Background: an optimization exercise with open tools, aiming at small area and a short achievable clock period. Do not read the settings as production practice. Function was checked by simulation only, so behaviour that the tests miss may differ from the original. Not every run is shown, and edits may drop behaviour that the tests do not exercise.

File: flow/constraint.sdc
create_clock -name core_clock -period 22.0 [get_ports {clk_I}]
set_input_delay 4.4000 -clock core_clock [delete_from_list [all_inputs] [get_ports {clk_I}]]
set_output_delay 4.4000 -clock core_clock [all_outputs]
set_load 0.01 [all_outputs]
File: flow/run.sh
#!/bin/bash
# synth_recipe.tcl (not shown) runs the flow's synth.tcl, then flattens the netlist and writes it again
# the make line also repeats each setting of config.mk as NAME=value (left out here)
make -C /OpenROAD-flow-scripts/flow DESIGN_CONFIG=/design/flow/config.mk WORK_HOME=/design/flow/orfs CLKGATE_MAP_FILE= SYNTH_SCRIPT=/design/flow/synth_recipe.tcl finish
File: flow/config.mk
export PLATFORM = sky130hd
export DESIGN_NAME = fma
export DESIGN_NICKNAME = fma
export VERILOG_FILES = /design/flow/design.v
export SDC_FILE = /design/flow/constraint.sdc
export NUM_CORES = 4
export LEC_CHECK = 0
export CAP_MARGIN = 20
export CORE_MARGIN = 2
export CORE_UTILIZATION = 40
export SLEW_MARGIN = 20
File: flow/design.v
`timescale 1ns/1ns
module VAR_LZC
#(
   parameter C_WIDTH          = 51,
   parameter C_LEADONE_WIDTH  = 6
)
  (
   input   [C_WIDTH-1:0]                data_I,
   output  reg [C_LEADONE_WIDTH-1:0]    leading_one_O,
   output  reg                          no_one_O
   );
    integer i;
  always @(*)begin
    leading_one_O = 0;
    no_one_O = 1'd1;
    for(i=0; i<C_WIDTH; i=i+1)begin
        if(data_I[i])begin
            leading_one_O = C_WIDTH-1'b1 -i;
            no_one_O = 1'd0;
        end
    end
  end
endmodule
`timescale 1ns/1ns  
module fma #(
    parameter       WORDWIDTH = 32,
    parameter       EXPONENTWIDTH = 8,
    parameter       MANTISSAWIDTH = 23
)(
    input wire                   clk_I,
    input wire                   rst_n_I,
    input wire [WORDWIDTH-1:0]           operand_a_I,
    input wire [WORDWIDTH-1:0]           operand_b_I,
    input wire [WORDWIDTH-1:0]           operand_c_I,
    input wire [2:0]                     rnd_mode,
    input                       gate,   
    output wire [WORDWIDTH-1:0]         result_O,
    output wire                         flag_overflow_O,
    output wire                         flag_underflow_O,
    output wire                         done_valid_O
);
localparam     BIAS = 2**(EXPONENTWIDTH-1)-1;
localparam     PRECISION = MANTISSAWIDTH+1;
localparam     SHIFT_WIDTH = $clog2(3*PRECISION+3);
localparam     EXPWIDTH = (EXPONENTWIDTH+2);
localparam     EXPONENT_MAX = 2**EXPONENTWIDTH-1;
localparam     EXPONENT_MIN = 0;
localparam     RNE = 0;
localparam     RTZ = 1;
localparam     RD  = 2;
localparam     RU  = 3;
localparam     RNM = 4;
reg [WORDWIDTH-1:0]   operand_a_d;
reg [WORDWIDTH-1:0]   operand_b_d;
reg [WORDWIDTH-1:0]   operand_c_d;
reg [2:0]             rnd_mode_d;
reg                   in_valid_d;
always @(posedge clk_I or negedge rst_n_I)begin
  if(~rst_n_I)begin
    operand_a_d <= 32'b0_00000000_00000000000000000000000;
    operand_b_d <= 32'b0_00000000_00000000000000000000000;
    operand_c_d <= 32'b0_00000000_00000000000000000000000;
    rnd_mode_d  <= 3'd0;
  end else if(~gate) begin 
    operand_a_d <= operand_a_I;
    operand_b_d <= operand_b_I;
    operand_c_d <= operand_c_I;
    rnd_mode_d  <= rnd_mode;
  end
end
always@(posedge clk_I or negedge rst_n_I)begin
  if(~rst_n_I)
    in_valid_d <= 1'b0;
  else if(~gate)
    in_valid_d <= 1'b1;
  else
    in_valid_d <= 1'b0;
end
wire                               sign_a;
wire                               sign_b;
wire                               sign_c;
wire         [EXPONENTWIDTH-1:0]   exponent_bias_a;
wire         [EXPONENTWIDTH-1:0]   exponent_bias_b;
wire         [EXPONENTWIDTH-1:0]   exponent_bias_c;
wire         [MANTISSAWIDTH-1:0]   mantissa_a;
wire         [MANTISSAWIDTH-1:0]   mantissa_b;
wire         [MANTISSAWIDTH-1:0]   mantissa_c;
wire                               flag_normal_a;
wire                               flag_normal_b;
wire                               flag_normal_c;
wire                               hidBit_a;
wire                               hidBit_b;  
wire                               hidBit_c;    
wire         [MANTISSAWIDTH:0]     significand_a;
wire         [MANTISSAWIDTH:0]     significand_b;
wire         [MANTISSAWIDTH:0]     significand_c;  
assign sign_a = operand_a_d[WORDWIDTH-1];
assign sign_b = operand_b_d[WORDWIDTH-1];
assign sign_c = operand_c_d[WORDWIDTH-1];
assign exponent_bias_a = operand_a_d[WORDWIDTH-2:MANTISSAWIDTH];
assign exponent_bias_b = operand_b_d[WORDWIDTH-2:MANTISSAWIDTH];
assign exponent_bias_c = operand_c_d[WORDWIDTH-2:MANTISSAWIDTH];
assign mantissa_a = operand_a_d[MANTISSAWIDTH-1:0];
assign mantissa_b = operand_b_d[MANTISSAWIDTH-1:0];
assign mantissa_c = operand_c_d[MANTISSAWIDTH-1:0];
assign flag_normal_a =  ((&exponent_bias_a) == 1'd1)
                        ? 1'd0
                        : (((|exponent_bias_a) == 1'd0)
                          ? 1'd0
                          : 1'd1);
assign flag_normal_b =  ((&exponent_bias_b) == 1'd1)
                        ? 1'd0
                        : (((|exponent_bias_b) == 1'd0)
                          ? 1'd0
                          : 1'd1);
assign flag_normal_c =  ((&exponent_bias_c) == 1'd1)
                        ? 1'd0
                        : (((|exponent_bias_c) == 1'd0)
                          ? 1'd0
                          : 1'd1);
assign hidBit_a = |exponent_bias_a;
assign hidBit_b = |exponent_bias_b;
assign hidBit_c = |exponent_bias_c;
assign significand_a = {hidBit_a,mantissa_a};
assign significand_b = {hidBit_b,mantissa_b};
assign significand_c = {hidBit_c,mantissa_c};
wire   flag_NAN_a;
wire   flag_NAN_b;
wire   flag_NAN_c;
wire   flag_INF_a;
wire   flag_INF_b;
wire   flag_INF_c;
wire   flag_subnormal_a;
wire   flag_subnormal_b;
wire   flag_subnormal_c;
wire   flag_zero_a;
wire   flag_zero_b;
wire   flag_zero_c;
assign flag_NAN_a = exponent_bias_a == {EXPONENTWIDTH{1'd1}}
                    ? ((mantissa_a == {MANTISSAWIDTH{1'd0}})
                        ? 0
                        : 1)
                    : 0;
assign flag_NAN_b = exponent_bias_b == {EXPONENTWIDTH{1'd1}}
                    ? ( mantissa_b == {MANTISSAWIDTH{1'd0}}
                        ? 0
                        : 1)
                    : 0;
assign flag_NAN_c = exponent_bias_c == {EXPONENTWIDTH{1'd1}}
                    ? ( mantissa_c == {MANTISSAWIDTH{1'd0}}
                        ? 0
                        : 1)
                    : 0;
assign flag_INF_a = exponent_bias_a == {EXPONENTWIDTH{1'd1}}
                    ? ( mantissa_a == {MANTISSAWIDTH{1'd0}}
                        ? 1
                        : 0)
                    : 0;
assign flag_INF_b = exponent_bias_b == {EXPONENTWIDTH{1'd1}}
                    ? ( mantissa_b == {MANTISSAWIDTH{1'd0}}
                        ? 1
                        : 0)
                    : 0;
assign flag_INF_c = exponent_bias_c == {EXPONENTWIDTH{1'd1}}
                    ? ( mantissa_c == {MANTISSAWIDTH{1'd0}}
                        ? 1
                        : 0)
                    : 0;
assign flag_subnormal_a = exponent_bias_a == {EXPONENTWIDTH{1'd0}}
                          ? (mantissa_a == {MANTISSAWIDTH{1'd0}}
                            ? 0
                            : 1)
                          : 0;
assign flag_subnormal_b = exponent_bias_b == {EXPONENTWIDTH{1'd0}}
                          ? (mantissa_b == {MANTISSAWIDTH{1'd0}}
                            ? 0
                            : 1)
                          : 0;
assign flag_subnormal_c = exponent_bias_c == {EXPONENTWIDTH{1'd0}}
                          ? (mantissa_c == {MANTISSAWIDTH{1'd0}}
                            ? 0
                            : 1)
                          : 0;
assign flag_zero_a = exponent_bias_a == {EXPONENTWIDTH{1'd0}}
                     ? (mantissa_a == {EXPONENTWIDTH{1'd0}}
                       ? 1
                       : 0)
                     : 0;
assign flag_zero_b = exponent_bias_b == {EXPONENTWIDTH{1'd0}}
                     ? (mantissa_b == {EXPONENTWIDTH{1'd0}}
                       ? 1
                       : 0)
                     : 0;
assign flag_zero_c = exponent_bias_c == {EXPONENTWIDTH{1'd0}}
                     ? (mantissa_c == {EXPONENTWIDTH{1'd0}}
                       ? 1
                       : 0)
                     : 0;
wire signed [EXPWIDTH-1:0]  exponent_addend;
wire signed [EXPWIDTH-1:0]  exponent_product;
wire signed [EXPWIDTH-1:0]  exponent_dif;
wire signed [EXPWIDTH-1:0]  exponent_alignment_result;
wire        [SHIFT_WIDTH-1:0]    shift_width_c;
wire        [3*PRECISION+3:0]    shift_c;            
wire        [PRECISION-1  :0]    shift_c_appendix;   
wire                             sticky_alignment;
assign exponent_addend = $signed({1'd0,exponent_bias_c})  +  $signed({1'd0,flag_subnormal_c});
assign exponent_product = (flag_zero_a || flag_zero_b)
                          ? (2 - $signed(BIAS))
                          : (   $signed({1'd0,exponent_bias_a}) + $signed({1'd0,flag_subnormal_a})
                                     + $signed({1'd0,exponent_bias_b}) + $signed({1'd0,flag_subnormal_b})
                                     - $signed(BIAS));
assign exponent_dif = exponent_addend - exponent_product;
assign exponent_alignment_result = (exponent_dif > 0)
                               ? exponent_addend
                               : exponent_product;
assign shift_width_c = (exponent_dif <= $signed(-2*PRECISION - 1))
                 ? 3*PRECISION + 4
                 : (exponent_dif <= $signed(PRECISION + 2)
                   ? $unsigned($signed(PRECISION) + 3 - exponent_dif)
                   : 0
                   );
assign {shift_c , shift_c_appendix} = (significand_c << (3*PRECISION + 4)) >> shift_width_c;
assign sticky_alignment = (| shift_c_appendix);
wire        [2*PRECISION-1:0]   product_ab;
assign product_ab = significand_a * significand_b;
wire        [3*PRECISION+3:0]   shift_ab;   
assign shift_ab = product_ab << 2;  
wire                     flag_effective_subtraction;
wire                     inject_carry_in;   
wire [3*PRECISION+3:0]   addend_temp_c;
wire [3*PRECISION+3:0]   sum;  
wire [3*PRECISION+4:0]   sum_temp;   
wire signed              flag_sum_positive;
wire                     sign_result;
assign flag_effective_subtraction = sign_a ^ sign_b ^ sign_c;
assign inject_carry_in = flag_effective_subtraction & (~sticky_alignment);
assign addend_temp_c = (flag_effective_subtraction) ? ~shift_c : shift_c;
assign sum_temp = shift_ab + addend_temp_c + inject_carry_in;
assign flag_sum_positive = sum_temp[3*PRECISION+4];
wire [3*PRECISION+4:0]   sum_negtive;
assign sum_negtive = -sum_temp;
assign sum = (flag_effective_subtraction && (~flag_sum_positive)) 
             ? sum_negtive[3*PRECISION+3:0]
             : sum_temp[3*PRECISION+3:0];
wire                    sign_product;
assign sign_product = sign_a ^ sign_b;
assign sign_result = (flag_effective_subtraction && (flag_sum_positive == sign_product) )
                     ? 1'b1
                     : (flag_effective_subtraction 
                        ? 1'b0
                        : sign_product
                       );
reg        [3*PRECISION+3:0]     sum_d;
reg signed [EXPWIDTH-1:0]   exponent_dif_d;
reg                              flag_effective_subtraction_d;
reg signed [EXPWIDTH-1:0]   exponent_product_d;
reg        [SHIFT_WIDTH-1:0]     shift_width_c_d;
reg signed [EXPWIDTH-1:0]   exponent_alignment_result_d;
reg                              sticky_alignment_d;
reg        [2:0]                 rnd_mode_d_d;
reg                              flag_NAN_a_d;
reg                              flag_NAN_b_d;
reg                              flag_NAN_c_d;
reg                              sign_result_d;
reg                              in_valid_d_d;
always @(*)begin
    sum_d = sum;
    exponent_dif_d = exponent_dif;
    flag_effective_subtraction_d = flag_effective_subtraction;
    exponent_product_d = exponent_product;
    shift_width_c_d = shift_width_c;
    exponent_alignment_result_d = exponent_alignment_result;
    sticky_alignment_d = sticky_alignment;
    rnd_mode_d_d = rnd_mode_d;
    flag_NAN_a_d = flag_NAN_a;
    flag_NAN_b_d = flag_NAN_b;
    flag_NAN_c_d = flag_NAN_c;  
    sign_result_d = sign_result;
    in_valid_d_d = in_valid_d;
end
parameter LEADONE_WIDTH = $clog2(2*PRECISION + 3);
wire        [LEADONE_WIDTH-1:0]   leading_zero_count;
wire                              flag_no_one;
wire        [SHIFT_WIDTH-1:0]     shift_width_norm;
wire signed [EXPWIDTH   -1:0]   exponent_norm_result;
wire        [PRECISION    :0]         significand_norm;     
wire        [2*PRECISION+2:0]     sticky_norm;      
wire signed [EXPWIDTH   -1:0]   exponent_norm_norm_result;
wire                              sticky_result;
VAR_LZC #(
  .C_WIDTH                (2*PRECISION + 3),
  .C_LEADONE_WIDTH        (LEADONE_WIDTH)
  ) LZC_U0(
   .data_I                (sum_d[2*PRECISION+2:0]),
   .leading_one_O         (leading_zero_count  ),
   .no_one_O              (flag_no_one         ) 
   );
assign shift_width_norm = ((exponent_dif_d <= 0)||(flag_effective_subtraction_d && (exponent_dif_d <= 2)))
                          ? ( (((exponent_product_d - $signed({1'd0,leading_zero_count}) +1)>= 0 )&&(!flag_no_one))
                              ? PRECISION+2+leading_zero_count
                              : $unsigned($signed(PRECISION)+2+exponent_dif_d)     
                          )
                          : shift_width_c_d;
assign exponent_norm_result = ((exponent_dif_d <= 0)||(flag_effective_subtraction_d && (exponent_dif_d <= 2)))
                              ? ( (((exponent_product_d - $signed({1'd0,leading_zero_count}) +1)>=0 )&&(!flag_no_one))
                                  ? exponent_product_d - $signed({1'd0,leading_zero_count}) +1
                                  : EXPONENT_MIN
                              )
                              : exponent_alignment_result_d;
wire [3*PRECISION+4:0]   sum_norm;    
assign sum_norm = sum_d << shift_width_norm;
assign {significand_norm,sticky_norm} = (sum_norm[3*PRECISION+4] == 1'd1)
                                        ? (sum_norm >> 1)
                                        : ((sum_norm[3*PRECISION+3] == 1'd1)
                                          ? sum_norm
                                          : ((sum_norm[3*PRECISION+2] == 1'd1)
                                            ? sum_norm << 1
                                            : 0
                                            )
                                        );    
assign exponent_norm_norm_result = (sum_norm[3*PRECISION+4] == 1'd1)
                                   ? (exponent_norm_result + 1)
                                   : ((sum_norm[3*PRECISION+3] == 1'd1)
                                    ? exponent_norm_result
                                    : ((sum_norm[3*PRECISION+2] == 1'd1)
                                      ? (exponent_norm_result - 1)
                                       : 0
                                       )
                                   );   
assign sticky_result = (|sticky_norm) | sticky_alignment_d;
wire        [EXPONENTWIDTH-1:0]                 exponent_bias_preround;
wire        [MANTISSAWIDTH-1:0]                 mantissa_preround;
wire        [EXPONENTWIDTH+MANTISSAWIDTH-1:0]   exponent_mantissa_round_i;
wire        [EXPONENTWIDTH+MANTISSAWIDTH-1:0]   exponent_mantissa_round_o;
wire        [1:0]                               round_sticky_bit;
wire                                            sign_round;
wire                                            flag_round_overflow_i;
wire                                            flag_round_underflow_i;
wire                                            flag_round_overflow_o;
wire                                            flag_round_underflow_o;
wire                                            flag_round_zero;
reg                                             round_success;
wire                                            round_odd;
assign flag_round_overflow_i = exponent_norm_norm_result >= EXPONENT_MAX;
assign flag_round_underflow_i= exponent_norm_norm_result == EXPONENT_MIN;
assign exponent_bias_preround =   flag_round_overflow_i
                                ? (EXPONENT_MAX-1)
                                : $unsigned(exponent_norm_norm_result[EXPONENTWIDTH-1:0] );
assign mantissa_preround      =   flag_round_overflow_i
                                ? 0   
                                : significand_norm[PRECISION-1:1];
assign exponent_mantissa_round_i = {exponent_bias_preround,mantissa_preround};
assign round_sticky_bit = flag_round_overflow_i? 2'b11 : {significand_norm[0],sticky_result};
assign round_odd = significand_norm[1];
always @(*)begin :round
  case(rnd_mode_d_d)
    RNE:     round_success = (round_sticky_bit[1] == 1'd0)? 0 : ((round_sticky_bit[0]==1'd0)? round_odd : 1'b1);
    RTZ:     round_success = 1'b0;
    RD:      round_success = (|round_sticky_bit)? sign_result: 1'b0;
    RU:      round_success = (|round_sticky_bit)? (~sign_result): 1'b0;
    RNM:     round_success = round_sticky_bit[1];
    default: round_success = 1'b0;
  endcase  
end
assign exponent_mantissa_round_o = exponent_mantissa_round_i + round_success;
assign flag_round_zero = (exponent_mantissa_round_o == 0) && (round_sticky_bit == 0);
assign sign_round = (flag_round_zero && flag_effective_subtraction_d)
                    ? (rnd_mode_d_d == RD)
                    : sign_result_d;
assign flag_round_overflow_o  = exponent_mantissa_round_o[EXPONENTWIDTH+MANTISSAWIDTH-1:MANTISSAWIDTH] == EXPONENT_MAX;
assign flag_round_underflow_o = exponent_mantissa_round_o[EXPONENTWIDTH+MANTISSAWIDTH-1:MANTISSAWIDTH] == EXPONENT_MIN;
wire                   flag_overflow_result;
wire                   flag_underflow_result;
wire [WORDWIDTH-1:0]   result;
assign flag_overflow_result  = (flag_round_overflow_i | flag_round_overflow_o);
assign flag_underflow_result = flag_round_underflow_o;
assign result = (flag_NAN_a_d | flag_NAN_b_d | flag_NAN_c_d) 
                  ? 0
                  : (   flag_round_underflow_o 
                        ? 0
                        : {sign_round,exponent_mantissa_round_o});
reg                   flag_overflow_result_d;
reg                   flag_underflow_result_d;
reg [WORDWIDTH-1:0]   result_d;
reg                   in_valid_d_d_d;
always@(posedge clk_I or negedge rst_n_I)begin
  if(~rst_n_I)begin
    flag_overflow_result_d <= 0;
    flag_underflow_result_d <= 0;
    result_d <= 0;
    in_valid_d_d_d <= 1'b0;
  end
  else begin
    flag_overflow_result_d <= flag_overflow_result;
    flag_underflow_result_d <= flag_underflow_result;
    result_d <= result;
    in_valid_d_d_d <= in_valid_d_d; 
  end
end
assign result_O = result_d;
assign flag_overflow_O = flag_overflow_result_d;
assign flag_underflow_O = flag_underflow_result_d;
assign done_valid_O = in_valid_d_d_d;
endmodule
Run 1, register map, names as in the netlist:
Bar = 100 um.
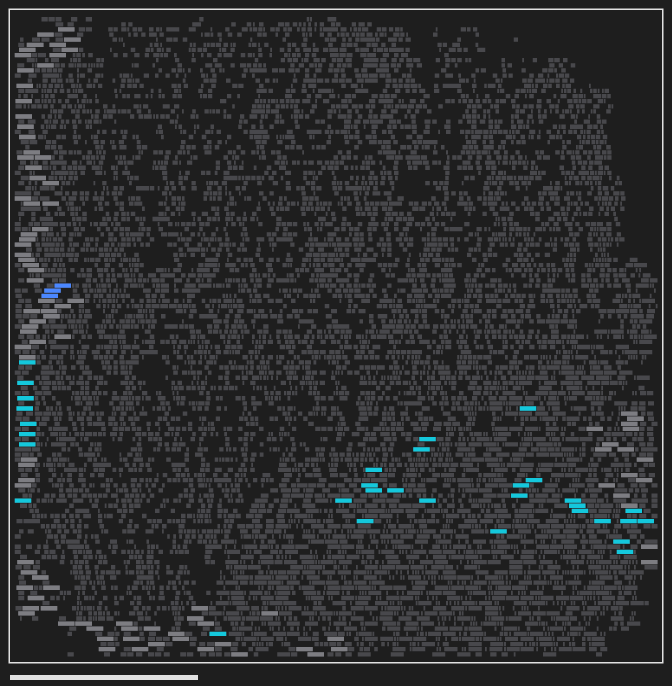
name in the netlist	colour	flops
operand_a_d	cyan	32
rnd_mode_d	blue	3

Run 1, placed standard cells:
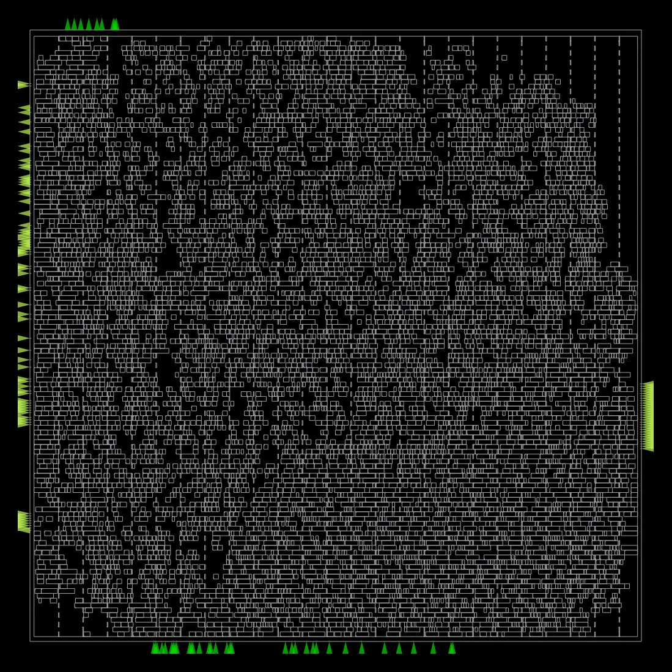
Finished Core Util: 0.539
Well Taps: 1524

==> flow_summary.toml, run 1 <==
[yosys]
synth_edf_count = 0
synth_fa_ha_area_frac = 0.282
synth_xor_xnor_area_share = 0.0621
yosysMostFrequentCell = "nand2_1"
synth-compound-area-share = 0.219
postSynth.topFlopCell = "dfrtp_1"
synthSimpleGateAreaFrac = 0.212
synth_top_family_by_area = "adder cells"
synth_cells = 6042

[floorplan]
die_area_sq_um = 120000
core_sq_um = 116000
die_x_um = 346

[min_path]
whs_endpoint = "in_valid_d_d_d$_DFF_PN0_"
hold_depth = 0
hold_start = "in_valid_d$_DFF_PN0_"

[finish]
insertedDiodeCount = 2
inv_count = 603
largest_cell_class = "multi-input gates"
seq-cell-share = 0.0539
buffer_area_frac = 0.218
finalNonFillerCells = 8925
n_fill_cell = 11176
multi_input_gates = 4918
mostFrequentLayoutCell = "buf_4"
register_area_sq_um = 3380

[sta]
finalSetupViolCount = 0
max_freq_ghz = 0.0472
fin_hold_ws_ps = 353
skew_ps = 20.8
hold_viol = 0
relSlewSlack = 0.141

[clocking]
cts.sinks = 135
holdBufCountCts = 0
numCtsBuffers = 17
clk_latency_ps = 530
ctsResizeCount = 31

[routing]
topRoutingLayerUsed = "met4"
drc = 0
drt_iter0_markers = 5183
ant_nets = 0
wl_per_cell_um = 25.1
totalWireLength_um = 224000
drt-pass1-iter-count = 6

[placed_design]
port_buffers = 136
postPlaceCellArea_sq_um = 60500
post-dp-hpwl_um = 187000

[critical_path]
worstPathRequired_ps = 22420
endpoint = "result_d[6]$_DFF_PN0_"
critical_path.startpoint = "operand_a_d[1]$_DFFE_PN0N_"
critPathLaunchType = "flop"
r2r_start = "operand_a_d[1]$_DFFE_PN0N_"
rrSetupSlack_ps = 800
cp_slowest_stage_delay_ps = 670
crit_buf_inv = 25
end_kind = "flop"
path_max_fanout = 12

[global_routing]
grt_pass1_vias = 52881
grt_use_met3 = 0.0569
use_met2 = 0.600

[status]
status = "complete, no violations"
Run 1, ports around the boundary:
Pins as bars across the die edge, other pins in grey.
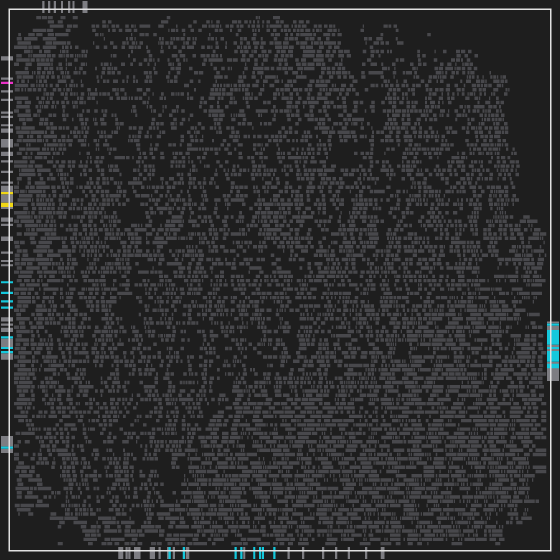
port	colour	pins	direction	edge
flag_underflow_O	magenta	1	output	left
rnd_mode	yellow	3	input	left
operand_b_I	cyan	32	input	16 right, 8 bottom, 8 left

## Run 2: large edit since run 1, in outline
flow/design.v: 405 -> 2370 lines; modules unchanged: 0
  VAR_LZC: edited, 22 -> 16 lines
  VAR_LZC_tree51: new, 128 lines
  fma: edited, 381 -> 264 lines
  mul_cs: new, 810 lines
  add_cmp: new, 656 lines
  norm_win: new, 306 lines
  lzc76: new, 188 lines
==> module VAR_LZC as of run 2 <==
module VAR_LZC
#(
   parameter C_WIDTH          = 51,
   parameter C_LEADONE_WIDTH  = 6
)
  (
   input   [C_WIDTH-1:0]                data_I,
   output  [C_LEADONE_WIDTH-1:0]        leading_one_O,
   output                               no_one_O
   );
  wire [5:0] cnt;
  wire       zero;
  VAR_LZC_tree51 u_tree (.x(data_I), .cnt(cnt), .zero(zero));
  assign leading_one_O = zero ? {C_LEADONE_WIDTH{1'b0}} : cnt;
  assign no_one_O      = zero;
endmodule
==> module norm_win as of run 2 <==
module norm_win (input [76:0] x, input [6:0] sh, output [26:0] y);
  wire [76:0] l0;
  assign l0[0] = sh[6] ? 1'b0 : x[0];
  assign l0[1] = sh[6] ? 1'b0 : x[1];
  assign l0[2] = sh[6] ? 1'b0 : x[2];
  assign l0[3] = sh[6] ? 1'b0 : x[3];
  assign l0[4] = sh[6] ? 1'b0 : x[4];
  assign l0[5] = sh[6] ? 1'b0 : x[5];
  assign l0[6] = sh[6] ? 1'b0 : x[6];
  assign l0[7] = sh[6] ? 1'b0 : x[7];
  assign l0[8] = sh[6] ? 1'b0 : x[8];
  assign l0[9] = sh[6] ? 1'b0 : x[9];
  assign l0[10] = sh[6] ? 1'b0 : x[10];
  assign l0[11] = sh[6] ? 1'b0 : x[11];
  assign l0[12] = sh[6] ? 1'b0 : x[12];
  assign l0[13] = sh[6] ? 1'b0 : x[13];
  assign l0[14] = sh[6] ? 1'b0 : x[14];
  assign l0[15] = sh[6] ? 1'b0 : x[15];
  assign l0[16] = sh[6] ? 1'b0 : x[16];
  assign l0[17] = sh[6] ? 1'b0 : x[17];
  assign l0[18] = sh[6] ? 1'b0 : x[18];
  assign l0[19] = sh[6] ? 1'b0 : x[19];
  assign l0[20] = sh[6] ? 1'b0 : x[20];
  assign l0[21] = sh[6] ? 1'b0 : x[21];
  assign l0[22] = sh[6] ? 1'b0 : x[22];
  assign l0[23] = sh[6] ? 1'b0 : x[23];
  assign l0[24] = sh[6] ? 1'b0 : x[24];
  assign l0[25] = sh[6] ? 1'b0 : x[25];
  assign l0[26] = sh[6] ? 1'b0 : x[26];
  assign l0[27] = sh[6] ? 1'b0 : x[27];
  assign l0[28] = sh[6] ? 1'b0 : x[28];
  assign l0[29] = sh[6] ? 1'b0 : x[29];
  assign l0[30] = sh[6] ? 1'b0 : x[30];
  assign l0[31] = sh[6] ? 1'b0 : x[31];
  assign l0[32] = sh[6] ? 1'b0 : x[32];
  assign l0[33] = sh[6] ? 1'b0 : x[33];
  assign l0[34] = sh[6] ? 1'b0 : x[34];
  assign l0[35] = sh[6] ? 1'b0 : x[35];
  assign l0[36] = sh[6] ? 1'b0 : x[36];
  assign l0[37] = sh[6] ? 1'b0 : x[37];
  assign l0[38] = sh[6] ? 1'b0 : x[38];
  assign l0[39] = sh[6] ? 1'b0 : x[39];
  assign l0[40] = sh[6] ? 1'b0 : x[40];
  assign l0[41] = sh[6] ? 1'b0 : x[41];
  assign l0[42] = sh[6] ? 1'b0 : x[42];
  assign l0[43] = sh[6] ? 1'b0 : x[43];
  assign l0[44] = sh[6] ? 1'b0 : x[44];
  assign l0[45] = sh[6] ? 1'b0 : x[45];
  assign l0[46] = sh[6] ? 1'b0 : x[46];
  assign l0[47] = sh[6] ? 1'b0 : x[47];
  assign l0[48] = sh[6] ? 1'b0 : x[48];
  assign l0[49] = sh[6] ? 1'b0 : x[49];
  assign l0[50] = sh[6] ? 1'b0 : x[50];
  assign l0[51] = sh[6] ? 1'b0 : x[51];
  assign l0[52] = sh[6] ? 1'b0 : x[52];
  assign l0[53] = sh[6] ? 1'b0 : x[53];
  assign l0[54] = sh[6] ? 1'b0 : x[54];
  assign l0[55] = sh[6] ? 1'b0 : x[55];
  assign l0[56] = sh[6] ? 1'b0 : x[56];
  assign l0[57] = sh[6] ? 1'b0 : x[57];
  assign l0[58] = sh[6] ? 1'b0 : x[58];
  assign l0[59] = sh[6] ? 1'b0 : x[59];
  assign l0[60] = sh[6] ? 1'b0 : x[60];
  assign l0[61] = sh[6] ? 1'b0 : x[61];
  assign l0[62] = sh[6] ? 1'b0 : x[62];
  assign l0[63] = sh[6] ? 1'b0 : x[63];
  assign l0[64] = sh[6] ? x[0] : x[64];
  assign l0[65] = sh[6] ? x[1] : x[65];
  assign l0[66] = sh[6] ? x[2] : x[66];
  assign l0[67] = sh[6] ? x[3] : x[67];
  assign l0[68] = sh[6] ? x[4] : x[68];
  assign l0[69] = sh[6] ? x[5] : x[69];
  assign l0[70] = sh[6] ? x[6] : x[70];
  assign l0[71] = sh[6] ? x[7] : x[71];
  assign l0[72] = sh[6] ? x[8] : x[72];
  assign l0[73] = sh[6] ? x[9] : x[73];
  assign l0[74] = sh[6] ? x[10] : x[74];
  assign l0[75] = sh[6] ? x[11] : x[75];
  assign l0[76] = sh[6] ? x[12] : x[76];
  wire [76:19] l1;
  assign l1[19] = sh[5] ? 1'b0 : l0[19];
  assign l1[20] = sh[5] ? 1'b0 : l0[20];
  assign l1[21] = sh[5] ? 1'b0 : l0[21];
  assign l1[22] = sh[5] ? 1'b0 : l0[22];
  assign l1[23] = sh[5] ? 1'b0 : l0[23];
  assign l1[24] = sh[5] ? 1'b0 : l0[24];
  assign l1[25] = sh[5] ? 1'b0 : l0[25];
  assign l1[26] = sh[5] ? 1'b0 : l0[26];
  assign l1[27] = sh[5] ? 1'b0 : l0[27];
  assign l1[28] = sh[5] ? 1'b0 : l0[28];
  assign l1[29] = sh[5] ? 1'b0 : l0[29];
  assign l1[30] = sh[5] ? 1'b0 : l0[30];
  assign l1[31] = sh[5] ? 1'b0 : l0[31];
  assign l1[32] = sh[5] ? l0[0] : l0[32];
  assign l1[33] = sh[5] ? l0[1] : l0[33];
  assign l1[34] = sh[5] ? l0[2] : l0[34];
  assign l1[35] = sh[5] ? l0[3] : l0[35];
  assign l1[36] = sh[5] ? l0[4] : l0[36];
  assign l1[37] = sh[5] ? l0[5] : l0[37];
  assign l1[38] = sh[5] ? l0[6] : l0[38];
  assign l1[39] = sh[5] ? l0[7] : l0[39];
  assign l1[40] = sh[5] ? l0[8] : l0[40];
  assign l1[41] = sh[5] ? l0[9] : l0[41];
  assign l1[42] = sh[5] ? l0[10] : l0[42];
  assign l1[43] = sh[5] ? l0[11] : l0[43];
  assign l1[44] = sh[5] ? l0[12] : l0[44];
  assign l1[45] = sh[5] ? l0[13] : l0[45];
  assign l1[46] = sh[5] ? l0[14] : l0[46];
  assign l1[47] = sh[5] ? l0[15] : l0[47];
  assign l1[48] = sh[5] ? l0[16] : l0[48];
  assign l1[49] = sh[5] ? l0[17] : l0[49];
  assign l1[50] = sh[5] ? l0[18] : l0[50];
  assign l1[51] = sh[5] ? l0[19] : l0[51];
  assign l1[52] = sh[5] ? l0[20] : l0[52];
  assign l1[53] = sh[5] ? l0[21] : l0[53];
  assign l1[54] = sh[5] ? l0[22] : l0[54];
  assign l1[55] = sh[5] ? l0[23] : l0[55];
  assign l1[56] = sh[5] ? l0[24] : l0[56];
  assign l1[57] = sh[5] ? l0[25] : l0[57];
  assign l1[58] = sh[5] ? l0[26] : l0[58];
  assign l1[59] = sh[5] ? l0[27] : l0[59];
  assign l1[60] = sh[5] ? l0[28] : l0[60];
  assign l1[61] = sh[5] ? l0[29] : l0[61];
  assign l1[62] = sh[5] ? l0[30] : l0[62];
  assign l1[63] = sh[5] ? l0[31] : l0[63];
  assign l1[64] = sh[5] ? l0[32] : l0[64];
  assign l1[65] = sh[5] ? l0[33] : l0[65];
  assign l1[66] = sh[5] ? l0[34] : l0[66];
  assign l1[67] = sh[5] ? l0[35] : l0[67];
  assign l1[68] = sh[5] ? l0[36] : l0[68];
  assign l1[69] = sh[5] ? l0[37] : l0[69];
  assign l1[70] = sh[5] ? l0[38] : l0[70];
  assign l1[71] = sh[5] ? l0[39] : l0[71];
  assign l1[72] = sh[5] ? l0[40] : l0[72];
  assign l1[73] = sh[5] ? l0[41] : l0[73];
  assign l1[74] = sh[5] ? l0[42] : l0[74];
  assign l1[75] = sh[5] ? l0[43] : l0[75];
  assign l1[76] = sh[5] ? l0[44] : l0[76];
  wire [76:35] l2;
  assign l2[35] = sh[4] ? l1[19] : l1[35];
  assign l2[36] = sh[4] ? l1[20] : l1[36];
  assign l2[37] = sh[4] ? l1[21] : l1[37];
  assign l2[38] = sh[4] ? l1[22] : l1[38];
  assign l2[39] = sh[4] ? l1[23] : l1[39];
  assign l2[40] = sh[4] ? l1[24] : l1[40];
  assign l2[41] = sh[4] ? l1[25] : l1[41];
  assign l2[42] = sh[4] ? l1[26] : l1[42];
  assign l2[43] = sh[4] ? l1[27] : l1[43];
  assign l2[44] = sh[4] ? l1[28] : l1[44];
  assign l2[45] = sh[4] ? l1[29] : l1[45];
  assign l2[46] = sh[4] ? l1[30] : l1[46];
  assign l2[47] = sh[4] ? l1[31] : l1[47];
  assign l2[48] = sh[4] ? l1[32] : l1[48];
  assign l2[49] = sh[4] ? l1[33] : l1[49];
  assign l2[50] = sh[4] ? l1[34] : l1[50];
  assign l2[51] = sh[4] ? l1[35] : l1[51];
  assign l2[52] = sh[4] ? l1[36] : l1[52];
  assign l2[53] = sh[4] ? l1[37] : l1[53];
  assign l2[54] = sh[4] ? l1[38] : l1[54];
  assign l2[55] = sh[4] ? l1[39] : l1[55];
  assign l2[56] = sh[4] ? l1[40] : l1[56];
  assign l2[57] = sh[4] ? l1[41] : l1[57];
  assign l2[58] = sh[4] ? l1[42] : l1[58];
  assign l2[59] = sh[4] ? l1[43] : l1[59];
  assign l2[60] = sh[4] ? l1[44] : l1[60];
  assign l2[61] = sh[4] ? l1[45] : l1[61];
  assign l2[62] = sh[4] ? l1[46] : l1[62];
  assign l2[63] = sh[4] ? l1[47] : l1[63];
  assign l2[64] = sh[4] ? l1[48] : l1[64];
  assign l2[65] = sh[4] ? l1[49] : l1[65];
  assign l2[66] = sh[4] ? l1[50] : l1[66];
  assign l2[67] = sh[4] ? l1[51] : l1[67];
  assign l2[68] = sh[4] ? l1[52] : l1[68];
  assign l2[69] = sh[4] ? l1[53] : l1[69];
  assign l2[70] = sh[4] ? l1[54] : l1[70];
  assign l2[71] = sh[4] ? l1[55] : l1[71];
  assign l2[72] = sh[4] ? l1[56] : l1[72];
  assign l2[73] = sh[4] ? l1[57] : l1[73];
  assign l2[74] = sh[4] ? l1[58] : l1[74];
  assign l2[75] = sh[4] ? l1[59] : l1[75];
  assign l2[76] = sh[4] ? l1[60] : l1[76];
  wire [76:43] l3;
  assign l3[43] = sh[3] ? l2[35] : l2[43];
  assign l3[44] = sh[3] ? l2[36] : l2[44];
  assign l3[45] = sh[3] ? l2[37] : l2[45];
  assign l3[46] = sh[3] ? l2[38] : l2[46];
  assign l3[47] = sh[3] ? l2[39] : l2[47];
  assign l3[48] = sh[3] ? l2[40] : l2[48];
  assign l3[49] = sh[3] ? l2[41] : l2[49];
  assign l3[50] = sh[3] ? l2[42] : l2[50];
  assign l3[51] = sh[3] ? l2[43] : l2[51];
  assign l3[52] = sh[3] ? l2[44] : l2[52];
  assign l3[53] = sh[3] ? l2[45] : l2[53];
  assign l3[54] = sh[3] ? l2[46] : l2[54];
  assign l3[55] = sh[3] ? l2[47] : l2[55];
  assign l3[56] = sh[3] ? l2[48] : l2[56];
  assign l3[57] = sh[3] ? l2[49] : l2[57];
  assign l3[58] = sh[3] ? l2[50] : l2[58];
  assign l3[59] = sh[3] ? l2[51] : l2[59];
  assign l3[60] = sh[3] ? l2[52] : l2[60];
  assign l3[61] = sh[3] ? l2[53] : l2[61];
  assign l3[62] = sh[3] ? l2[54] : l2[62];
  assign l3[63] = sh[3] ? l2[55] : l2[63];
  assign l3[64] = sh[3] ? l2[56] : l2[64];
  assign l3[65] = sh[3] ? l2[57] : l2[65];
  assign l3[66] = sh[3] ? l2[58] : l2[66];
  assign l3[67] = sh[3] ? l2[59] : l2[67];
  assign l3[68] = sh[3] ? l2[60] : l2[68];
  assign l3[69] = sh[3] ? l2[61] : l2[69];
  assign l3[70] = sh[3] ? l2[62] : l2[70];
  assign l3[71] = sh[3] ? l2[63] : l2[71];
  assign l3[72] = sh[3] ? l2[64] : l2[72];
  assign l3[73] = sh[3] ? l2[65] : l2[73];
  assign l3[74] = sh[3] ? l2[66] : l2[74];
  assign l3[75] = sh[3] ? l2[67] : l2[75];
  assign l3[76] = sh[3] ? l2[68] : l2[76];
  wire [76:47] l4;
  assign l4[47] = sh[2] ? l3[43] : l3[47];
  assign l4[48] = sh[2] ? l3[44] : l3[48];
  assign l4[49] = sh[2] ? l3[45] : l3[49];
  assign l4[50] = sh[2] ? l3[46] : l3[50];
  assign l4[51] = sh[2] ? l3[47] : l3[51];
  assign l4[52] = sh[2] ? l3[48] : l3[52];
  assign l4[53] = sh[2] ? l3[49] : l3[53];
  assign l4[54] = sh[2] ? l3[50] : l3[54];
  assign l4[55] = sh[2] ? l3[51] : l3[55];
  assign l4[56] = sh[2] ? l3[52] : l3[56];
  assign l4[57] = sh[2] ? l3[53] : l3[57];
  assign l4[58] = sh[2] ? l3[54] : l3[58];
  assign l4[59] = sh[2] ? l3[55] : l3[59];
  assign l4[60] = sh[2] ? l3[56] : l3[60];
  assign l4[61] = sh[2] ? l3[57] : l3[61];
  assign l4[62] = sh[2] ? l3[58] : l3[62];
  assign l4[63] = sh[2] ? l3[59] : l3[63];
  assign l4[64] = sh[2] ? l3[60] : l3[64];
  assign l4[65] = sh[2] ? l3[61] : l3[65];
  assign l4[66] = sh[2] ? l3[62] : l3[66];
  assign l4[67] = sh[2] ? l3[63] : l3[67];
  assign l4[68] = sh[2] ? l3[64] : l3[68];
  assign l4[69] = sh[2] ? l3[65] : l3[69];
  assign l4[70] = sh[2] ? l3[66] : l3[70];
  assign l4[71] = sh[2] ? l3[67] : l3[71];
  assign l4[72] = sh[2] ? l3[68] : l3[72];
  assign l4[73] = sh[2] ? l3[69] : l3[73];
  assign l4[74] = sh[2] ? l3[70] : l3[74];
  assign l4[75] = sh[2] ? l3[71] : l3[75];
  assign l4[76] = sh[2] ? l3[72] : l3[76];
  wire [76:49] l5;
  assign l5[49] = sh[1] ? l4[47] : l4[49];
  assign l5[50] = sh[1] ? l4[48] : l4[50];
  assign l5[51] = sh[1] ? l4[49] : l4[51];
  assign l5[52] = sh[1] ? l4[50] : l4[52];
  assign l5[53] = sh[1] ? l4[51] : l4[53];
  assign l5[54] = sh[1] ? l4[52] : l4[54];
  assign l5[55] = sh[1] ? l4[53] : l4[55];
  assign l5[56] = sh[1] ? l4[54] : l4[56];
  assign l5[57] = sh[1] ? l4[55] : l4[57];
  assign l5[58] = sh[1] ? l4[56] : l4[58];
  assign l5[59] = sh[1] ? l4[57] : l4[59];
  assign l5[60] = sh[1] ? l4[58] : l4[60];
  assign l5[61] = sh[1] ? l4[59] : l4[61];
  assign l5[62] = sh[1] ? l4[60] : l4[62];
  assign l5[63] = sh[1] ? l4[61] : l4[63];
  assign l5[64] = sh[1] ? l4[62] : l4[64];
  assign l5[65] = sh[1] ? l4[63] : l4[65];
  assign l5[66] = sh[1] ? l4[64] : l4[66];
  assign l5[67] = sh[1] ? l4[65] : l4[67];
  assign l5[68] = sh[1] ? l4[66] : l4[68];
  assign l5[69] = sh[1] ? l4[67] : l4[69];
  assign l5[70] = sh[1] ? l4[68] : l4[70];
  assign l5[71] = sh[1] ? l4[69] : l4[71];
  assign l5[72] = sh[1] ? l4[70] : l4[72];
  assign l5[73] = sh[1] ? l4[71] : l4[73];
  assign l5[74] = sh[1] ? l4[72] : l4[74];
  assign l5[75] = sh[1] ? l4[73] : l4[75];
  assign l5[76] = sh[1] ? l4[74] : l4[76];
  wire [76:50] l6;
  assign l6[50] = sh[0] ? l5[49] : l5[50];
  assign l6[51] = sh[0] ? l5[50] : l5[51];
  assign l6[52] = sh[0] ? l5[51] : l5[52];
  assign l6[53] = sh[0] ? l5[52] : l5[53];
  assign l6[54] = sh[0] ? l5[53] : l5[54];
  assign l6[55] = sh[0] ? l5[54] : l5[55];
  assign l6[56] = sh[0] ? l5[55] : l5[56];
  assign l6[57] = sh[0] ? l5[56] : l5[57];
  assign l6[58] = sh[0] ? l5[57] : l5[58];
  assign l6[59] = sh[0] ? l5[58] : l5[59];
  assign l6[60] = sh[0] ? l5[59] : l5[60];
  assign l6[61] = sh[0] ? l5[60] : l5[61];
  assign l6[62] = sh[0] ? l5[61] : l5[62];
  assign l6[63] = sh[0] ? l5[62] : l5[63];
  assign l6[64] = sh[0] ? l5[63] : l5[64];
  assign l6[65] = sh[0] ? l5[64] : l5[65];
  assign l6[66] = sh[0] ? l5[65] : l5[66];
  assign l6[67] = sh[0] ? l5[66] : l5[67];
  assign l6[68] = sh[0] ? l5[67] : l5[68];
  assign l6[69] = sh[0] ? l5[68] : l5[69];
  assign l6[70] = sh[0] ? l5[69] : l5[70];
  assign l6[71] = sh[0] ? l5[70] : l5[71];
  assign l6[72] = sh[0] ? l5[71] : l5[72];
  assign l6[73] = sh[0] ? l5[72] : l5[73];
  assign l6[74] = sh[0] ? l5[73] : l5[74];
  assign l6[75] = sh[0] ? l5[74] : l5[75];
  assign l6[76] = sh[0] ? l5[75] : l5[76];
  assign y = l6[76:50];
endmodule
==> flow/flow/run.sh (new file) <==
#!/bin/bash
# Layout: the standard flow, with timing repair aiming for a setup slack
# of MARGIN ns at the design's clock period (the default aims for 0, which
# this design meets without any repair).
set -euo pipefail
MARGIN=$(cat flow/margin.txt)
bash standard.sh SETUP_SLACK_MARGIN="$MARGIN" finish > standard_flow.log 2>&1
==> flow/flow/margin.txt (new file) <==
12
==> flow/standard.sh (new file) <==
#!/bin/bash
# synth_recipe.tcl (not shown) runs the flow's synth.tcl, then flattens the netlist and writes it again
# the make line also repeats each setting of config.mk as NAME=value (left out here)
make -C /OpenROAD-flow-scripts/flow DESIGN_CONFIG=/design/flow/config.mk WORK_HOME=/design/flow/orfs CLKGATE_MAP_FILE= SYNTH_SCRIPT=/design/flow/synth_recipe.tcl "${@:-finish}"
--- a/flow/config.mk
+++ b/flow/config.mk
@@ -6,4 +6,5 @@
 export NUM_CORES = 4
 export LEC_CHECK = 0
+export ABC_AREA = 1
 export CAP_MARGIN = 20
 export CORE_MARGIN = 2
removed: flow/run.sh
Run 2, placed standard cells:
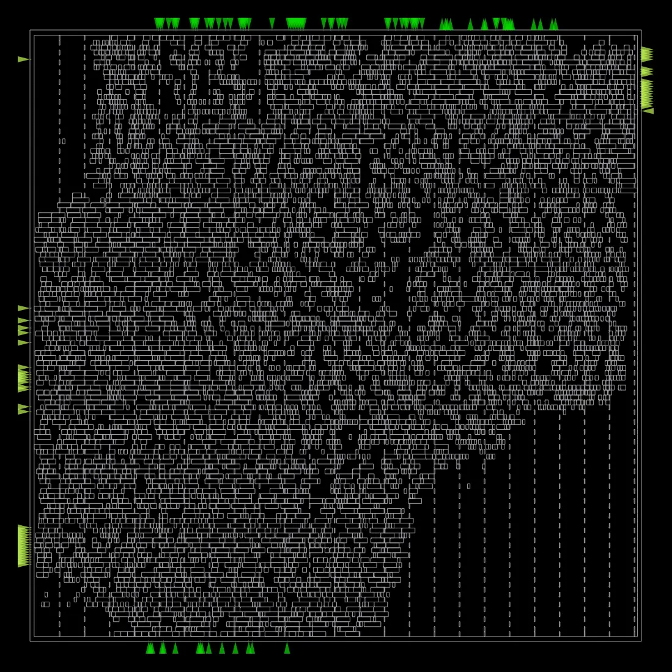
Seq area share: 0.124
sequential cells: 292

Run 2, register map, names as in the netlist:
Bar = 100 um.
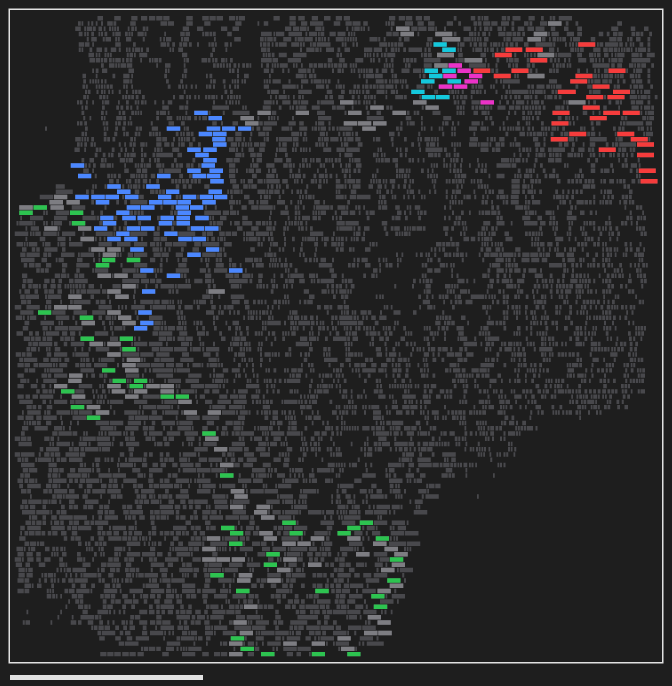
name in the netlist	colour	flops
r1_q	blue	77
r1_ec1	magenta	8
r1_sw	cyan	10
r2_em	red	31
r1_s	green	46
not coloured	120

==> flow_summary.toml, run 2 <==
[status]
status = "complete, no violations"

[routing]
drc = 0
drt_iter0_markers = 4282
topRoutingLayerUsed = "met5"
drt-pass1-iter-count = 6
totalWireLength_um = 176000
wl_per_cell_um = 22.2
ant_nets = 0

[yosys]
synth_fa_ha_area_frac = 0.220
postSynth.topFlopCell = "dfxtp_1"
yosysMostFrequentCell = "nand2_1"
synth_top_family_by_area = "simple AND/OR/NAND/NOR gates"
synth-compound-area-share = 0.155
synth_cells = 6416

[finish]
inv_count = 1129
largest_cell_class = "multi-input gates"
finalNonFillerCells = 7949
n_fill_cell = 11656
register_area_sq_um = 6040
insertedDiodeCount = 0
mostFrequentLayoutCell = "nand2_1"

[sta]
relSlewSlack = 0.160
finalSetupViolCount = 0
hold_viol = 0
fin_hold_ws_ps = 418
skew_ps = 28.3
max_freq_ghz = 0.104

[min_path]
hold_start = "r1_valid$_DFF_PN0_"
whs_endpoint = "r2_valid$_DFF_PN0_"

[critical_path]
worstPathRequired_ps = 17600
rr_worst_depth = 43
cp_slowest_stage_delay_ps = 390
r2r_start = "r1_big$_DFF_P_"
path_max_fanout = 5
rrSetupSlack_ps = 12500
critical_path.startpoint = "r2_em[0]$_DFFE_PN0P_"
endpoint = "result_O[9]"
critPathLaunchType = "flop"
crit_buf_inv = 20

[placed_design]
postPlaceCellArea_sq_um = 46600
post-dp-hpwl_um = 140000

[clocking]
clk_latency_ps = 600
cts.sinks = 292
ctsResizeCount = 64
holdBufCountCts = 0

[floorplan]
die_area_sq_um = 114000
taps = 1488

[global_routing]
grt_use_met3 = 0.0507
grt_pass1_vias = 42506
Run 2, nets reached from selected ports:
Bar = 100 um.
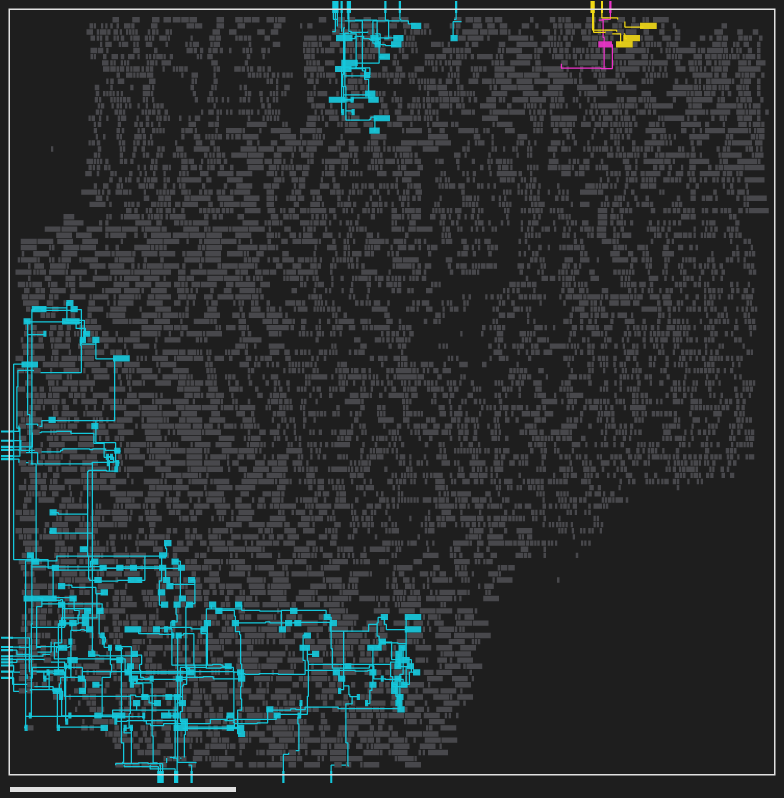
port	colour	bits	direction	end cells	buffers	wire
flag_underflow_O	magenta	1	output	1	2	66.5 um
operand_b_I	cyan	32	input	206	42	4750 um
rnd_mode	yellow	3	input	3	3	68.3 um
Port Buffers: 136
IO Pins: 137

Run 2, ports around the boundary:
Pins as bars across the die edge, other pins in grey.
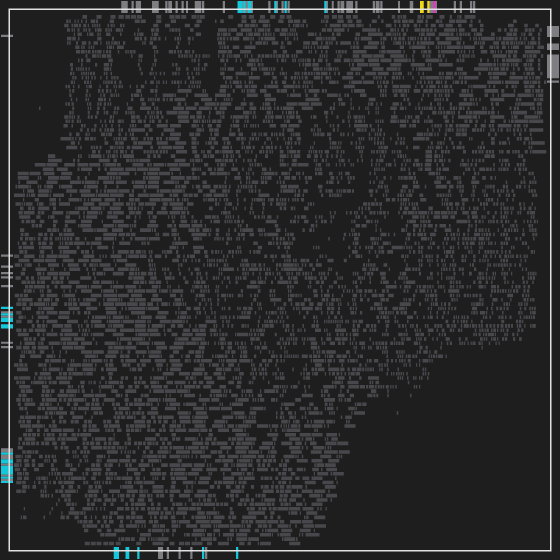
port	colour	pins	direction	edge
operand_b_I	cyan	32	input	15 left, 9 top, 8 bottom
flag_underflow_O	magenta	1	output	top
rnd_mode	yellow	3	input	top
all pins by edge	70 top, 32 left, 20 right, 15 bottom
Die W: 337 um
Die Ht: 337 um

==> inputs of run 3 (changes only) <==
==> flow/run.sh (new file) <==
#!/bin/bash
# synth_recipe.tcl (not shown) runs the flow's synth.tcl, then flattens the netlist and writes it again
# the make line also repeats each setting of config.mk as NAME=value (left out here)
make -C /OpenROAD-flow-scripts/flow DESIGN_CONFIG=/design/flow/config.mk WORK_HOME=/design/flow/orfs CLKGATE_MAP_FILE= SYNTH_SCRIPT=/design/flow/synth_recipe.tcl finish
removed: flow/flow/run.sh
removed: flow/flow/margin.txt
removed: flow/standard.sh
Run 3, nets reached from selected ports:
Bar = 100 um.
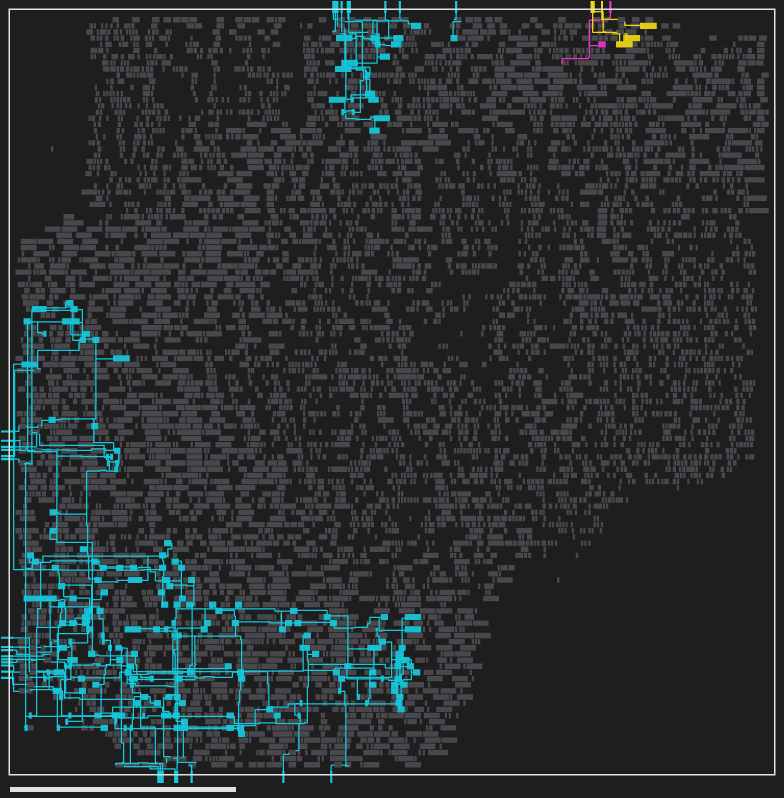
port	colour	bits	direction	end cells	buffers	wire
operand_b_I	cyan	32	input	206	42	4720 um
rnd_mode	yellow	3	input	3	3	67.6 um
flag_underflow_O	magenta	1	output	1	1	46.0 um

Run 3, cells by drive strength:
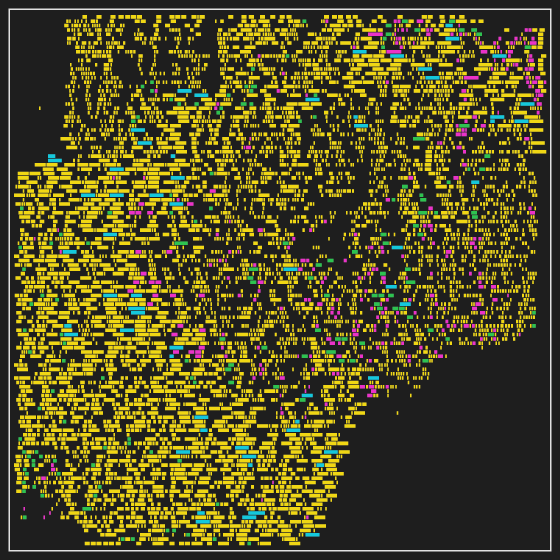
size	colour	cells
drive 3 to 4	green	153
drive 1 or less	yellow	5885
drive 6 and up	cyan	60
drive 2	magenta	286

==> flow_summary.toml, run 3 <==
[status]
status = "complete, no violations"

[sta]
relSlewSlack = 0.190
finalSetupTns_ps = 0
worst-slew-pin-transition_ps = 1200
finalSetupViolCount = 0
max_freq_ghz = 0.0902
rsz0062_at_grt = "no"
skew_ps = 27.0
hold_viol = 0
fin_hold_ws_ps = 419

[finish]
multi_input_gates = 4683
design.seq.count = 292
mostFrequentLayoutCell = "nand2_1"
inv_count = 1123
multi_input_area_share = 0.678
clkbuf_count = 47
layout-drive-gt1-share = 0.0782
design_area_sq_um = 47900
area_growth_pct = 7.61
multi_input_area_sq_um = 32500
largest_cell_class = "multi-input gates"
buffer_area_frac = 0.0413
n_all_buffers = 218
insertedDiodeCount = 3

[yosys]
synthMuxAreaShare = 0.0111
synth_top_area_share = 0.158
ys_warn_count = 1
yosysMostFrequentCell = "nand2_1"
synth_edf_count = 0
syn_area_sq_um = 44500
synth_xor_xnor_area_share = 0.0894
synth_cells = 6416
yosysTopAreaCell = "fa_1"
yosys-top-cells-area = "fa_1 16%, dfxtp_1 11%, nand2_1 9.8%, inv_1 8.9%, xor2_1 8.2%"
synth_top_family_by_area = "simple AND/OR/NAND/NOR gates"
postSynth.topFlopCell = "dfxtp_1"
synthArstFlopShare = 0.130
synth_fa_ha_area_frac = 0.220
syn-num-nets = 7090
synth-compound-area-share = 0.155
synth_seq_area_share = 0.136
synthSimpleGateAreaFrac = 0.253

[global_routing]
grt_pass1_vias = 42255
use_met2 = 0.477
grt_use_met3 = 0.0517
grt_max_degree = 109
grt_pass1_wl_um = 261000
antenna_found_initial = 4
grt-ovfl-total = 0
grt_use_total = 0.301

[placed_design]
post-dp-hpwl_um = 140000
port_buffers = 136
postPlaceCellArea_sq_um = 46600

[critical_path]
path_max_fanout = 108
cp.arrival_ps = 11560
end_kind = "flop"
critPathLaunchType = "flop"
cp_slowest_cell = "a221oi_1"
r2r_start = "r1_big$_DFF_P_"
rr_worst_depth = 50
crit_buf_inv = 7
worstPathRequired_ps = 22480
cp_slowest_stage_delay_ps = 910
rrSetupSlack_ps = 10920
cp_common_cell = "nand2_1"
endpoint = "r2_em[16]$_DFFE_PN0P_"
critical_path.startpoint = "r1_big$_DFF_P_"
crit_cells = 50

[routing]
drt-met1-wl_um = 72600
ant_nets = 0
drt_iter0_markers = 4339
drt-pass1-iter-count = 7
wl_per_cell_um = 22.1
wl_met3_um = 14200
totalWireLength_um = 174000
topRoutingLayerUsed = "met5"
drc = 0
route.met2.wl_um = 77200
vias = 43641

[floorplan]
die_x_um = 337
die_area_sq_um = 114000
die_height_um = 337
pin_count = 137

[clocking]
htreeDepth = 2
numCtsBuffers = 37
holdBufCountCts = 0
cts_tree = "done"
cts.sinks = 292
ctsRootBufferMaster = "clkbuf_16"
ctsResizeCount = 0
clk_latency_ps = 600

[min_path]
hold_depth = 0
hp-class = "flop to flop"
whs_endpoint = "r2_valid$_DFF_PN0_"
hold_start = "r1_valid$_DFF_PN0_"
Run 3, register map, names as in the netlist:
Bar = 100 um.
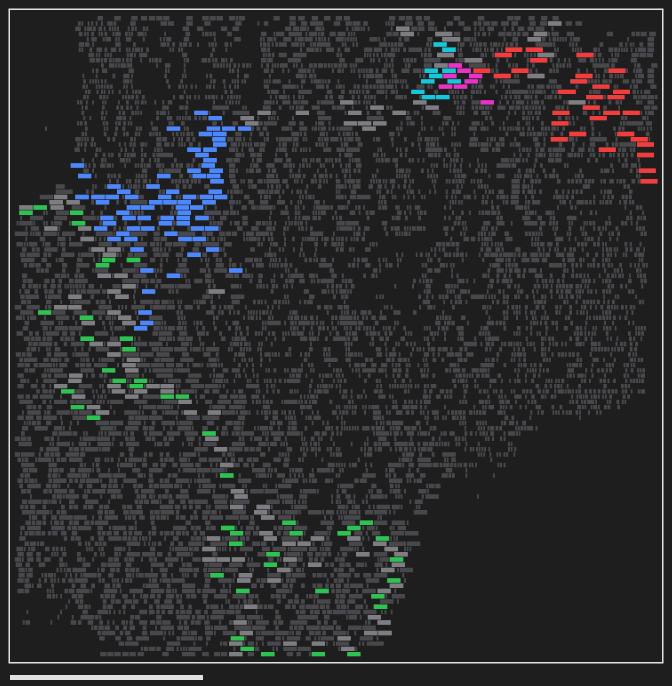
name in the netlist	colour	flops
r1_ec1	magenta	8
r1_q	blue	77
r1_sw	cyan	10
r1_s	green	46
r2_em	red	31
not coloured	120
register area: 6040 sq um
Finished Core Util: 0.433
Seq area share: 0.126

Run 3, placed standard cells:
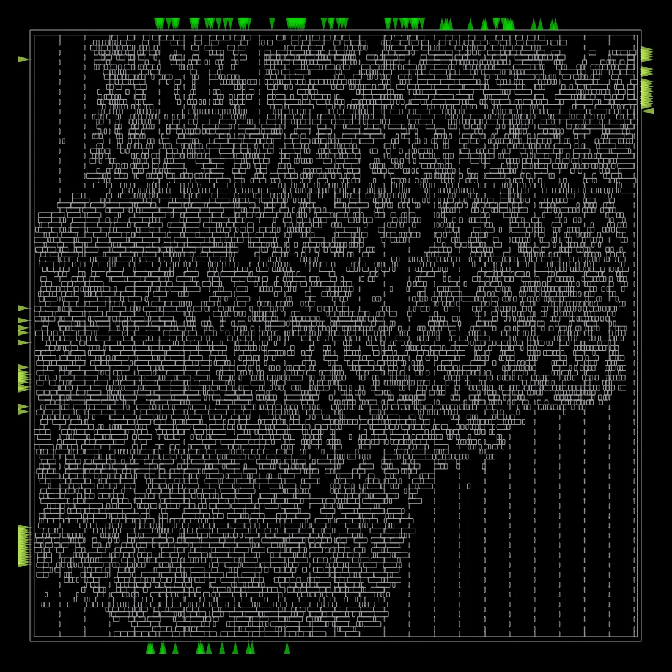
Core Area: 111000 sq um
non-filler instance count after layout: 7875
Well Taps: 1488
number of fill cells: 11714

==> inputs of run 4 (changes only) <==
--- a/flow/config.mk
+++ b/flow/config.mk
@@ -7,3 +7,2 @@
 export LEC_CHECK = 0
-export ABC_AREA = 1
 export CAP_MARGIN = 20
Run 4, cells by drive strength:
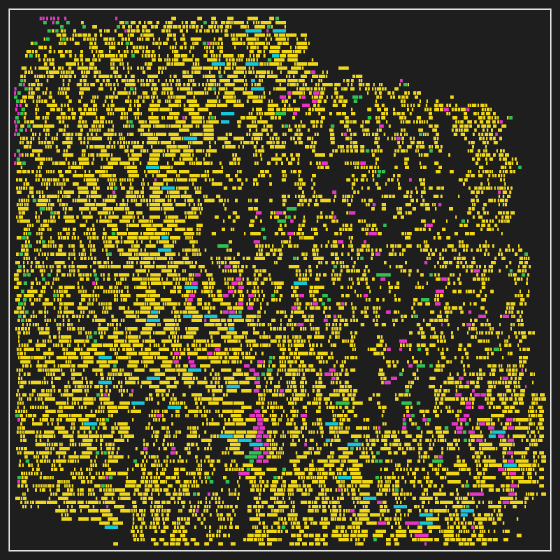
size	colour	cells
drive 3 to 4	green	166
drive 6 and up	cyan	47
drive 1 or less	yellow	6284
drive 2	magenta	204
setup ws final: 8650 ps
Layout area overhead: 6.62%
post-route design area: 52600 sq um
nonclk buf count: 275

Run 4, nets reached from selected ports:
Bar = 100 um.
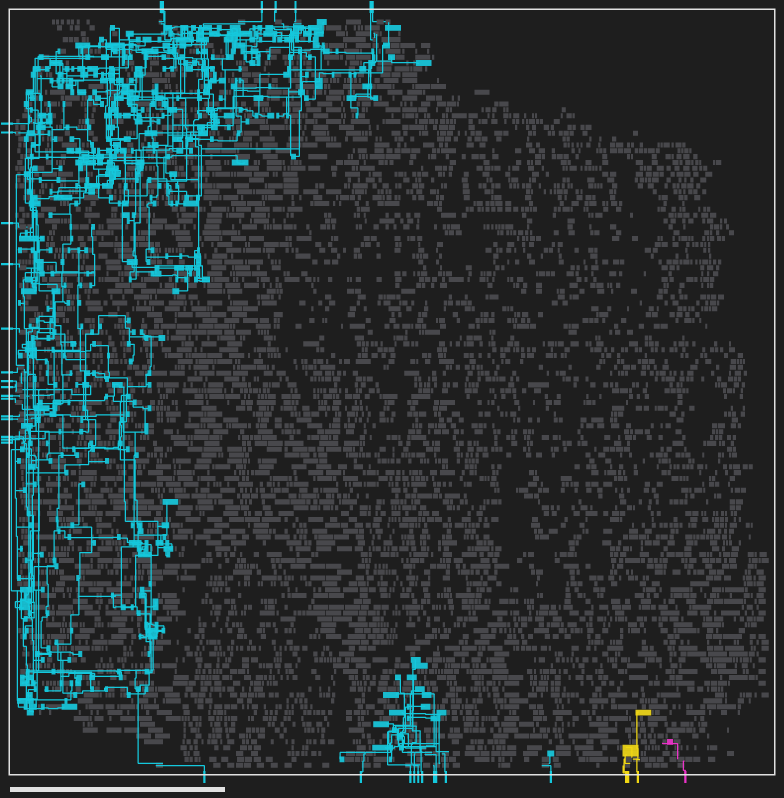
port	colour	bits	direction	end cells	buffers	wire
rnd_mode	yellow	3	input	3	3	61.6 um
flag_underflow_O	magenta	1	output	1	1	21.4 um
operand_b_I	cyan	32	input	645	47	10000 um

==> flow_summary.toml, run 4 <==
[status]
status = "complete, no violations"

[placed_design]
postPlaceCellArea_sq_um = 51400
post-dp-hpwl_um = 171000
port_buffers = 136

[finish]
layout-drive-gt1-share = 0.0622
insertedDiodeCount = 3
design.seq.count = 292
buffer_area_frac = 0.0431
clkbuf_count = 44
mostFrequentLayoutCell = "nand2_1"
largest_cell_class = "multi-input gates"
layout_common_cells = "896 x nand2_1, 623 x inv_1, 615 x nor2_1"
multi_input_gates = 5441
multi_input_area_sq_um = 38700
finalNonFillerCells = 8329
multi_input_area_share = 0.736
inv_count = 630

[floorplan]
die_area_sq_um = 126000
pin_count = 137
taps = 1625
core_sq_um = 122000
die_x_um = 355

[critical_path]
endpoint = "r2_rs$_DFFE_PN0P_"
critical_path.startpoint = "r1_sw_lo[0]$_SDFF_PP0_"
rr_worst_depth = 39
path_max_fanout = 56
crit_buf_inv = 7
end_kind = "flop"
crit_cells = 39
cp_common_cell = "buf_4"
cp_slowest_stage_delay_ps = 800
cp.arrival_ps = 13840
worstPathRequired_ps = 22480
r2r_start = "r1_sw_lo[0]$_SDFF_PP0_"
rrSetupSlack_ps = 8650
critPathLaunchType = "flop"

[job]
cap_violations = 0

[yosys]
synth-compound-area-share = 0.277
synthMuxAreaShare = 0.0452
synth_edf_count = 0
synthArstFlopShare = 0.130
yosys-top-cells-area = "fa_1 14%, dfxtp_1 10%, nand2_1 6.8%, a21oi_1 6.2%, ha_1 5.6%"
postSynth.topFlopCell = "dfxtp_1"
syn-num-nets = 7603
syn_area_sq_um = 49300
synth_seq_area_share = 0.122
synthSimpleGateAreaFrac = 0.207
synth_cells = 6929
synth_top_area_share = 0.143
synth_fa_ha_area_frac = 0.209
synth_xor_xnor_area_share = 0.0449
synth_top_family_by_area = "compound AO/OA/AOI/OAI gates"
yosysTopAreaCell = "fa_1"
ys_warn_count = 1
yosysMostFrequentCell = "nand2_1"

[min_path]
hold_start = "r2_em[23]$_DFFE_PN1P_"
hold_depth = 2
whs_endpoint = "r2_em[23]$_DFFE_PN1P_"
hp-class = "flop to flop"

[global_routing]
grt_max_degree = 103
grt_use_total = 0.332
grt_pass1_vias = 48575
antenna_found_initial = 2
grt_pass1_wl_um = 321000
grt_use_met3 = 0.0430
use_met2 = 0.545
grt-ovfl-total = 0

[sta]
worst-slew-pin-transition_ps = 1310
fin_hold_ws_ps = 471
skew_ps = 36.7
finalSetupViolCount = 0
max_freq_ghz = 0.0749
rsz0062_at_grt = "no"
finalSetupTns_ps = 0
relSlewSlack = 0.120
hold_viol = 0

[clocking]
numCtsBuffers = 35
holdBufCountCts = 0
clk_latency_ps = 600
ctsResizeCount = 0
cts.sinks = 292
cts_tree = "done"

[routing]
totalWireLength_um = 216000
drt-pass1-iter-count = 7
wl_met3_um = 16100
ant_nets = 0
drt_iter0_markers = 5833
drt-met1-wl_um = 87700
wl_per_cell_um = 25.9
topRoutingLayerUsed = "met5"
drc = 0
Run 4, placed standard cells:
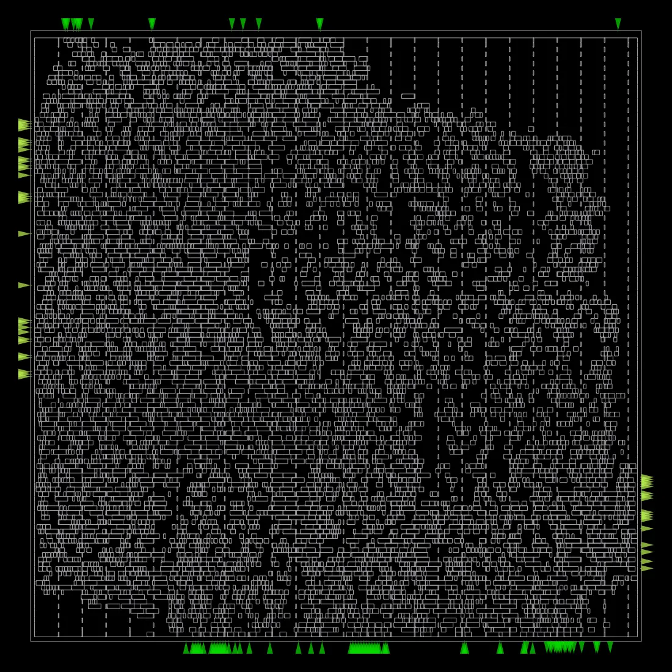
Seq area share: 0.115
number of fill cells: 12696

Run 4, register map, names as in the netlist:
Bar = 100 um.
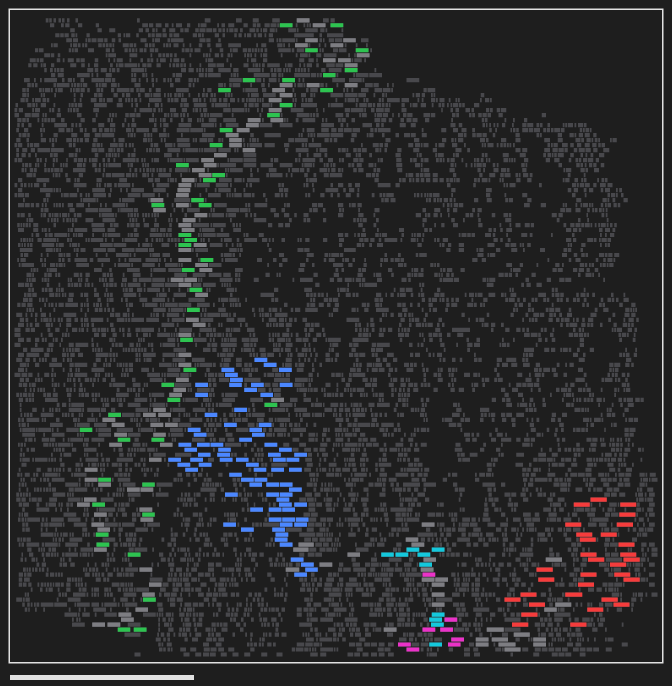
name in the netlist	colour	flops
r1_s	green	46
r1_sw	cyan	10
r2_em	red	31
r1_ec1	magenta	8
r1_q	blue	77
not coloured	120
register area: 6050 sq um
Finished Core Util: 0.431

==> inputs of run 5 (changes only) <==
--- a/flow/design.v
+++ b/flow/design.v
@@ -211,4 +211,4 @@
 wire [24:0]  c_op  = eff_sub ? (~{1'b0, sig_c} + 25'd1) : {1'b0, sig_c};
-wire [4:0]   sw_hi = sh_none ? 5'd0 : sw_f[6:2];
-wire [1:0]   sw_lo = sh_none ? 2'd0 : sw_f[1:0];
+wire [4:0]   sw_hi = sh_none ? 5'd0 : (sw_f[6:2] | {5{sh_big}});
+wire [1:0]   sw_lo = sh_none ? 2'd0 : (sw_f[1:0] | {2{sh_big}});
 wire [100:0] c_sh  = $signed({c_op, 76'b0}) >>> {sw_hi, 2'b00};
@@ -220,3 +220,2 @@
 reg [1:0]  r1_sw_lo;
-reg        r1_big, r1_fill;
 reg        r1_st, r1_eff_sub, r1_sgn_p, r1_sgn_c, r1_nan;
@@ -228,3 +227,3 @@
   r1_s <= pp_s; r1_t <= pp_t; r1_u <= pp_u; r1_q <= q_hi;
-  r1_sw_lo <= sw_lo; r1_big <= sh_big; r1_fill <= c_op[24];
+  r1_sw_lo <= sw_lo;
   r1_st <= st_align; r1_eff_sub <= eff_sub; r1_sgn_p <= sgn_p; r1_sgn_c <= sgn_c;
@@ -254,3 +253,3 @@
 wire [76:0] q_sh  = $signed(r1_q) >>> r1_sw_lo;
-wire [77:0] q_add = r1_big ? {78{r1_fill}} : {q_sh[76], q_sh};
+wire [77:0] q_add = {q_sh[76], q_sh};
 wire [77:0] c1_u = r1_s ^ r1_t ^ r1_u;
@@ -264,9 +263,13 @@
 wire        sgn_r = neg ? r1_sgn_c : r1_sgn_p;
-wire [5:0]  lzc;
-wire        no_one;
-VAR_LZC #(.C_WIDTH(51), .C_LEADONE_WIDTH(6)) u_lzc (.data_I(sum[50:0]), .leading_one_O(lzc), .no_one_O(no_one));
-wire        lz_ok = cond_a & |(sum[50:0] & lim_mask);
+wire [5:0]  lzc_p, lzc_n;
+wire        no_one_p, no_one_n;
+VAR_LZC #(.C_WIDTH(51), .C_LEADONE_WIDTH(6)) u_lzc_p (.data_I(x_0[50:0]), .leading_one_O(lzc_p), .no_one_O(no_one_p));
+VAR_LZC #(.C_WIDTH(51), .C_LEADONE_WIDTH(6)) u_lzc_n (.data_I(~x_m1[50:0]), .leading_one_O(lzc_n), .no_one_O(no_one_n));
+wire [5:0]  lzc  = neg ? lzc_n : lzc_p;
+wire        ok_p = |(x_0[50:0] & lim_mask);
+wire        ok_n = |(~x_m1[50:0] & lim_mask);
+wire        lz_ok = cond_a & (neg ? ok_n : ok_p);
 wire [75:0] sum_rev;
 generate for (gk = 0; gk < 76; gk = gk + 1) begin : g_rev
-  assign sum_rev[gk] = sum[75 - gk];
+  assign sum_rev[gk] = x_0[75 - gk];
 end endgenerate
@@ -378,12 +381,14 @@
 reg [30:0] r2_em;
+reg [2:0]  r2_ab;    
 reg        r2_rs, r2_ovf, r2_sgn, r2_zero, r2_valid;
+wire [2:0] ab_i = {&em_i[22:16], &em_i[15:8], &em_i[7:0]};
 always @(posedge clk_I or negedge rst_n_I) begin
   if (~rst_n_I) begin
-    r2_em <= {8'd1, 23'd0}; r2_rs <= 1'b0; r2_ovf <= 1'b0;
+    r2_em <= {8'd1, 23'd0}; r2_ab <= 3'd0; r2_rs <= 1'b0; r2_ovf <= 1'b0;
     r2_sgn <= 1'b0; r2_zero <= 1'b1;
   end else if (r1_rst) begin
-    r2_em <= 31'd0; r2_rs <= 1'b0; r2_ovf <= 1'b0;
+    r2_em <= 31'd0; r2_ab <= 3'd0; r2_rs <= 1'b0; r2_ovf <= 1'b0;
     r2_sgn <= 1'b0; r2_zero <= 1'b0;
   end else if (r1_valid) begin
-    r2_em <= em_i; r2_rs <= rs_i; r2_ovf <= ovf_i;
+    r2_em <= em_i; r2_ab <= ab_i; r2_rs <= rs_i; r2_ovf <= ovf_i;
     r2_sgn <= sgn_r; r2_zero <= r1_nan;
@@ -396,5 +401,19 @@
 wire [30:0] ones;
-assign ones[0] = 1'b1;
-generate for (gk = 1; gk < 31; gk = gk + 1) begin : g_ones
-  assign ones[gk] = &r2_em[gk-1:0];
+generate for (gk = 0; gk < 31; gk = gk + 1) begin : g_ones
+  if (gk == 0)
+    assign ones[gk] = 1'b1;
+  else if (gk < 8)
+    assign ones[gk] = &r2_em[gk-1:0];
+  else if (gk == 8)
+    assign ones[gk] = r2_ab[0];
+  else if (gk < 16)
+    assign ones[gk] = r2_ab[0] & (&r2_em[gk-1:8]);
+  else if (gk == 16)
+    assign ones[gk] = r2_ab[0] & r2_ab[1];
+  else if (gk < 23)
+    assign ones[gk] = r2_ab[0] & r2_ab[1] & (&r2_em[gk-1:16]);
+  else if (gk == 23)
+    assign ones[gk] = &r2_ab;
+  else
+    assign ones[gk] = (&r2_ab) & (&r2_em[gk-1:23]);
 end endgenerate
==> flow/flow/run.sh (new file) <==
#!/bin/bash
# Layout: the standard flow, with timing repair aiming for a setup slack
# of MARGIN ns at the design's clock period (the default aims for 0, which
# this design meets without any repair).
set -euo pipefail
MARGIN=$(cat flow/margin.txt)
bash standard.sh SETUP_SLACK_MARGIN="$MARGIN" finish > standard_flow.log 2>&1
==> flow/flow/margin.txt (new file) <==
12
==> flow/standard.sh (new file) <==
#!/bin/bash
# synth_recipe.tcl (not shown) runs the flow's synth.tcl, then flattens the netlist and writes it again
# the make line also repeats each setting of config.mk as NAME=value (left out here)
make -C /OpenROAD-flow-scripts/flow DESIGN_CONFIG=/design/flow/config.mk WORK_HOME=/design/flow/orfs CLKGATE_MAP_FILE= SYNTH_SCRIPT=/design/flow/synth_recipe.tcl "${@:-finish}"
--- a/flow/config.mk
+++ b/flow/config.mk
@@ -7,2 +7,3 @@
 export LEC_CHECK = 0
+export ABC_AREA = 1
 export CAP_MARGIN = 20
removed: flow/run.sh
Run 5, register map, names as in the netlist:
Bar = 100 um.
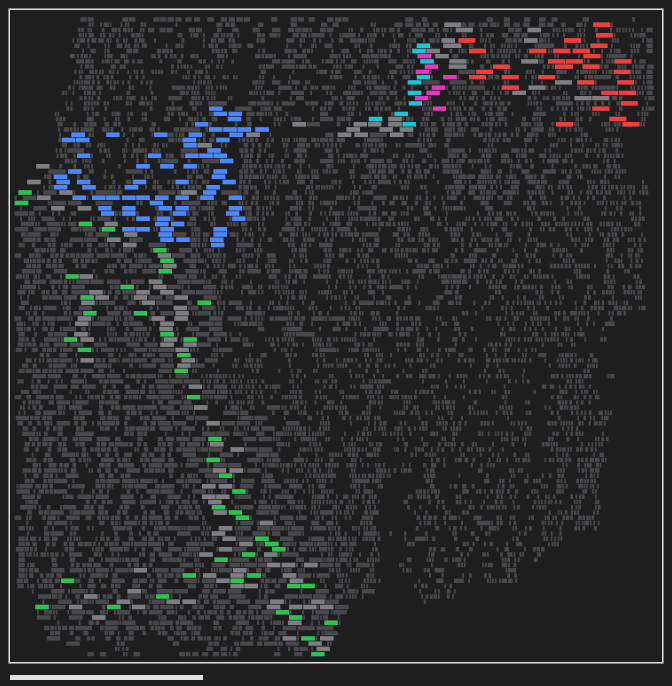
name in the netlist	colour	flops
r1_ec1	magenta	8
r2_em	red	31
r1_sw	cyan	10
r1_q	blue	77
r1_s	green	46
not coloured	122

Run 5, placed standard cells:
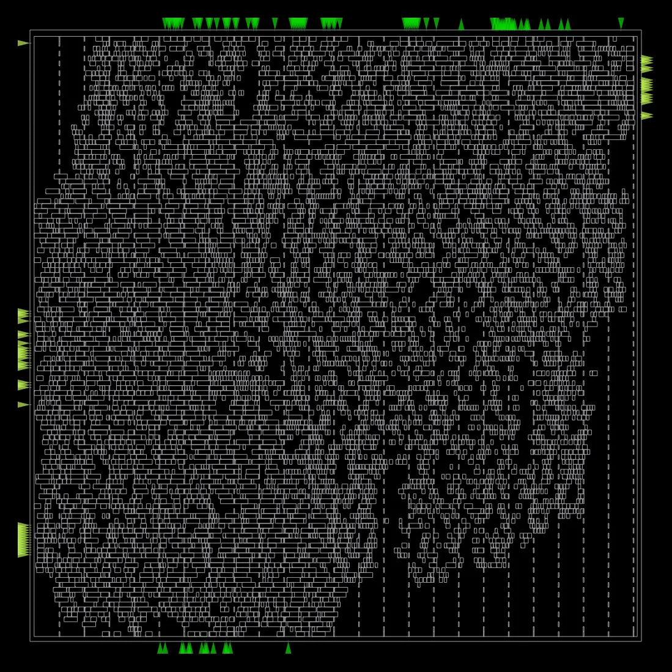
Core Area: 111000 sq um
Finished Core Util: 0.448
sequential cells: 294

==> flow_summary.toml, run 5 <==
[min_path]
hold_depth = 0
whs_endpoint = "r2_valid$_DFF_PN0_"
hold_start = "r1_valid$_DFF_PN0_"

[finish]
layout_common_cells = "1566 x nand2_1, 1194 x inv_1, 483 x nor2_1"
clkbuf_count = 44
layout-drive-gt1-share = 0.0612
design_area_sq_um = 49600
finalNonFillerCells = 8413
register_area_sq_um = 6100
seq-cell-share = 0.123
multi_input_gates = 5045
buffer_area_frac = 0.0503
area_growth_pct = 11.0
multi_input_area_sq_um = 33100

[placed_design]
postPlaceCellArea_sq_um = 47400
port_buffers = 136

[global_routing]
use_met2 = 0.525
grt-ovfl-total = 0
antenna_found_initial = 1
grt_max_degree = 92
grt_use_total = 0.331

[critical_path]
crit_cells = 49
cp_slowest_cell = "inv_1"
rr_worst_depth = 49
critical_path.startpoint = "r1_sw_lo[0]$_SDFF_PP0_"
path_max_fanout = 47

[sta]
max_freq_ghz = 0.103
finalSetupViolCount = 0
finalSetupTns_ps = 0
layout_setup_ws_ps = 12330
relSlewSlack = 0.238

[yosys]
syn-num-nets = 7567
yosys-top-cells-area = "fa_1 16%, nand2_1 13%, dfxtp_1 11%, inv_1 10%, xor2_1 7.0%"
synth_cells = 6892
synth_top_family_by_area = "simple AND/OR/NAND/NOR gates"
synthArstFlopShare = 0.139
synth_top_area_share = 0.158
synth_edf_count = 0
yosysTopAreaCell = "fa_1"
synthMuxAreaShare = 0.00877
synth_fa_ha_area_frac = 0.220
synth_seq_area_share = 0.137
yosysMostFrequentCell = "nand2_1"

[routing]
vias = 47359
totalWireLength_um = 194000
route.met2.wl_um = 85800
ant_nets = 0
drt-pass1-iter-count = 7
wl_per_cell_um = 23.0
drt_iter0_markers = 5552
drt-met1-wl_um = 81000
topRoutingLayerUsed = "met4"

[floorplan]
taps = 1488
pin_count = 137

[clocking]
ctsRootBufferMaster = "clkbuf_16"
ctsResizeCount = 66
holdBufCountCts = 0
clk_latency_ps = 590

[status]
status = "complete, no violations"
Run 5, ports around the boundary:
Pins as bars across the die edge, other pins in grey.
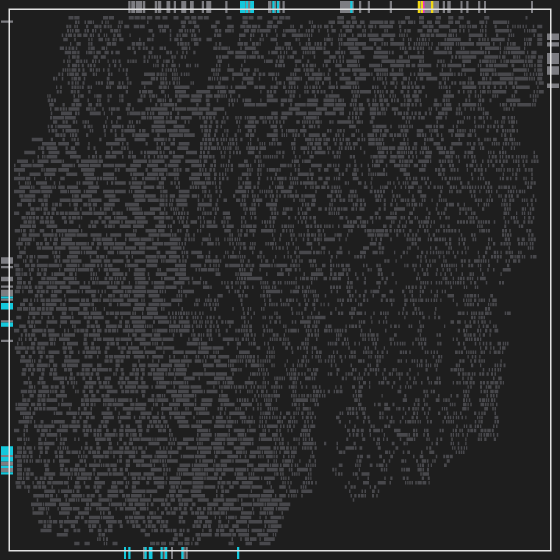
port	colour	pins	direction	edge
rnd_mode	yellow	3	input	top
flag_underflow_O	magenta	1	output	top
operand_b_I	cyan	32	input	14 left, 9 bottom, 9 top
Die Ht: 338 um
Die W: 338 um

Run 5, nets reached from selected ports:
Bar = 100 um.
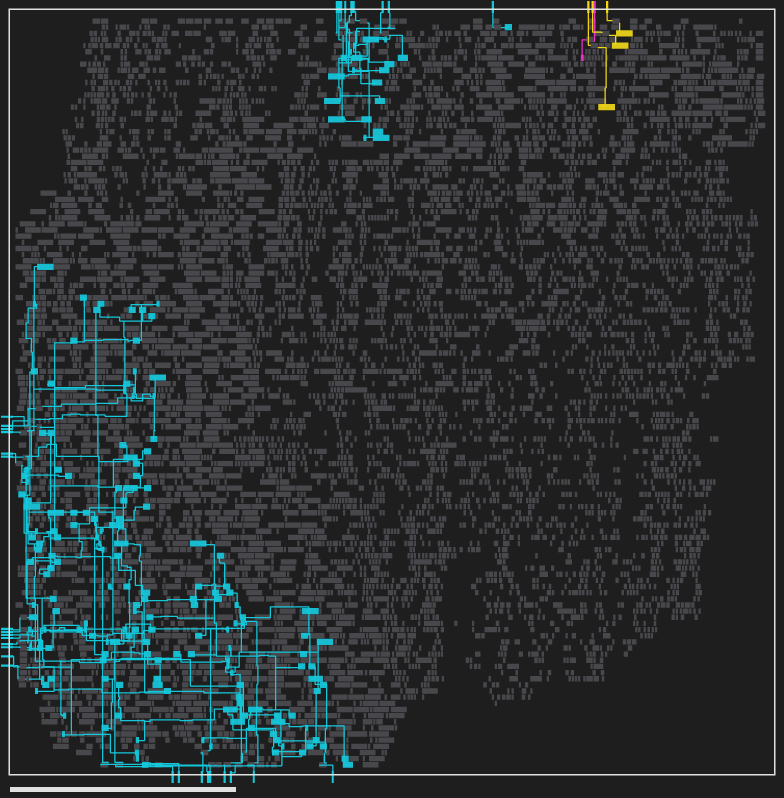
port	colour	bits	direction	end cells	buffers	wire
flag_underflow_O	magenta	1	output	1	1	24.6 um
operand_b_I	cyan	32	input	208	40	4950 um
rnd_mode	yellow	3	input	3	3	78.8 um

## Run 6: large edit since run 5, in outline
flow/design.v: 2389 -> 2734 lines; modules unchanged: 5
  fma: edited, 283 -> 168 lines
  mul_cs: edited, 810 -> 1270 lines
==> module fma as of run 6 <==
module fma #(
    parameter       WORDWIDTH = 32,
    parameter       EXPONENTWIDTH = 8,
    parameter       MANTISSAWIDTH = 23
)(
    input wire                   clk_I,
    input wire                   rst_n_I,
    input wire [WORDWIDTH-1:0]   operand_a_I,
    input wire [WORDWIDTH-1:0]   operand_b_I,
    input wire [WORDWIDTH-1:0]   operand_c_I,
    input wire [2:0]             rnd_mode,
    input                        gate,
    output wire [WORDWIDTH-1:0]  result_O,
    output wire                  flag_overflow_O,
    output wire                  flag_underflow_O,
    output wire                  done_valid_O
);
localparam RNE = 3'd0;
localparam RTZ = 3'd1;
localparam RD  = 3'd2;
localparam RU  = 3'd3;
localparam RNM = 3'd4;
wire        sgn_a = operand_a_I[31];
wire        sgn_b = operand_b_I[31];
wire        sgn_c = operand_c_I[31];
wire [7:0]  ea = operand_a_I[30:23];
wire [7:0]  eb = operand_b_I[30:23];
wire [7:0]  ec = operand_c_I[30:23];
wire [22:0] ma = operand_a_I[22:0];
wire [22:0] mb = operand_b_I[22:0];
wire [22:0] mc = operand_c_I[22:0];
wire hid_a = |ea;
wire hid_b = |eb;
wire hid_c = |ec;
wire mnz_a = |ma;
wire mnz_b = |mb;
wire mnz_c = |mc;
wire zero_ab = (~hid_a & ~mnz_a) | (~hid_b & ~mnz_b);
wire nan_any = ((&ea) & mnz_a) | ((&eb) & mnz_b) | ((&ec) & mnz_c);
wire [7:0]  ea1 = {ea[7:1], ea[0] | (~hid_a & mnz_a)};
wire [7:0]  eb1 = {eb[7:1], eb[0] | (~hid_b & mnz_b)};
wire [7:0]  ec1 = {ec[7:1], ec[0] | (~hid_c & mnz_c)};
wire signed [9:0] ep_n   = $signed({2'b0, ea1}) + $signed({2'b0, eb1}) - 10'sd127;
wire signed [9:0] ep     = zero_ab ? -10'sd125 : ep_n;
wire signed [9:0] sw_n   = $signed({2'b0, ea1}) + $signed({2'b0, eb1}) - $signed({2'b0, ec1}) - 10'sd100;
wire signed [9:0] sw_z   = -10'sd98 - $signed({2'b0, ec1});
wire signed [9:0] sw_raw = zero_ab ? sw_z : sw_n;
wire        eff_sub = sgn_a ^ sgn_b ^ sgn_c;
wire        sgn_p   = sgn_a ^ sgn_b;
wire        cond_a  = (sw_raw >= 10'sd27) | (eff_sub & (sw_raw >= 10'sd25));
wire        sh_none = sw_raw < 10'sd1;      
wire        sh_big  = sw_raw >= 10'sd128;   
wire [23:0] sig_a = {hid_a, ma};
wire [23:0] sig_b = {hid_b, mb};
wire [23:0] sig_c = {hid_c, mc};
wire [23:0] lost_mask;
genvar gk;
generate for (gk = 0; gk < 24; gk = gk + 1) begin : g_lost
  assign lost_mask[gk] = sw_raw > $signed(10'd52 + gk);
end endgenerate
wire        st_align = |(sig_c & lost_mask);
wire [24:0]  c_op = eff_sub ? (~{1'b0, sig_c} + 25'd1) : {1'b0, sig_c};
wire [100:0] c_sh = $signed({c_op, 76'b0}) >>> sw_raw[6:0];
wire [77:0]  q_add = sh_none ? {c_op[24], c_op, 52'b0}
                   : sh_big  ? {78{c_op[24]}}
                   : {c_sh[100], c_sh[100:24]};
wire [77:0] pp_s, pp_t;
mul_cs u_mul (.a(sig_a), .b(sig_b), .s(pp_s), .t(pp_t));
wire [9:0]  e_alt  = cond_a ? ep : {2'b0, ec1};
wire [6:0]  sh_alt = cond_a ? (7'd53 - sw_raw[6:0]) : (sh_none ? 7'd0 : sw_raw[6:0]);
wire signed [9:0] ep1 = ep + 10'sd1;
wire        lim_neg = ep1[9];
wire [5:0]  lim     = (ep1 >= 10'sd63) ? 6'd63 : ep1[5:0];
reg [77:0] r1_s, r1_t, r1_q;
reg        r1_st, r1_eff_sub, r1_sgn_p, r1_sgn_c, r1_cond_a, r1_nan, r1_lim_neg;
reg [9:0]  r1_e_alt;
reg [6:0]  r1_sh_alt;
reg [5:0]  r1_lim;
reg [2:0]  r1_rnd;
reg        r1_valid, r1_rst;
always @(posedge clk_I) begin
  r1_s <= pp_s; r1_t <= pp_t; r1_q <= q_add;
  r1_st <= st_align; r1_eff_sub <= eff_sub; r1_sgn_p <= sgn_p; r1_sgn_c <= sgn_c;
  r1_cond_a <= cond_a; r1_nan <= nan_any; r1_e_alt <= e_alt; r1_sh_alt <= sh_alt;
  r1_lim <= lim; r1_lim_neg <= lim_neg;
  r1_rnd <= rnd_mode;
end
always @(posedge clk_I or negedge rst_n_I) begin
  if (~rst_n_I) begin
    r1_valid <= 1'b0;
    r1_rst   <= 1'b1;
  end else begin
    r1_valid <= ~gate;
    r1_rst   <= 1'b0;
  end
end
wire [77:0] csa_u = r1_s ^ r1_t ^ r1_q;
wire [77:0] csa_v = {(r1_s[76:0] & r1_t[76:0]) | (r1_s[76:0] & r1_q[76:0]) | (r1_t[76:0] & r1_q[76:0]), 1'b0};
wire [77:0] x_m1, x_0;
add_cmp u_add (.u(csa_u), .v(csa_v), .s0(x_m1), .s1(x_0));
wire        neg  = r1_eff_sub & x_0[77];
wire [75:0] sum  = neg ? ~x_m1[75:0] : x_0[75:0];
wire        sgn_r = neg ? r1_sgn_c : r1_sgn_p;
wire [5:0]  lzc;
wire        no_one;
VAR_LZC #(.C_WIDTH(51), .C_LEADONE_WIDTH(6)) u_lzc (.data_I(sum[50:0]), .leading_one_O(lzc), .no_one_O(no_one));
wire [75:0] sum_rev;
generate for (gk = 0; gk < 76; gk = gk + 1) begin : g_rev
  assign sum_rev[gk] = sum[75 - gk];
end endgenerate
wire [6:0]  tz;
wire        sum_zero;
lzc76 u_tz (.x(sum_rev), .cnt(tz), .zero(sum_zero));
wire        lz_ok = r1_cond_a & ~no_one & ~r1_lim_neg & (lzc <= r1_lim);
wire [6:0]  sh_n  = lz_ok ? (7'd26 + {1'b0, lzc}) : r1_sh_alt;
wire signed [9:0] e_lz = $signed(r1_e_alt) - $signed({4'b0, lzc});
wire [9:0]  e_n   = r1_cond_a ? (lz_ok ? e_lz + 10'd1 : 10'd0) : r1_e_alt;
wire [26:0] win;
norm_win u_win (.x({1'b0, sum}), .sh(sh_n), .y(win));
wire [7:0]  tzsh = {1'b0, tz} + {1'b0, sh_n};
wire        top2 = win[26];
wire        top1 = ~win[26] & win[25];
wire        top0 = ~win[26] & ~win[25] & win[24];
wire [24:0] sig_n = top2 ? win[26:2] : top1 ? win[25:1] : top0 ? win[24:0] : 25'd0;
wire        st_n  = ~sum_zero & ((top2 & (tzsh <= 8'd51)) | (top1 & (tzsh <= 8'd50)) | (top0 & (tzsh <= 8'd49)));
wire [9:0]  e_nn  = top2 ? e_n + 10'd1 : top1 ? e_n : top0 ? e_n - 10'd1 : 10'd0;
wire        sticky = st_n | r1_st;
wire        ovf_i = $signed(e_nn) >= 10'sd255;
wire [30:0] em_i  = ovf_i ? {8'd254, 23'd0} : {e_nn[7:0], sig_n[23:1]};
wire        rb_i  = ovf_i | sig_n[0];
wire        sb_i  = ovf_i | sticky;
reg [30:0] r2_em;
reg        r2_rb, r2_sb, r2_ovf, r2_sgn, r2_zero, r2_valid;
reg [2:0]  r2_rnd;
always @(posedge clk_I or negedge rst_n_I) begin
  if (~rst_n_I) begin
    r2_em <= {8'd1, 23'd0}; r2_rb <= 1'b0; r2_sb <= 1'b0; r2_ovf <= 1'b0;
    r2_sgn <= 1'b0; r2_zero <= 1'b1; r2_rnd <= 3'd0;
  end else if (r1_rst) begin
    r2_em <= 31'd0; r2_rb <= 1'b0; r2_sb <= 1'b0; r2_ovf <= 1'b0;
    r2_sgn <= 1'b0; r2_zero <= 1'b0; r2_rnd <= 3'd0;
  end else if (r1_valid) begin
    r2_em <= em_i; r2_rb <= rb_i; r2_sb <= sb_i; r2_ovf <= ovf_i;
    r2_sgn <= sgn_r; r2_zero <= r1_nan; r2_rnd <= r1_rnd;
  end
end
always @(posedge clk_I or negedge rst_n_I) begin
  if (~rst_n_I) r2_valid <= 1'b0;
  else          r2_valid <= r1_valid;
end
reg         rs;
always @(*) begin
  case (r2_rnd)
    RNE:     rs = r2_rb & (r2_sb | r2_em[0]);
    RD:      rs = (r2_rb | r2_sb) & r2_sgn;
    RU:      rs = (r2_rb | r2_sb) & ~r2_sgn;
    RNM:     rs = r2_rb;
    default: rs = 1'b0;
  endcase
end
wire [30:0] em_o  = r2_em + {30'b0, rs};
wire        unf_o = ~|em_o[30:23];
wire        ovf_o = &em_o[30:23];
assign result_O         = (r2_zero | unf_o) ? 32'b0 : {r2_sgn, em_o};
assign flag_overflow_O  = r2_ovf | ovf_o;
assign flag_underflow_O = unf_o;
assign done_valid_O     = r2_valid;
endmodule
==> flow/run.sh (new file) <==
#!/bin/bash
# synth_recipe.tcl (not shown) runs the flow's synth.tcl, then flattens the netlist and writes it again
# the make line also repeats each setting of config.mk as NAME=value (left out here)
make -C /OpenROAD-flow-scripts/flow DESIGN_CONFIG=/design/flow/config.mk WORK_HOME=/design/flow/orfs CLKGATE_MAP_FILE= SYNTH_SCRIPT=/design/flow/synth_recipe.tcl finish
--- a/flow/config.mk
+++ b/flow/config.mk
@@ -6,5 +6,4 @@
 export NUM_CORES = 4
 export LEC_CHECK = 0
-export ABC_AREA = 1
 export CAP_MARGIN = 20
 export CORE_MARGIN = 2
removed: flow/flow/run.sh
removed: flow/flow/margin.txt
removed: flow/standard.sh
Run 6, ports around the boundary:
Pins as bars across the die edge, other pins in grey.
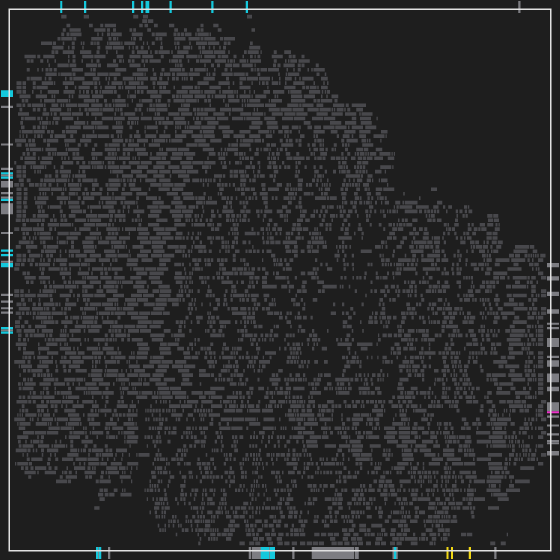
port	colour	pins	direction	edge
operand_b_I	cyan	32	input	12 left, 11 bottom, 9 top
flag_underflow_O	magenta	1	output	right
rnd_mode	yellow	3	input	bottom
all pins by edge	58 bottom, 36 right, 33 left, 10 top

Run 6, placed standard cells:
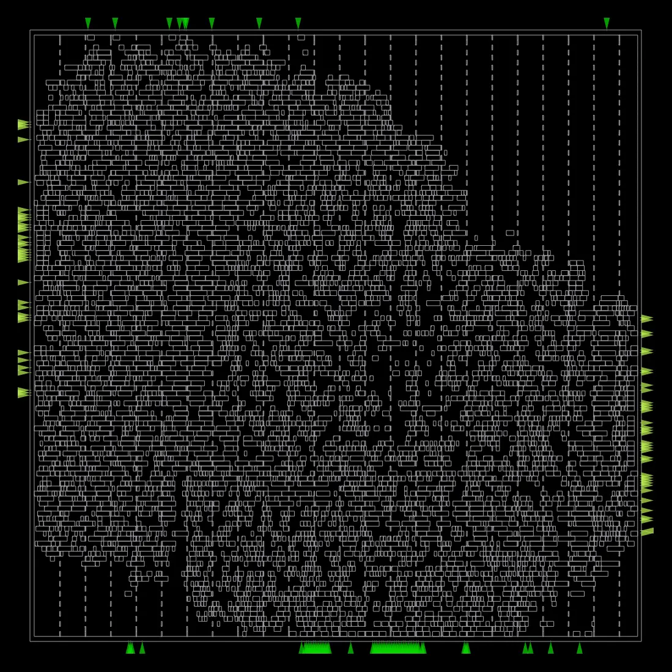
Well Taps: 1403
non-filler instance count after layout: 6691
Seq area share: 0.110

==> flow_summary.toml, run 6 <==
[status]
status = "complete, no violations"

[clocking]
cts.sinks = 245
numCtsBuffers = 26
ctsRootBufferMaster = "clkbuf_16"
cts_tree = "done"
clk_latency_ps = 580
htreeDepth = 1

[yosys]
synth-compound-area-share = 0.169
postSynth.topFlopCell = "dfxtp_1"
yosysMostFrequentCell = "inv_1"
syn-num-nets = 6187
synth_xor_xnor_area_share = 0.0303
yosysTopAreaCell = "fa_1"
synthSimpleGateAreaFrac = 0.223
syn_area_sq_um = 43000
synth_fa_ha_area_frac = 0.327
synth_top_area_share = 0.265
yosys-top-cells-area = "fa_1 26%, dfxtp_1 9.5%, and2_1 7.3%, ha_1 6.2%, inv_1 6.0%"

[floorplan]
die_area_sq_um = 110000
core_sq_um = 107000

[sta]
hold_viol = 0
fin_hold_ws_ps = 485
max_freq_ghz = 0.0690
finalSetupTns_ps = 0
finalSetupViolCount = 0
skew_ps = 26.9
worst-slew-pin-transition_ps = 1110

[global_routing]
grt-ovfl-total = 0
grt_max_degree = 68
use_met2 = 0.458
grt_pass1_vias = 39062
antenna_found_initial = 4
grt_use_met3 = 0.0332

[finish]
insertedDiodeCount = 1
multi_input_gates = 4072
layout-drive-gt1-share = 0.0541
design.seq.count = 245
n_fill_cell = 10892
final_util = 0.435
design_area_sq_um = 46500
inv_count = 695
mostFrequentLayoutCell = "inv_1"
buffer_area_frac = 0.0438
clkbuf_count = 36
multi_input_area_share = 0.733
largest_cell_class = "multi-input gates"
multi_input_area_sq_um = 34100

[min_path]
whs_endpoint = "r2_rnd[0]$_DFFE_PN0P_"
hp-class = "flop to flop"
hold_depth = 2

[placed_design]
post-dp-hpwl_um = 123000
postPlaceCellArea_sq_um = 45600
port_buffers = 136

[critical_path]
end_kind = "flop"
cp_slowest_stage_delay_ps = 860
crit_cells = 42
r2r_start = "r1_s[33]$_DFF_P_"
rr_worst_depth = 42
path_max_fanout = 38
crit_buf_inv = 5

[routing]
totalWireLength_um = 157000
topRoutingLayerUsed = "met4"
vias = 39308
drt_iter0_markers = 3694
wl_per_cell_um = 23.4
wl_met3_um = 11300
drt-met1-wl_um = 66300
Run 6, register map, names as in the netlist:
Bar = 100 um.
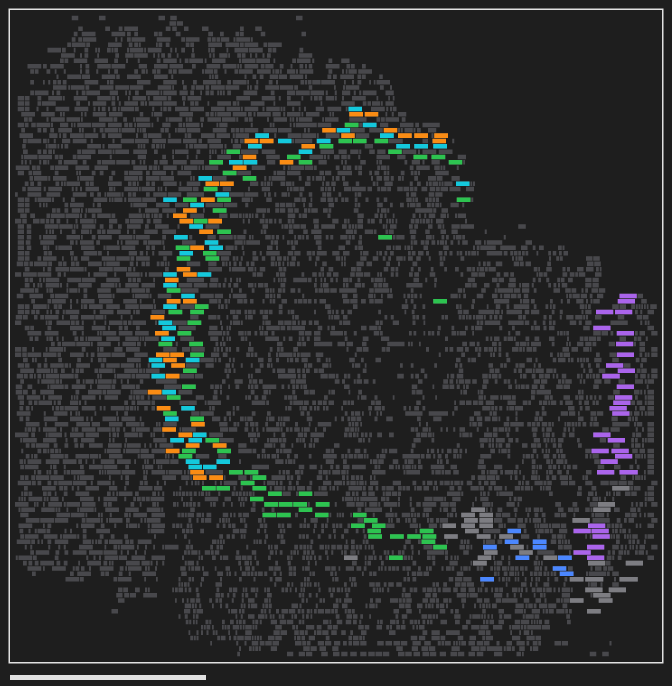
name in the netlist	colour	flops
r1_q	green	77
r1_e_alt	blue	10
r2_em	purple	31
r1_s	cyan	46
r1_t	orange	47
not coloured	34

Run 6, cells by drive strength:
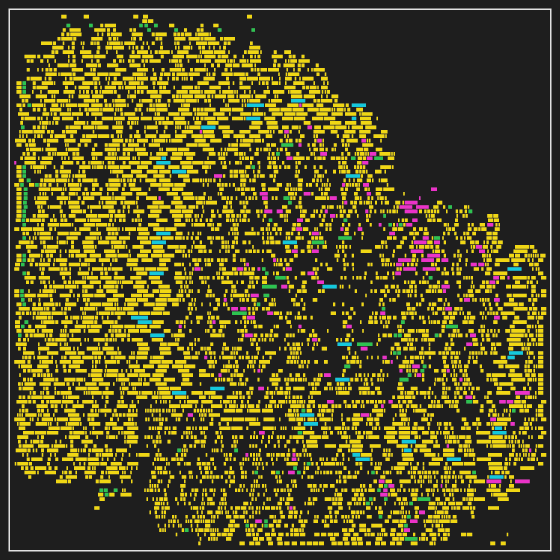
size	colour	cells
drive 1 or less	yellow	5001
drive 3 to 4	green	112
drive 6 and up	cyan	35
drive 2	magenta	139
setup ws final: 7500 ps
Layout area overhead: 8.13%

## Run 7: large edit since run 6, in outline
flow/design.v: 2734 -> 2468 lines; modules unchanged: 0
  VAR_LZC: edited, 16 -> 137 lines
  fma: edited, 168 -> 91 lines
  fma_s0: new, 886 lines
  fma_s1: new, 1312 lines
  fma_s2: new, 40 lines
  removed: VAR_LZC_tree51, mul_cs, add_cmp, norm_win, lzc76
==> module fma_s2 as of run 7 <==
module fma_s2 (
    input wire [30:0] r2_em,
    input wire [2:0]  r2_ab,
    input wire        r2_rs,
    input wire        r2_ovf,
    input wire        r2_sgn,
    input wire        r2_zero,
    output wire [31:0] result_O,
    output wire        flag_overflow_O,
    output wire        flag_underflow_O
);
wire [30:0] ones;
genvar gk;
generate for (gk = 0; gk < 31; gk = gk + 1) begin : g_ones
  if (gk == 0)
    assign ones[gk] = 1'b1;
  else if (gk < 8)
    assign ones[gk] = &r2_em[gk-1:0];
  else if (gk == 8)
    assign ones[gk] = r2_ab[0];
  else if (gk < 16)
    assign ones[gk] = r2_ab[0] & (&r2_em[gk-1:8]);
  else if (gk == 16)
    assign ones[gk] = r2_ab[0] & r2_ab[1];
  else if (gk < 23)
    assign ones[gk] = r2_ab[0] & r2_ab[1] & (&r2_em[gk-1:16]);
  else if (gk == 23)
    assign ones[gk] = &r2_ab;
  else
    assign ones[gk] = (&r2_ab) & (&r2_em[gk-1:23]);
end endgenerate
wire [30:0] em_o  = r2_em ^ (ones & {31{r2_rs}});
wire [7:0]  ex    = r2_em[30:23];
wire        cy_e  = r2_rs & ones[23];
wire        unf_o = cy_e ? (&ex) : ~|ex;
wire        ovf_o = cy_e ? (ex == 8'd254) : (&ex);
assign result_O         = (r2_zero | unf_o) ? 32'b0 : {r2_sgn, em_o};
assign flag_overflow_O  = r2_ovf | ovf_o;
assign flag_underflow_O = unf_o;
endmodule
==> module fma as of run 7 <==
module fma #(
    parameter       WORDWIDTH = 32,
    parameter       EXPONENTWIDTH = 8,
    parameter       MANTISSAWIDTH = 23
)(
    input wire                   clk_I,
    input wire                   rst_n_I,
    input wire [WORDWIDTH-1:0]   operand_a_I,
    input wire [WORDWIDTH-1:0]   operand_b_I,
    input wire [WORDWIDTH-1:0]   operand_c_I,
    input wire [2:0]             rnd_mode,
    input                        gate,
    output wire [WORDWIDTH-1:0]  result_O,
    output wire                  flag_overflow_O,
    output wire                  flag_underflow_O,
    output wire                  done_valid_O
);
wire [45:0] pp_s_nc;
reg  [45:0] r1_s_nc;
wire [45:0] pp_t_nc;
reg  [45:0] r1_t_nc;
wire [45:0] pp_u_nc;
reg  [45:0] r1_u_nc;
wire [76:0] q_hi;
wire [1:0]  sw_lo;
wire        st_align, eff_sub, sgn_p, sgn_c, nan_any;
wire [9:0]  sw_raw, ep;
wire [7:0]  ec1;
fma_s0 u_s0 (
  .operand_a_I(operand_a_I), .operand_b_I(operand_b_I), .operand_c_I(operand_c_I),
  .pp_s_nc(pp_s_nc), .pp_t_nc(pp_t_nc), .pp_u_nc(pp_u_nc),
  .q_hi(q_hi), .sw_lo(sw_lo), .st_align(st_align), .eff_sub(eff_sub),
  .sgn_p(sgn_p), .sgn_c(sgn_c), .nan_any(nan_any), .sw_raw(sw_raw), .ep(ep), .ec1(ec1)
);
reg [76:0] r1_q;
reg [1:0]  r1_sw_lo;
reg        r1_st, r1_eff_sub, r1_sgn_p, r1_sgn_c, r1_nan;
reg [9:0]  r1_sw, r1_ep;
reg [7:0]  r1_ec1;
reg [2:0]  r1_rnd;
reg        r1_valid, r1_rst;
always @(posedge clk_I) begin
  r1_s_nc <= pp_s_nc; r1_t_nc <= pp_t_nc; r1_u_nc <= pp_u_nc; r1_q <= q_hi;
  r1_sw_lo <= sw_lo;
  r1_st <= st_align; r1_eff_sub <= eff_sub; r1_sgn_p <= sgn_p; r1_sgn_c <= sgn_c;
  r1_nan <= nan_any; r1_sw <= sw_raw; r1_ep <= ep; r1_ec1 <= ec1;
  r1_rnd <= rnd_mode;
end
always @(posedge clk_I or negedge rst_n_I) begin
  if (~rst_n_I) begin
    r1_valid <= 1'b0;
    r1_rst   <= 1'b1;
  end else begin
    r1_valid <= ~gate;
    r1_rst   <= 1'b0;
  end
end
wire [30:0] em_i;
wire [2:0]  ab_i;
wire        rs_i, ovf_i, sgn_r;
fma_s1 u_s1 (
  .r1_s_nc(r1_s_nc), .r1_t_nc(r1_t_nc), .r1_u_nc(r1_u_nc), .r1_q(r1_q), .r1_sw_lo(r1_sw_lo),
  .r1_st(r1_st), .r1_eff_sub(r1_eff_sub), .r1_sgn_p(r1_sgn_p), .r1_sgn_c(r1_sgn_c),
  .r1_sw(r1_sw), .r1_ep(r1_ep), .r1_ec1(r1_ec1), .r1_rnd(r1_rnd),
  .em_i(em_i), .ab_i(ab_i), .rs_i(rs_i), .ovf_i(ovf_i), .sgn_r(sgn_r)
);
reg [30:0] r2_em;
reg [2:0]  r2_ab;    
reg        r2_rs, r2_ovf, r2_sgn, r2_zero, r2_valid;
always @(posedge clk_I or negedge rst_n_I) begin
  if (~rst_n_I) begin
    r2_em <= {8'd1, 23'd0}; r2_ab <= 3'd0; r2_rs <= 1'b0; r2_ovf <= 1'b0;
    r2_sgn <= 1'b0; r2_zero <= 1'b1;
  end else if (r1_rst) begin
    r2_em <= 31'd0; r2_ab <= 3'd0; r2_rs <= 1'b0; r2_ovf <= 1'b0;
    r2_sgn <= 1'b0; r2_zero <= 1'b0;
  end else if (r1_valid) begin
    r2_em <= em_i; r2_ab <= ab_i; r2_rs <= rs_i; r2_ovf <= ovf_i;
    r2_sgn <= sgn_r; r2_zero <= r1_nan;
  end
end
always @(posedge clk_I or negedge rst_n_I) begin
  if (~rst_n_I) r2_valid <= 1'b0;
  else          r2_valid <= r1_valid;
end
fma_s2 u_s2 (
  .r2_em(r2_em), .r2_ab(r2_ab), .r2_rs(r2_rs), .r2_ovf(r2_ovf), .r2_sgn(r2_sgn), .r2_zero(r2_zero),
  .result_O(result_O), .flag_overflow_O(flag_overflow_O), .flag_underflow_O(flag_underflow_O)
);
assign done_valid_O = r2_valid;
endmodule
==> flow/flow/run.sh (new file) <==
#!/bin/bash
# Layout: the standard flow, with timing repair aiming for a setup slack
# of MARGIN ns at the design's clock period (the default aims for 0, which
# this design meets without any repair).
set -euo pipefail
MARGIN=$(cat flow/margin.txt)
bash standard.sh SETUP_SLACK_MARGIN="$MARGIN" finish > standard_flow.log 2>&1
==> flow/flow/margin.txt (new file) <==
13
==> flow/standard.sh (new file) <==
#!/bin/bash
# synth_recipe.tcl (not shown) runs the flow's synth.tcl, then flattens the netlist and writes it again
# the make line also repeats each setting of config.mk as NAME=value (left out here)
make -C /OpenROAD-flow-scripts/flow DESIGN_CONFIG=/design/flow/config.mk WORK_HOME=/design/flow/orfs CLKGATE_MAP_FILE= SYNTH_SCRIPT=/design/flow/synth_recipe.tcl "${@:-finish}"
--- a/flow/config.mk
+++ b/flow/config.mk
@@ -6,4 +6,5 @@
 export NUM_CORES = 4
 export LEC_CHECK = 0
+export ABC_AREA = 1
 export CAP_MARGIN = 20
 export CORE_MARGIN = 2
removed: flow/run.sh
Run 7, register map, names as in the netlist:
Bar = 100 um.
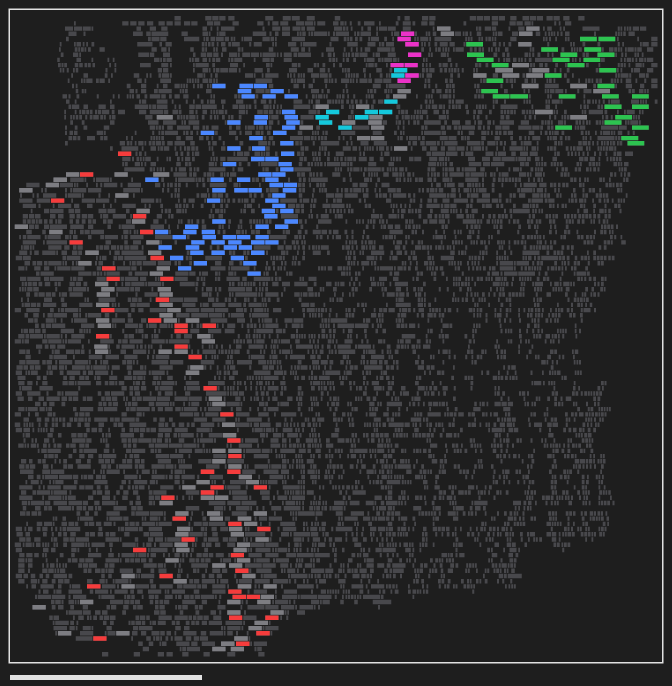
name in the netlist	colour	flops
r1_t_nc	red	46
r1_sw	cyan	10
r1_ec1	magenta	8
r1_q	blue	77
r2_em	green	31
not coloured	122

Run 7, ports around the boundary:
Pins as bars across the die edge, other pins in grey.
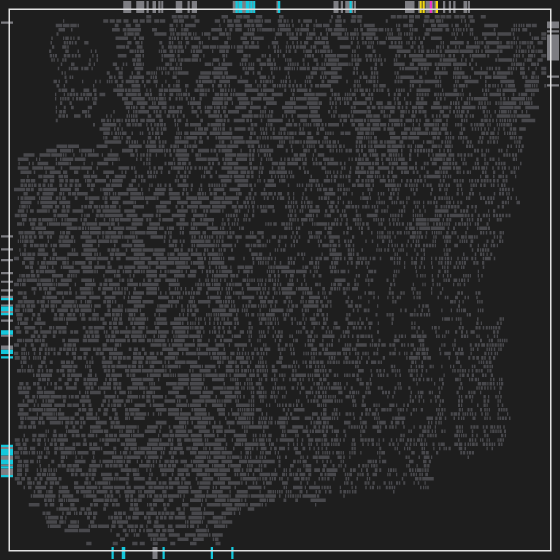
port	colour	pins	direction	edge
operand_b_I	cyan	32	input	17 left, 9 top, 6 bottom
flag_underflow_O	magenta	1	output	top
rnd_mode	yellow	3	input	top
all pins by edge	72 top, 38 left, 18 right, 9 bottom

==> flow_summary.toml, run 7 <==
[clocking]
ctsRootBufferMaster = "clkbuf_16"
clk_latency_ps = 600
cts.sinks = 294
htreeDepth = 2
holdBufCountCts = 0
numCtsBuffers = 37
ctsResizeCount = 169
cts_tree = "done"

[yosys]
synthArstFlopShare = 0.139
synth_seq_area_share = 0.135
synth_top_area_share = 0.156
synth_cells = 6945
yosysTopAreaCell = "fa_1"
yosysMostFrequentCell = "nand2_1"
synth-compound-area-share = 0.144
synthMuxAreaShare = 0.00731
postSynth.topFlopCell = "dfxtp_1"
syn_area_sq_um = 45200
synthSimpleGateAreaFrac = 0.285

[min_path]
hold_depth = 0
whs_endpoint = "r2_valid$_DFF_PN0_"
hp-class = "flop to flop"

[finish]
register_area_sq_um = 6100
area_growth_pct = 16.0
final_util = 0.467
multi_input_area_sq_um = 34900
inv_count = 1256
n_fill_cell = 11748
mostFrequentLayoutCell = "nand2_1"
buffer_area_frac = 0.0650
layout-drive-gt1-share = 0.113
layout_common_cells = "1493 x nand2_1, 1154 x inv_1, 539 x nand3_1"
n_all_buffers = 325
design.seq.count = 294
insertedDiodeCount = 0
design_area_sq_um = 52400
finalNonFillerCells = 8550
largest_cell_class = "multi-input gates"
multi_input_gates = 5107

[routing]
vias = 47972
wl_per_cell_um = 22.6
totalWireLength_um = 193000
topRoutingLayerUsed = "met4"
drt_iter0_markers = 5312
drc = 0
route.met2.wl_um = 84900
drt-met1-wl_um = 79700

[sta]
finalSetupViolCount = 0
finalSetupTns_ps = 0
layout_setup_ws_ps = 13220
max_freq_ghz = 0.114
skew_ps = 28.1
relSlewSlack = 0.228
hold_viol = 0
rsz0062_at_grt = "yes"
fin_hold_ws_ps = 430

[critical_path]
critPathLaunchType = "input pin"
crit_cells = 29
cp_slowest_cell = "clkdlybuf4s50_1"
crit_buf_inv = 7
rr_worst_depth = 53
cp_slowest_stage_delay_ps = 470
worstPathRequired_ps = 22540
endpoint = "r1_q[67]$_DFF_P_"
cp.arrival_ps = 9320
path_max_fanout = 14
critical_path.startpoint = "operand_a_I[23]"
rrSetupSlack_ps = 13290
r2r_start = "r1_sw_lo[0]$_SDFF_PN0_"
cp_common_cell = "nor2_4"

[status]
status = "complete, no violations"

[floorplan]
die_x_um = 340
die_height_um = 340
die_area_sq_um = 116000
taps = 1500

[job]
cap_violations = 0

[global_routing]
grt_max_degree = 92
antenna_found_initial = 3
grt_pass1_wl_um = 281000
grt_use_total = 0.317

[placed_design]
postPlaceCellArea_sq_um = 47800
port_buffers = 136
Run 7, nets reached from selected ports:
Bar = 100 um.
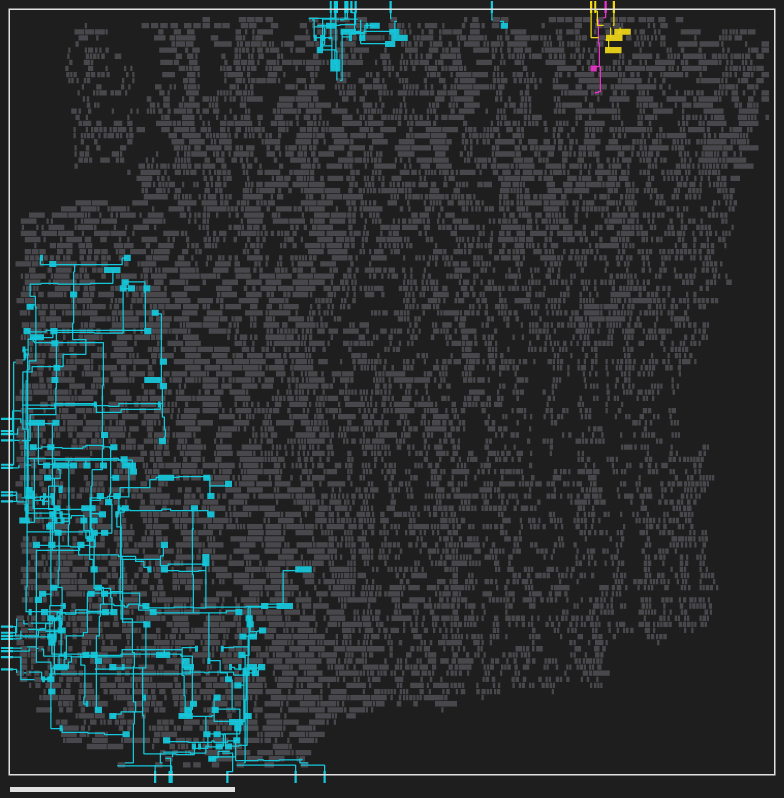
port	colour	bits	direction	end cells	buffers	wire
flag_underflow_O	magenta	1	output	1	1	42.7 um
rnd_mode	yellow	3	input	3	3	46.0 um
operand_b_I	cyan	32	input	201	40	4710 um

Run 7, placed standard cells:
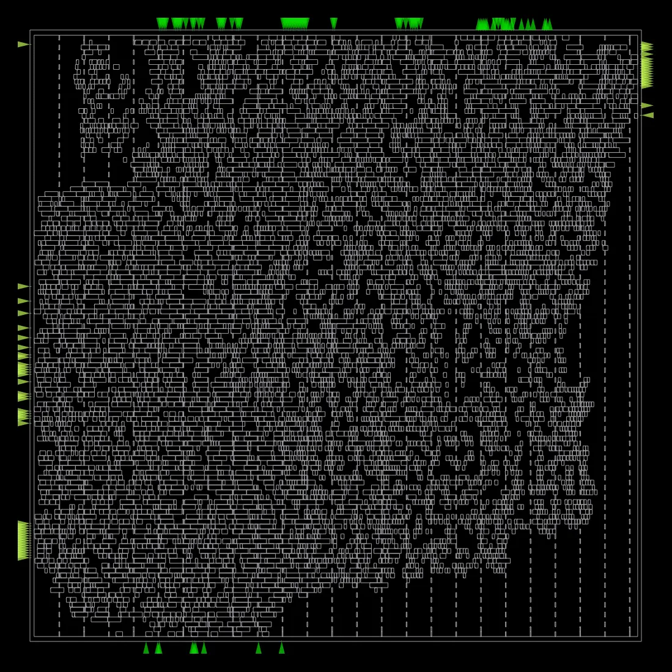
Core Area: 112000 sq um
Seq area share: 0.116

-- static timing again, ports no longer ideal --
No port has a modelled driver above. Below, the same layouts with a new extraction and two added sets of constraints.
Step 1: set_driving_cell puts a clkbuf_16 on clk_I and a buf_2 on each other input, an assumption about the parent block.
Step 2 times the ports against the registers' clock, not the clock port: input delays grow and output delays shrink by t, the midpoint of the rising clock arrivals with the driver on.
Slacks: ideal / step 1 / step 2; pairs: ideal / step 1.
run	shift t [ns]	setup WS [ns]	hold WS [ns]	cell pins on the clock port's net
run 1	0.599	0.795 / 0.795 / 0.795	0.353 / 0.353 / 0.353	1
run 2	0.665	12.361 / 12.279 / 11.768	0.418 / 0.418 / 0.418	1
run 3	0.665	10.915 / 10.915 / 10.709	0.419 / 0.419 / 0.419	1
run 4	0.651	8.648 / 8.648 / 8.648	0.471 / 0.471 / 0.471	1
run 5	0.649	12.332 / 12.332 / 11.857	0.385 / 0.385 / 0.385	1
run 6	0.639	7.505 / 7.505 / 7.505	0.485 / 0.485 / 0.485	1
run 7	0.672	13.221 / 13.268 / 12.596	0.430 / 0.430 / 0.430	1
After both steps every run listed still meets setup and hold. For run 7, which loses most, drivers alone change the setup slack by +0.047 ns; drivers and shift together by -0.625 ns.
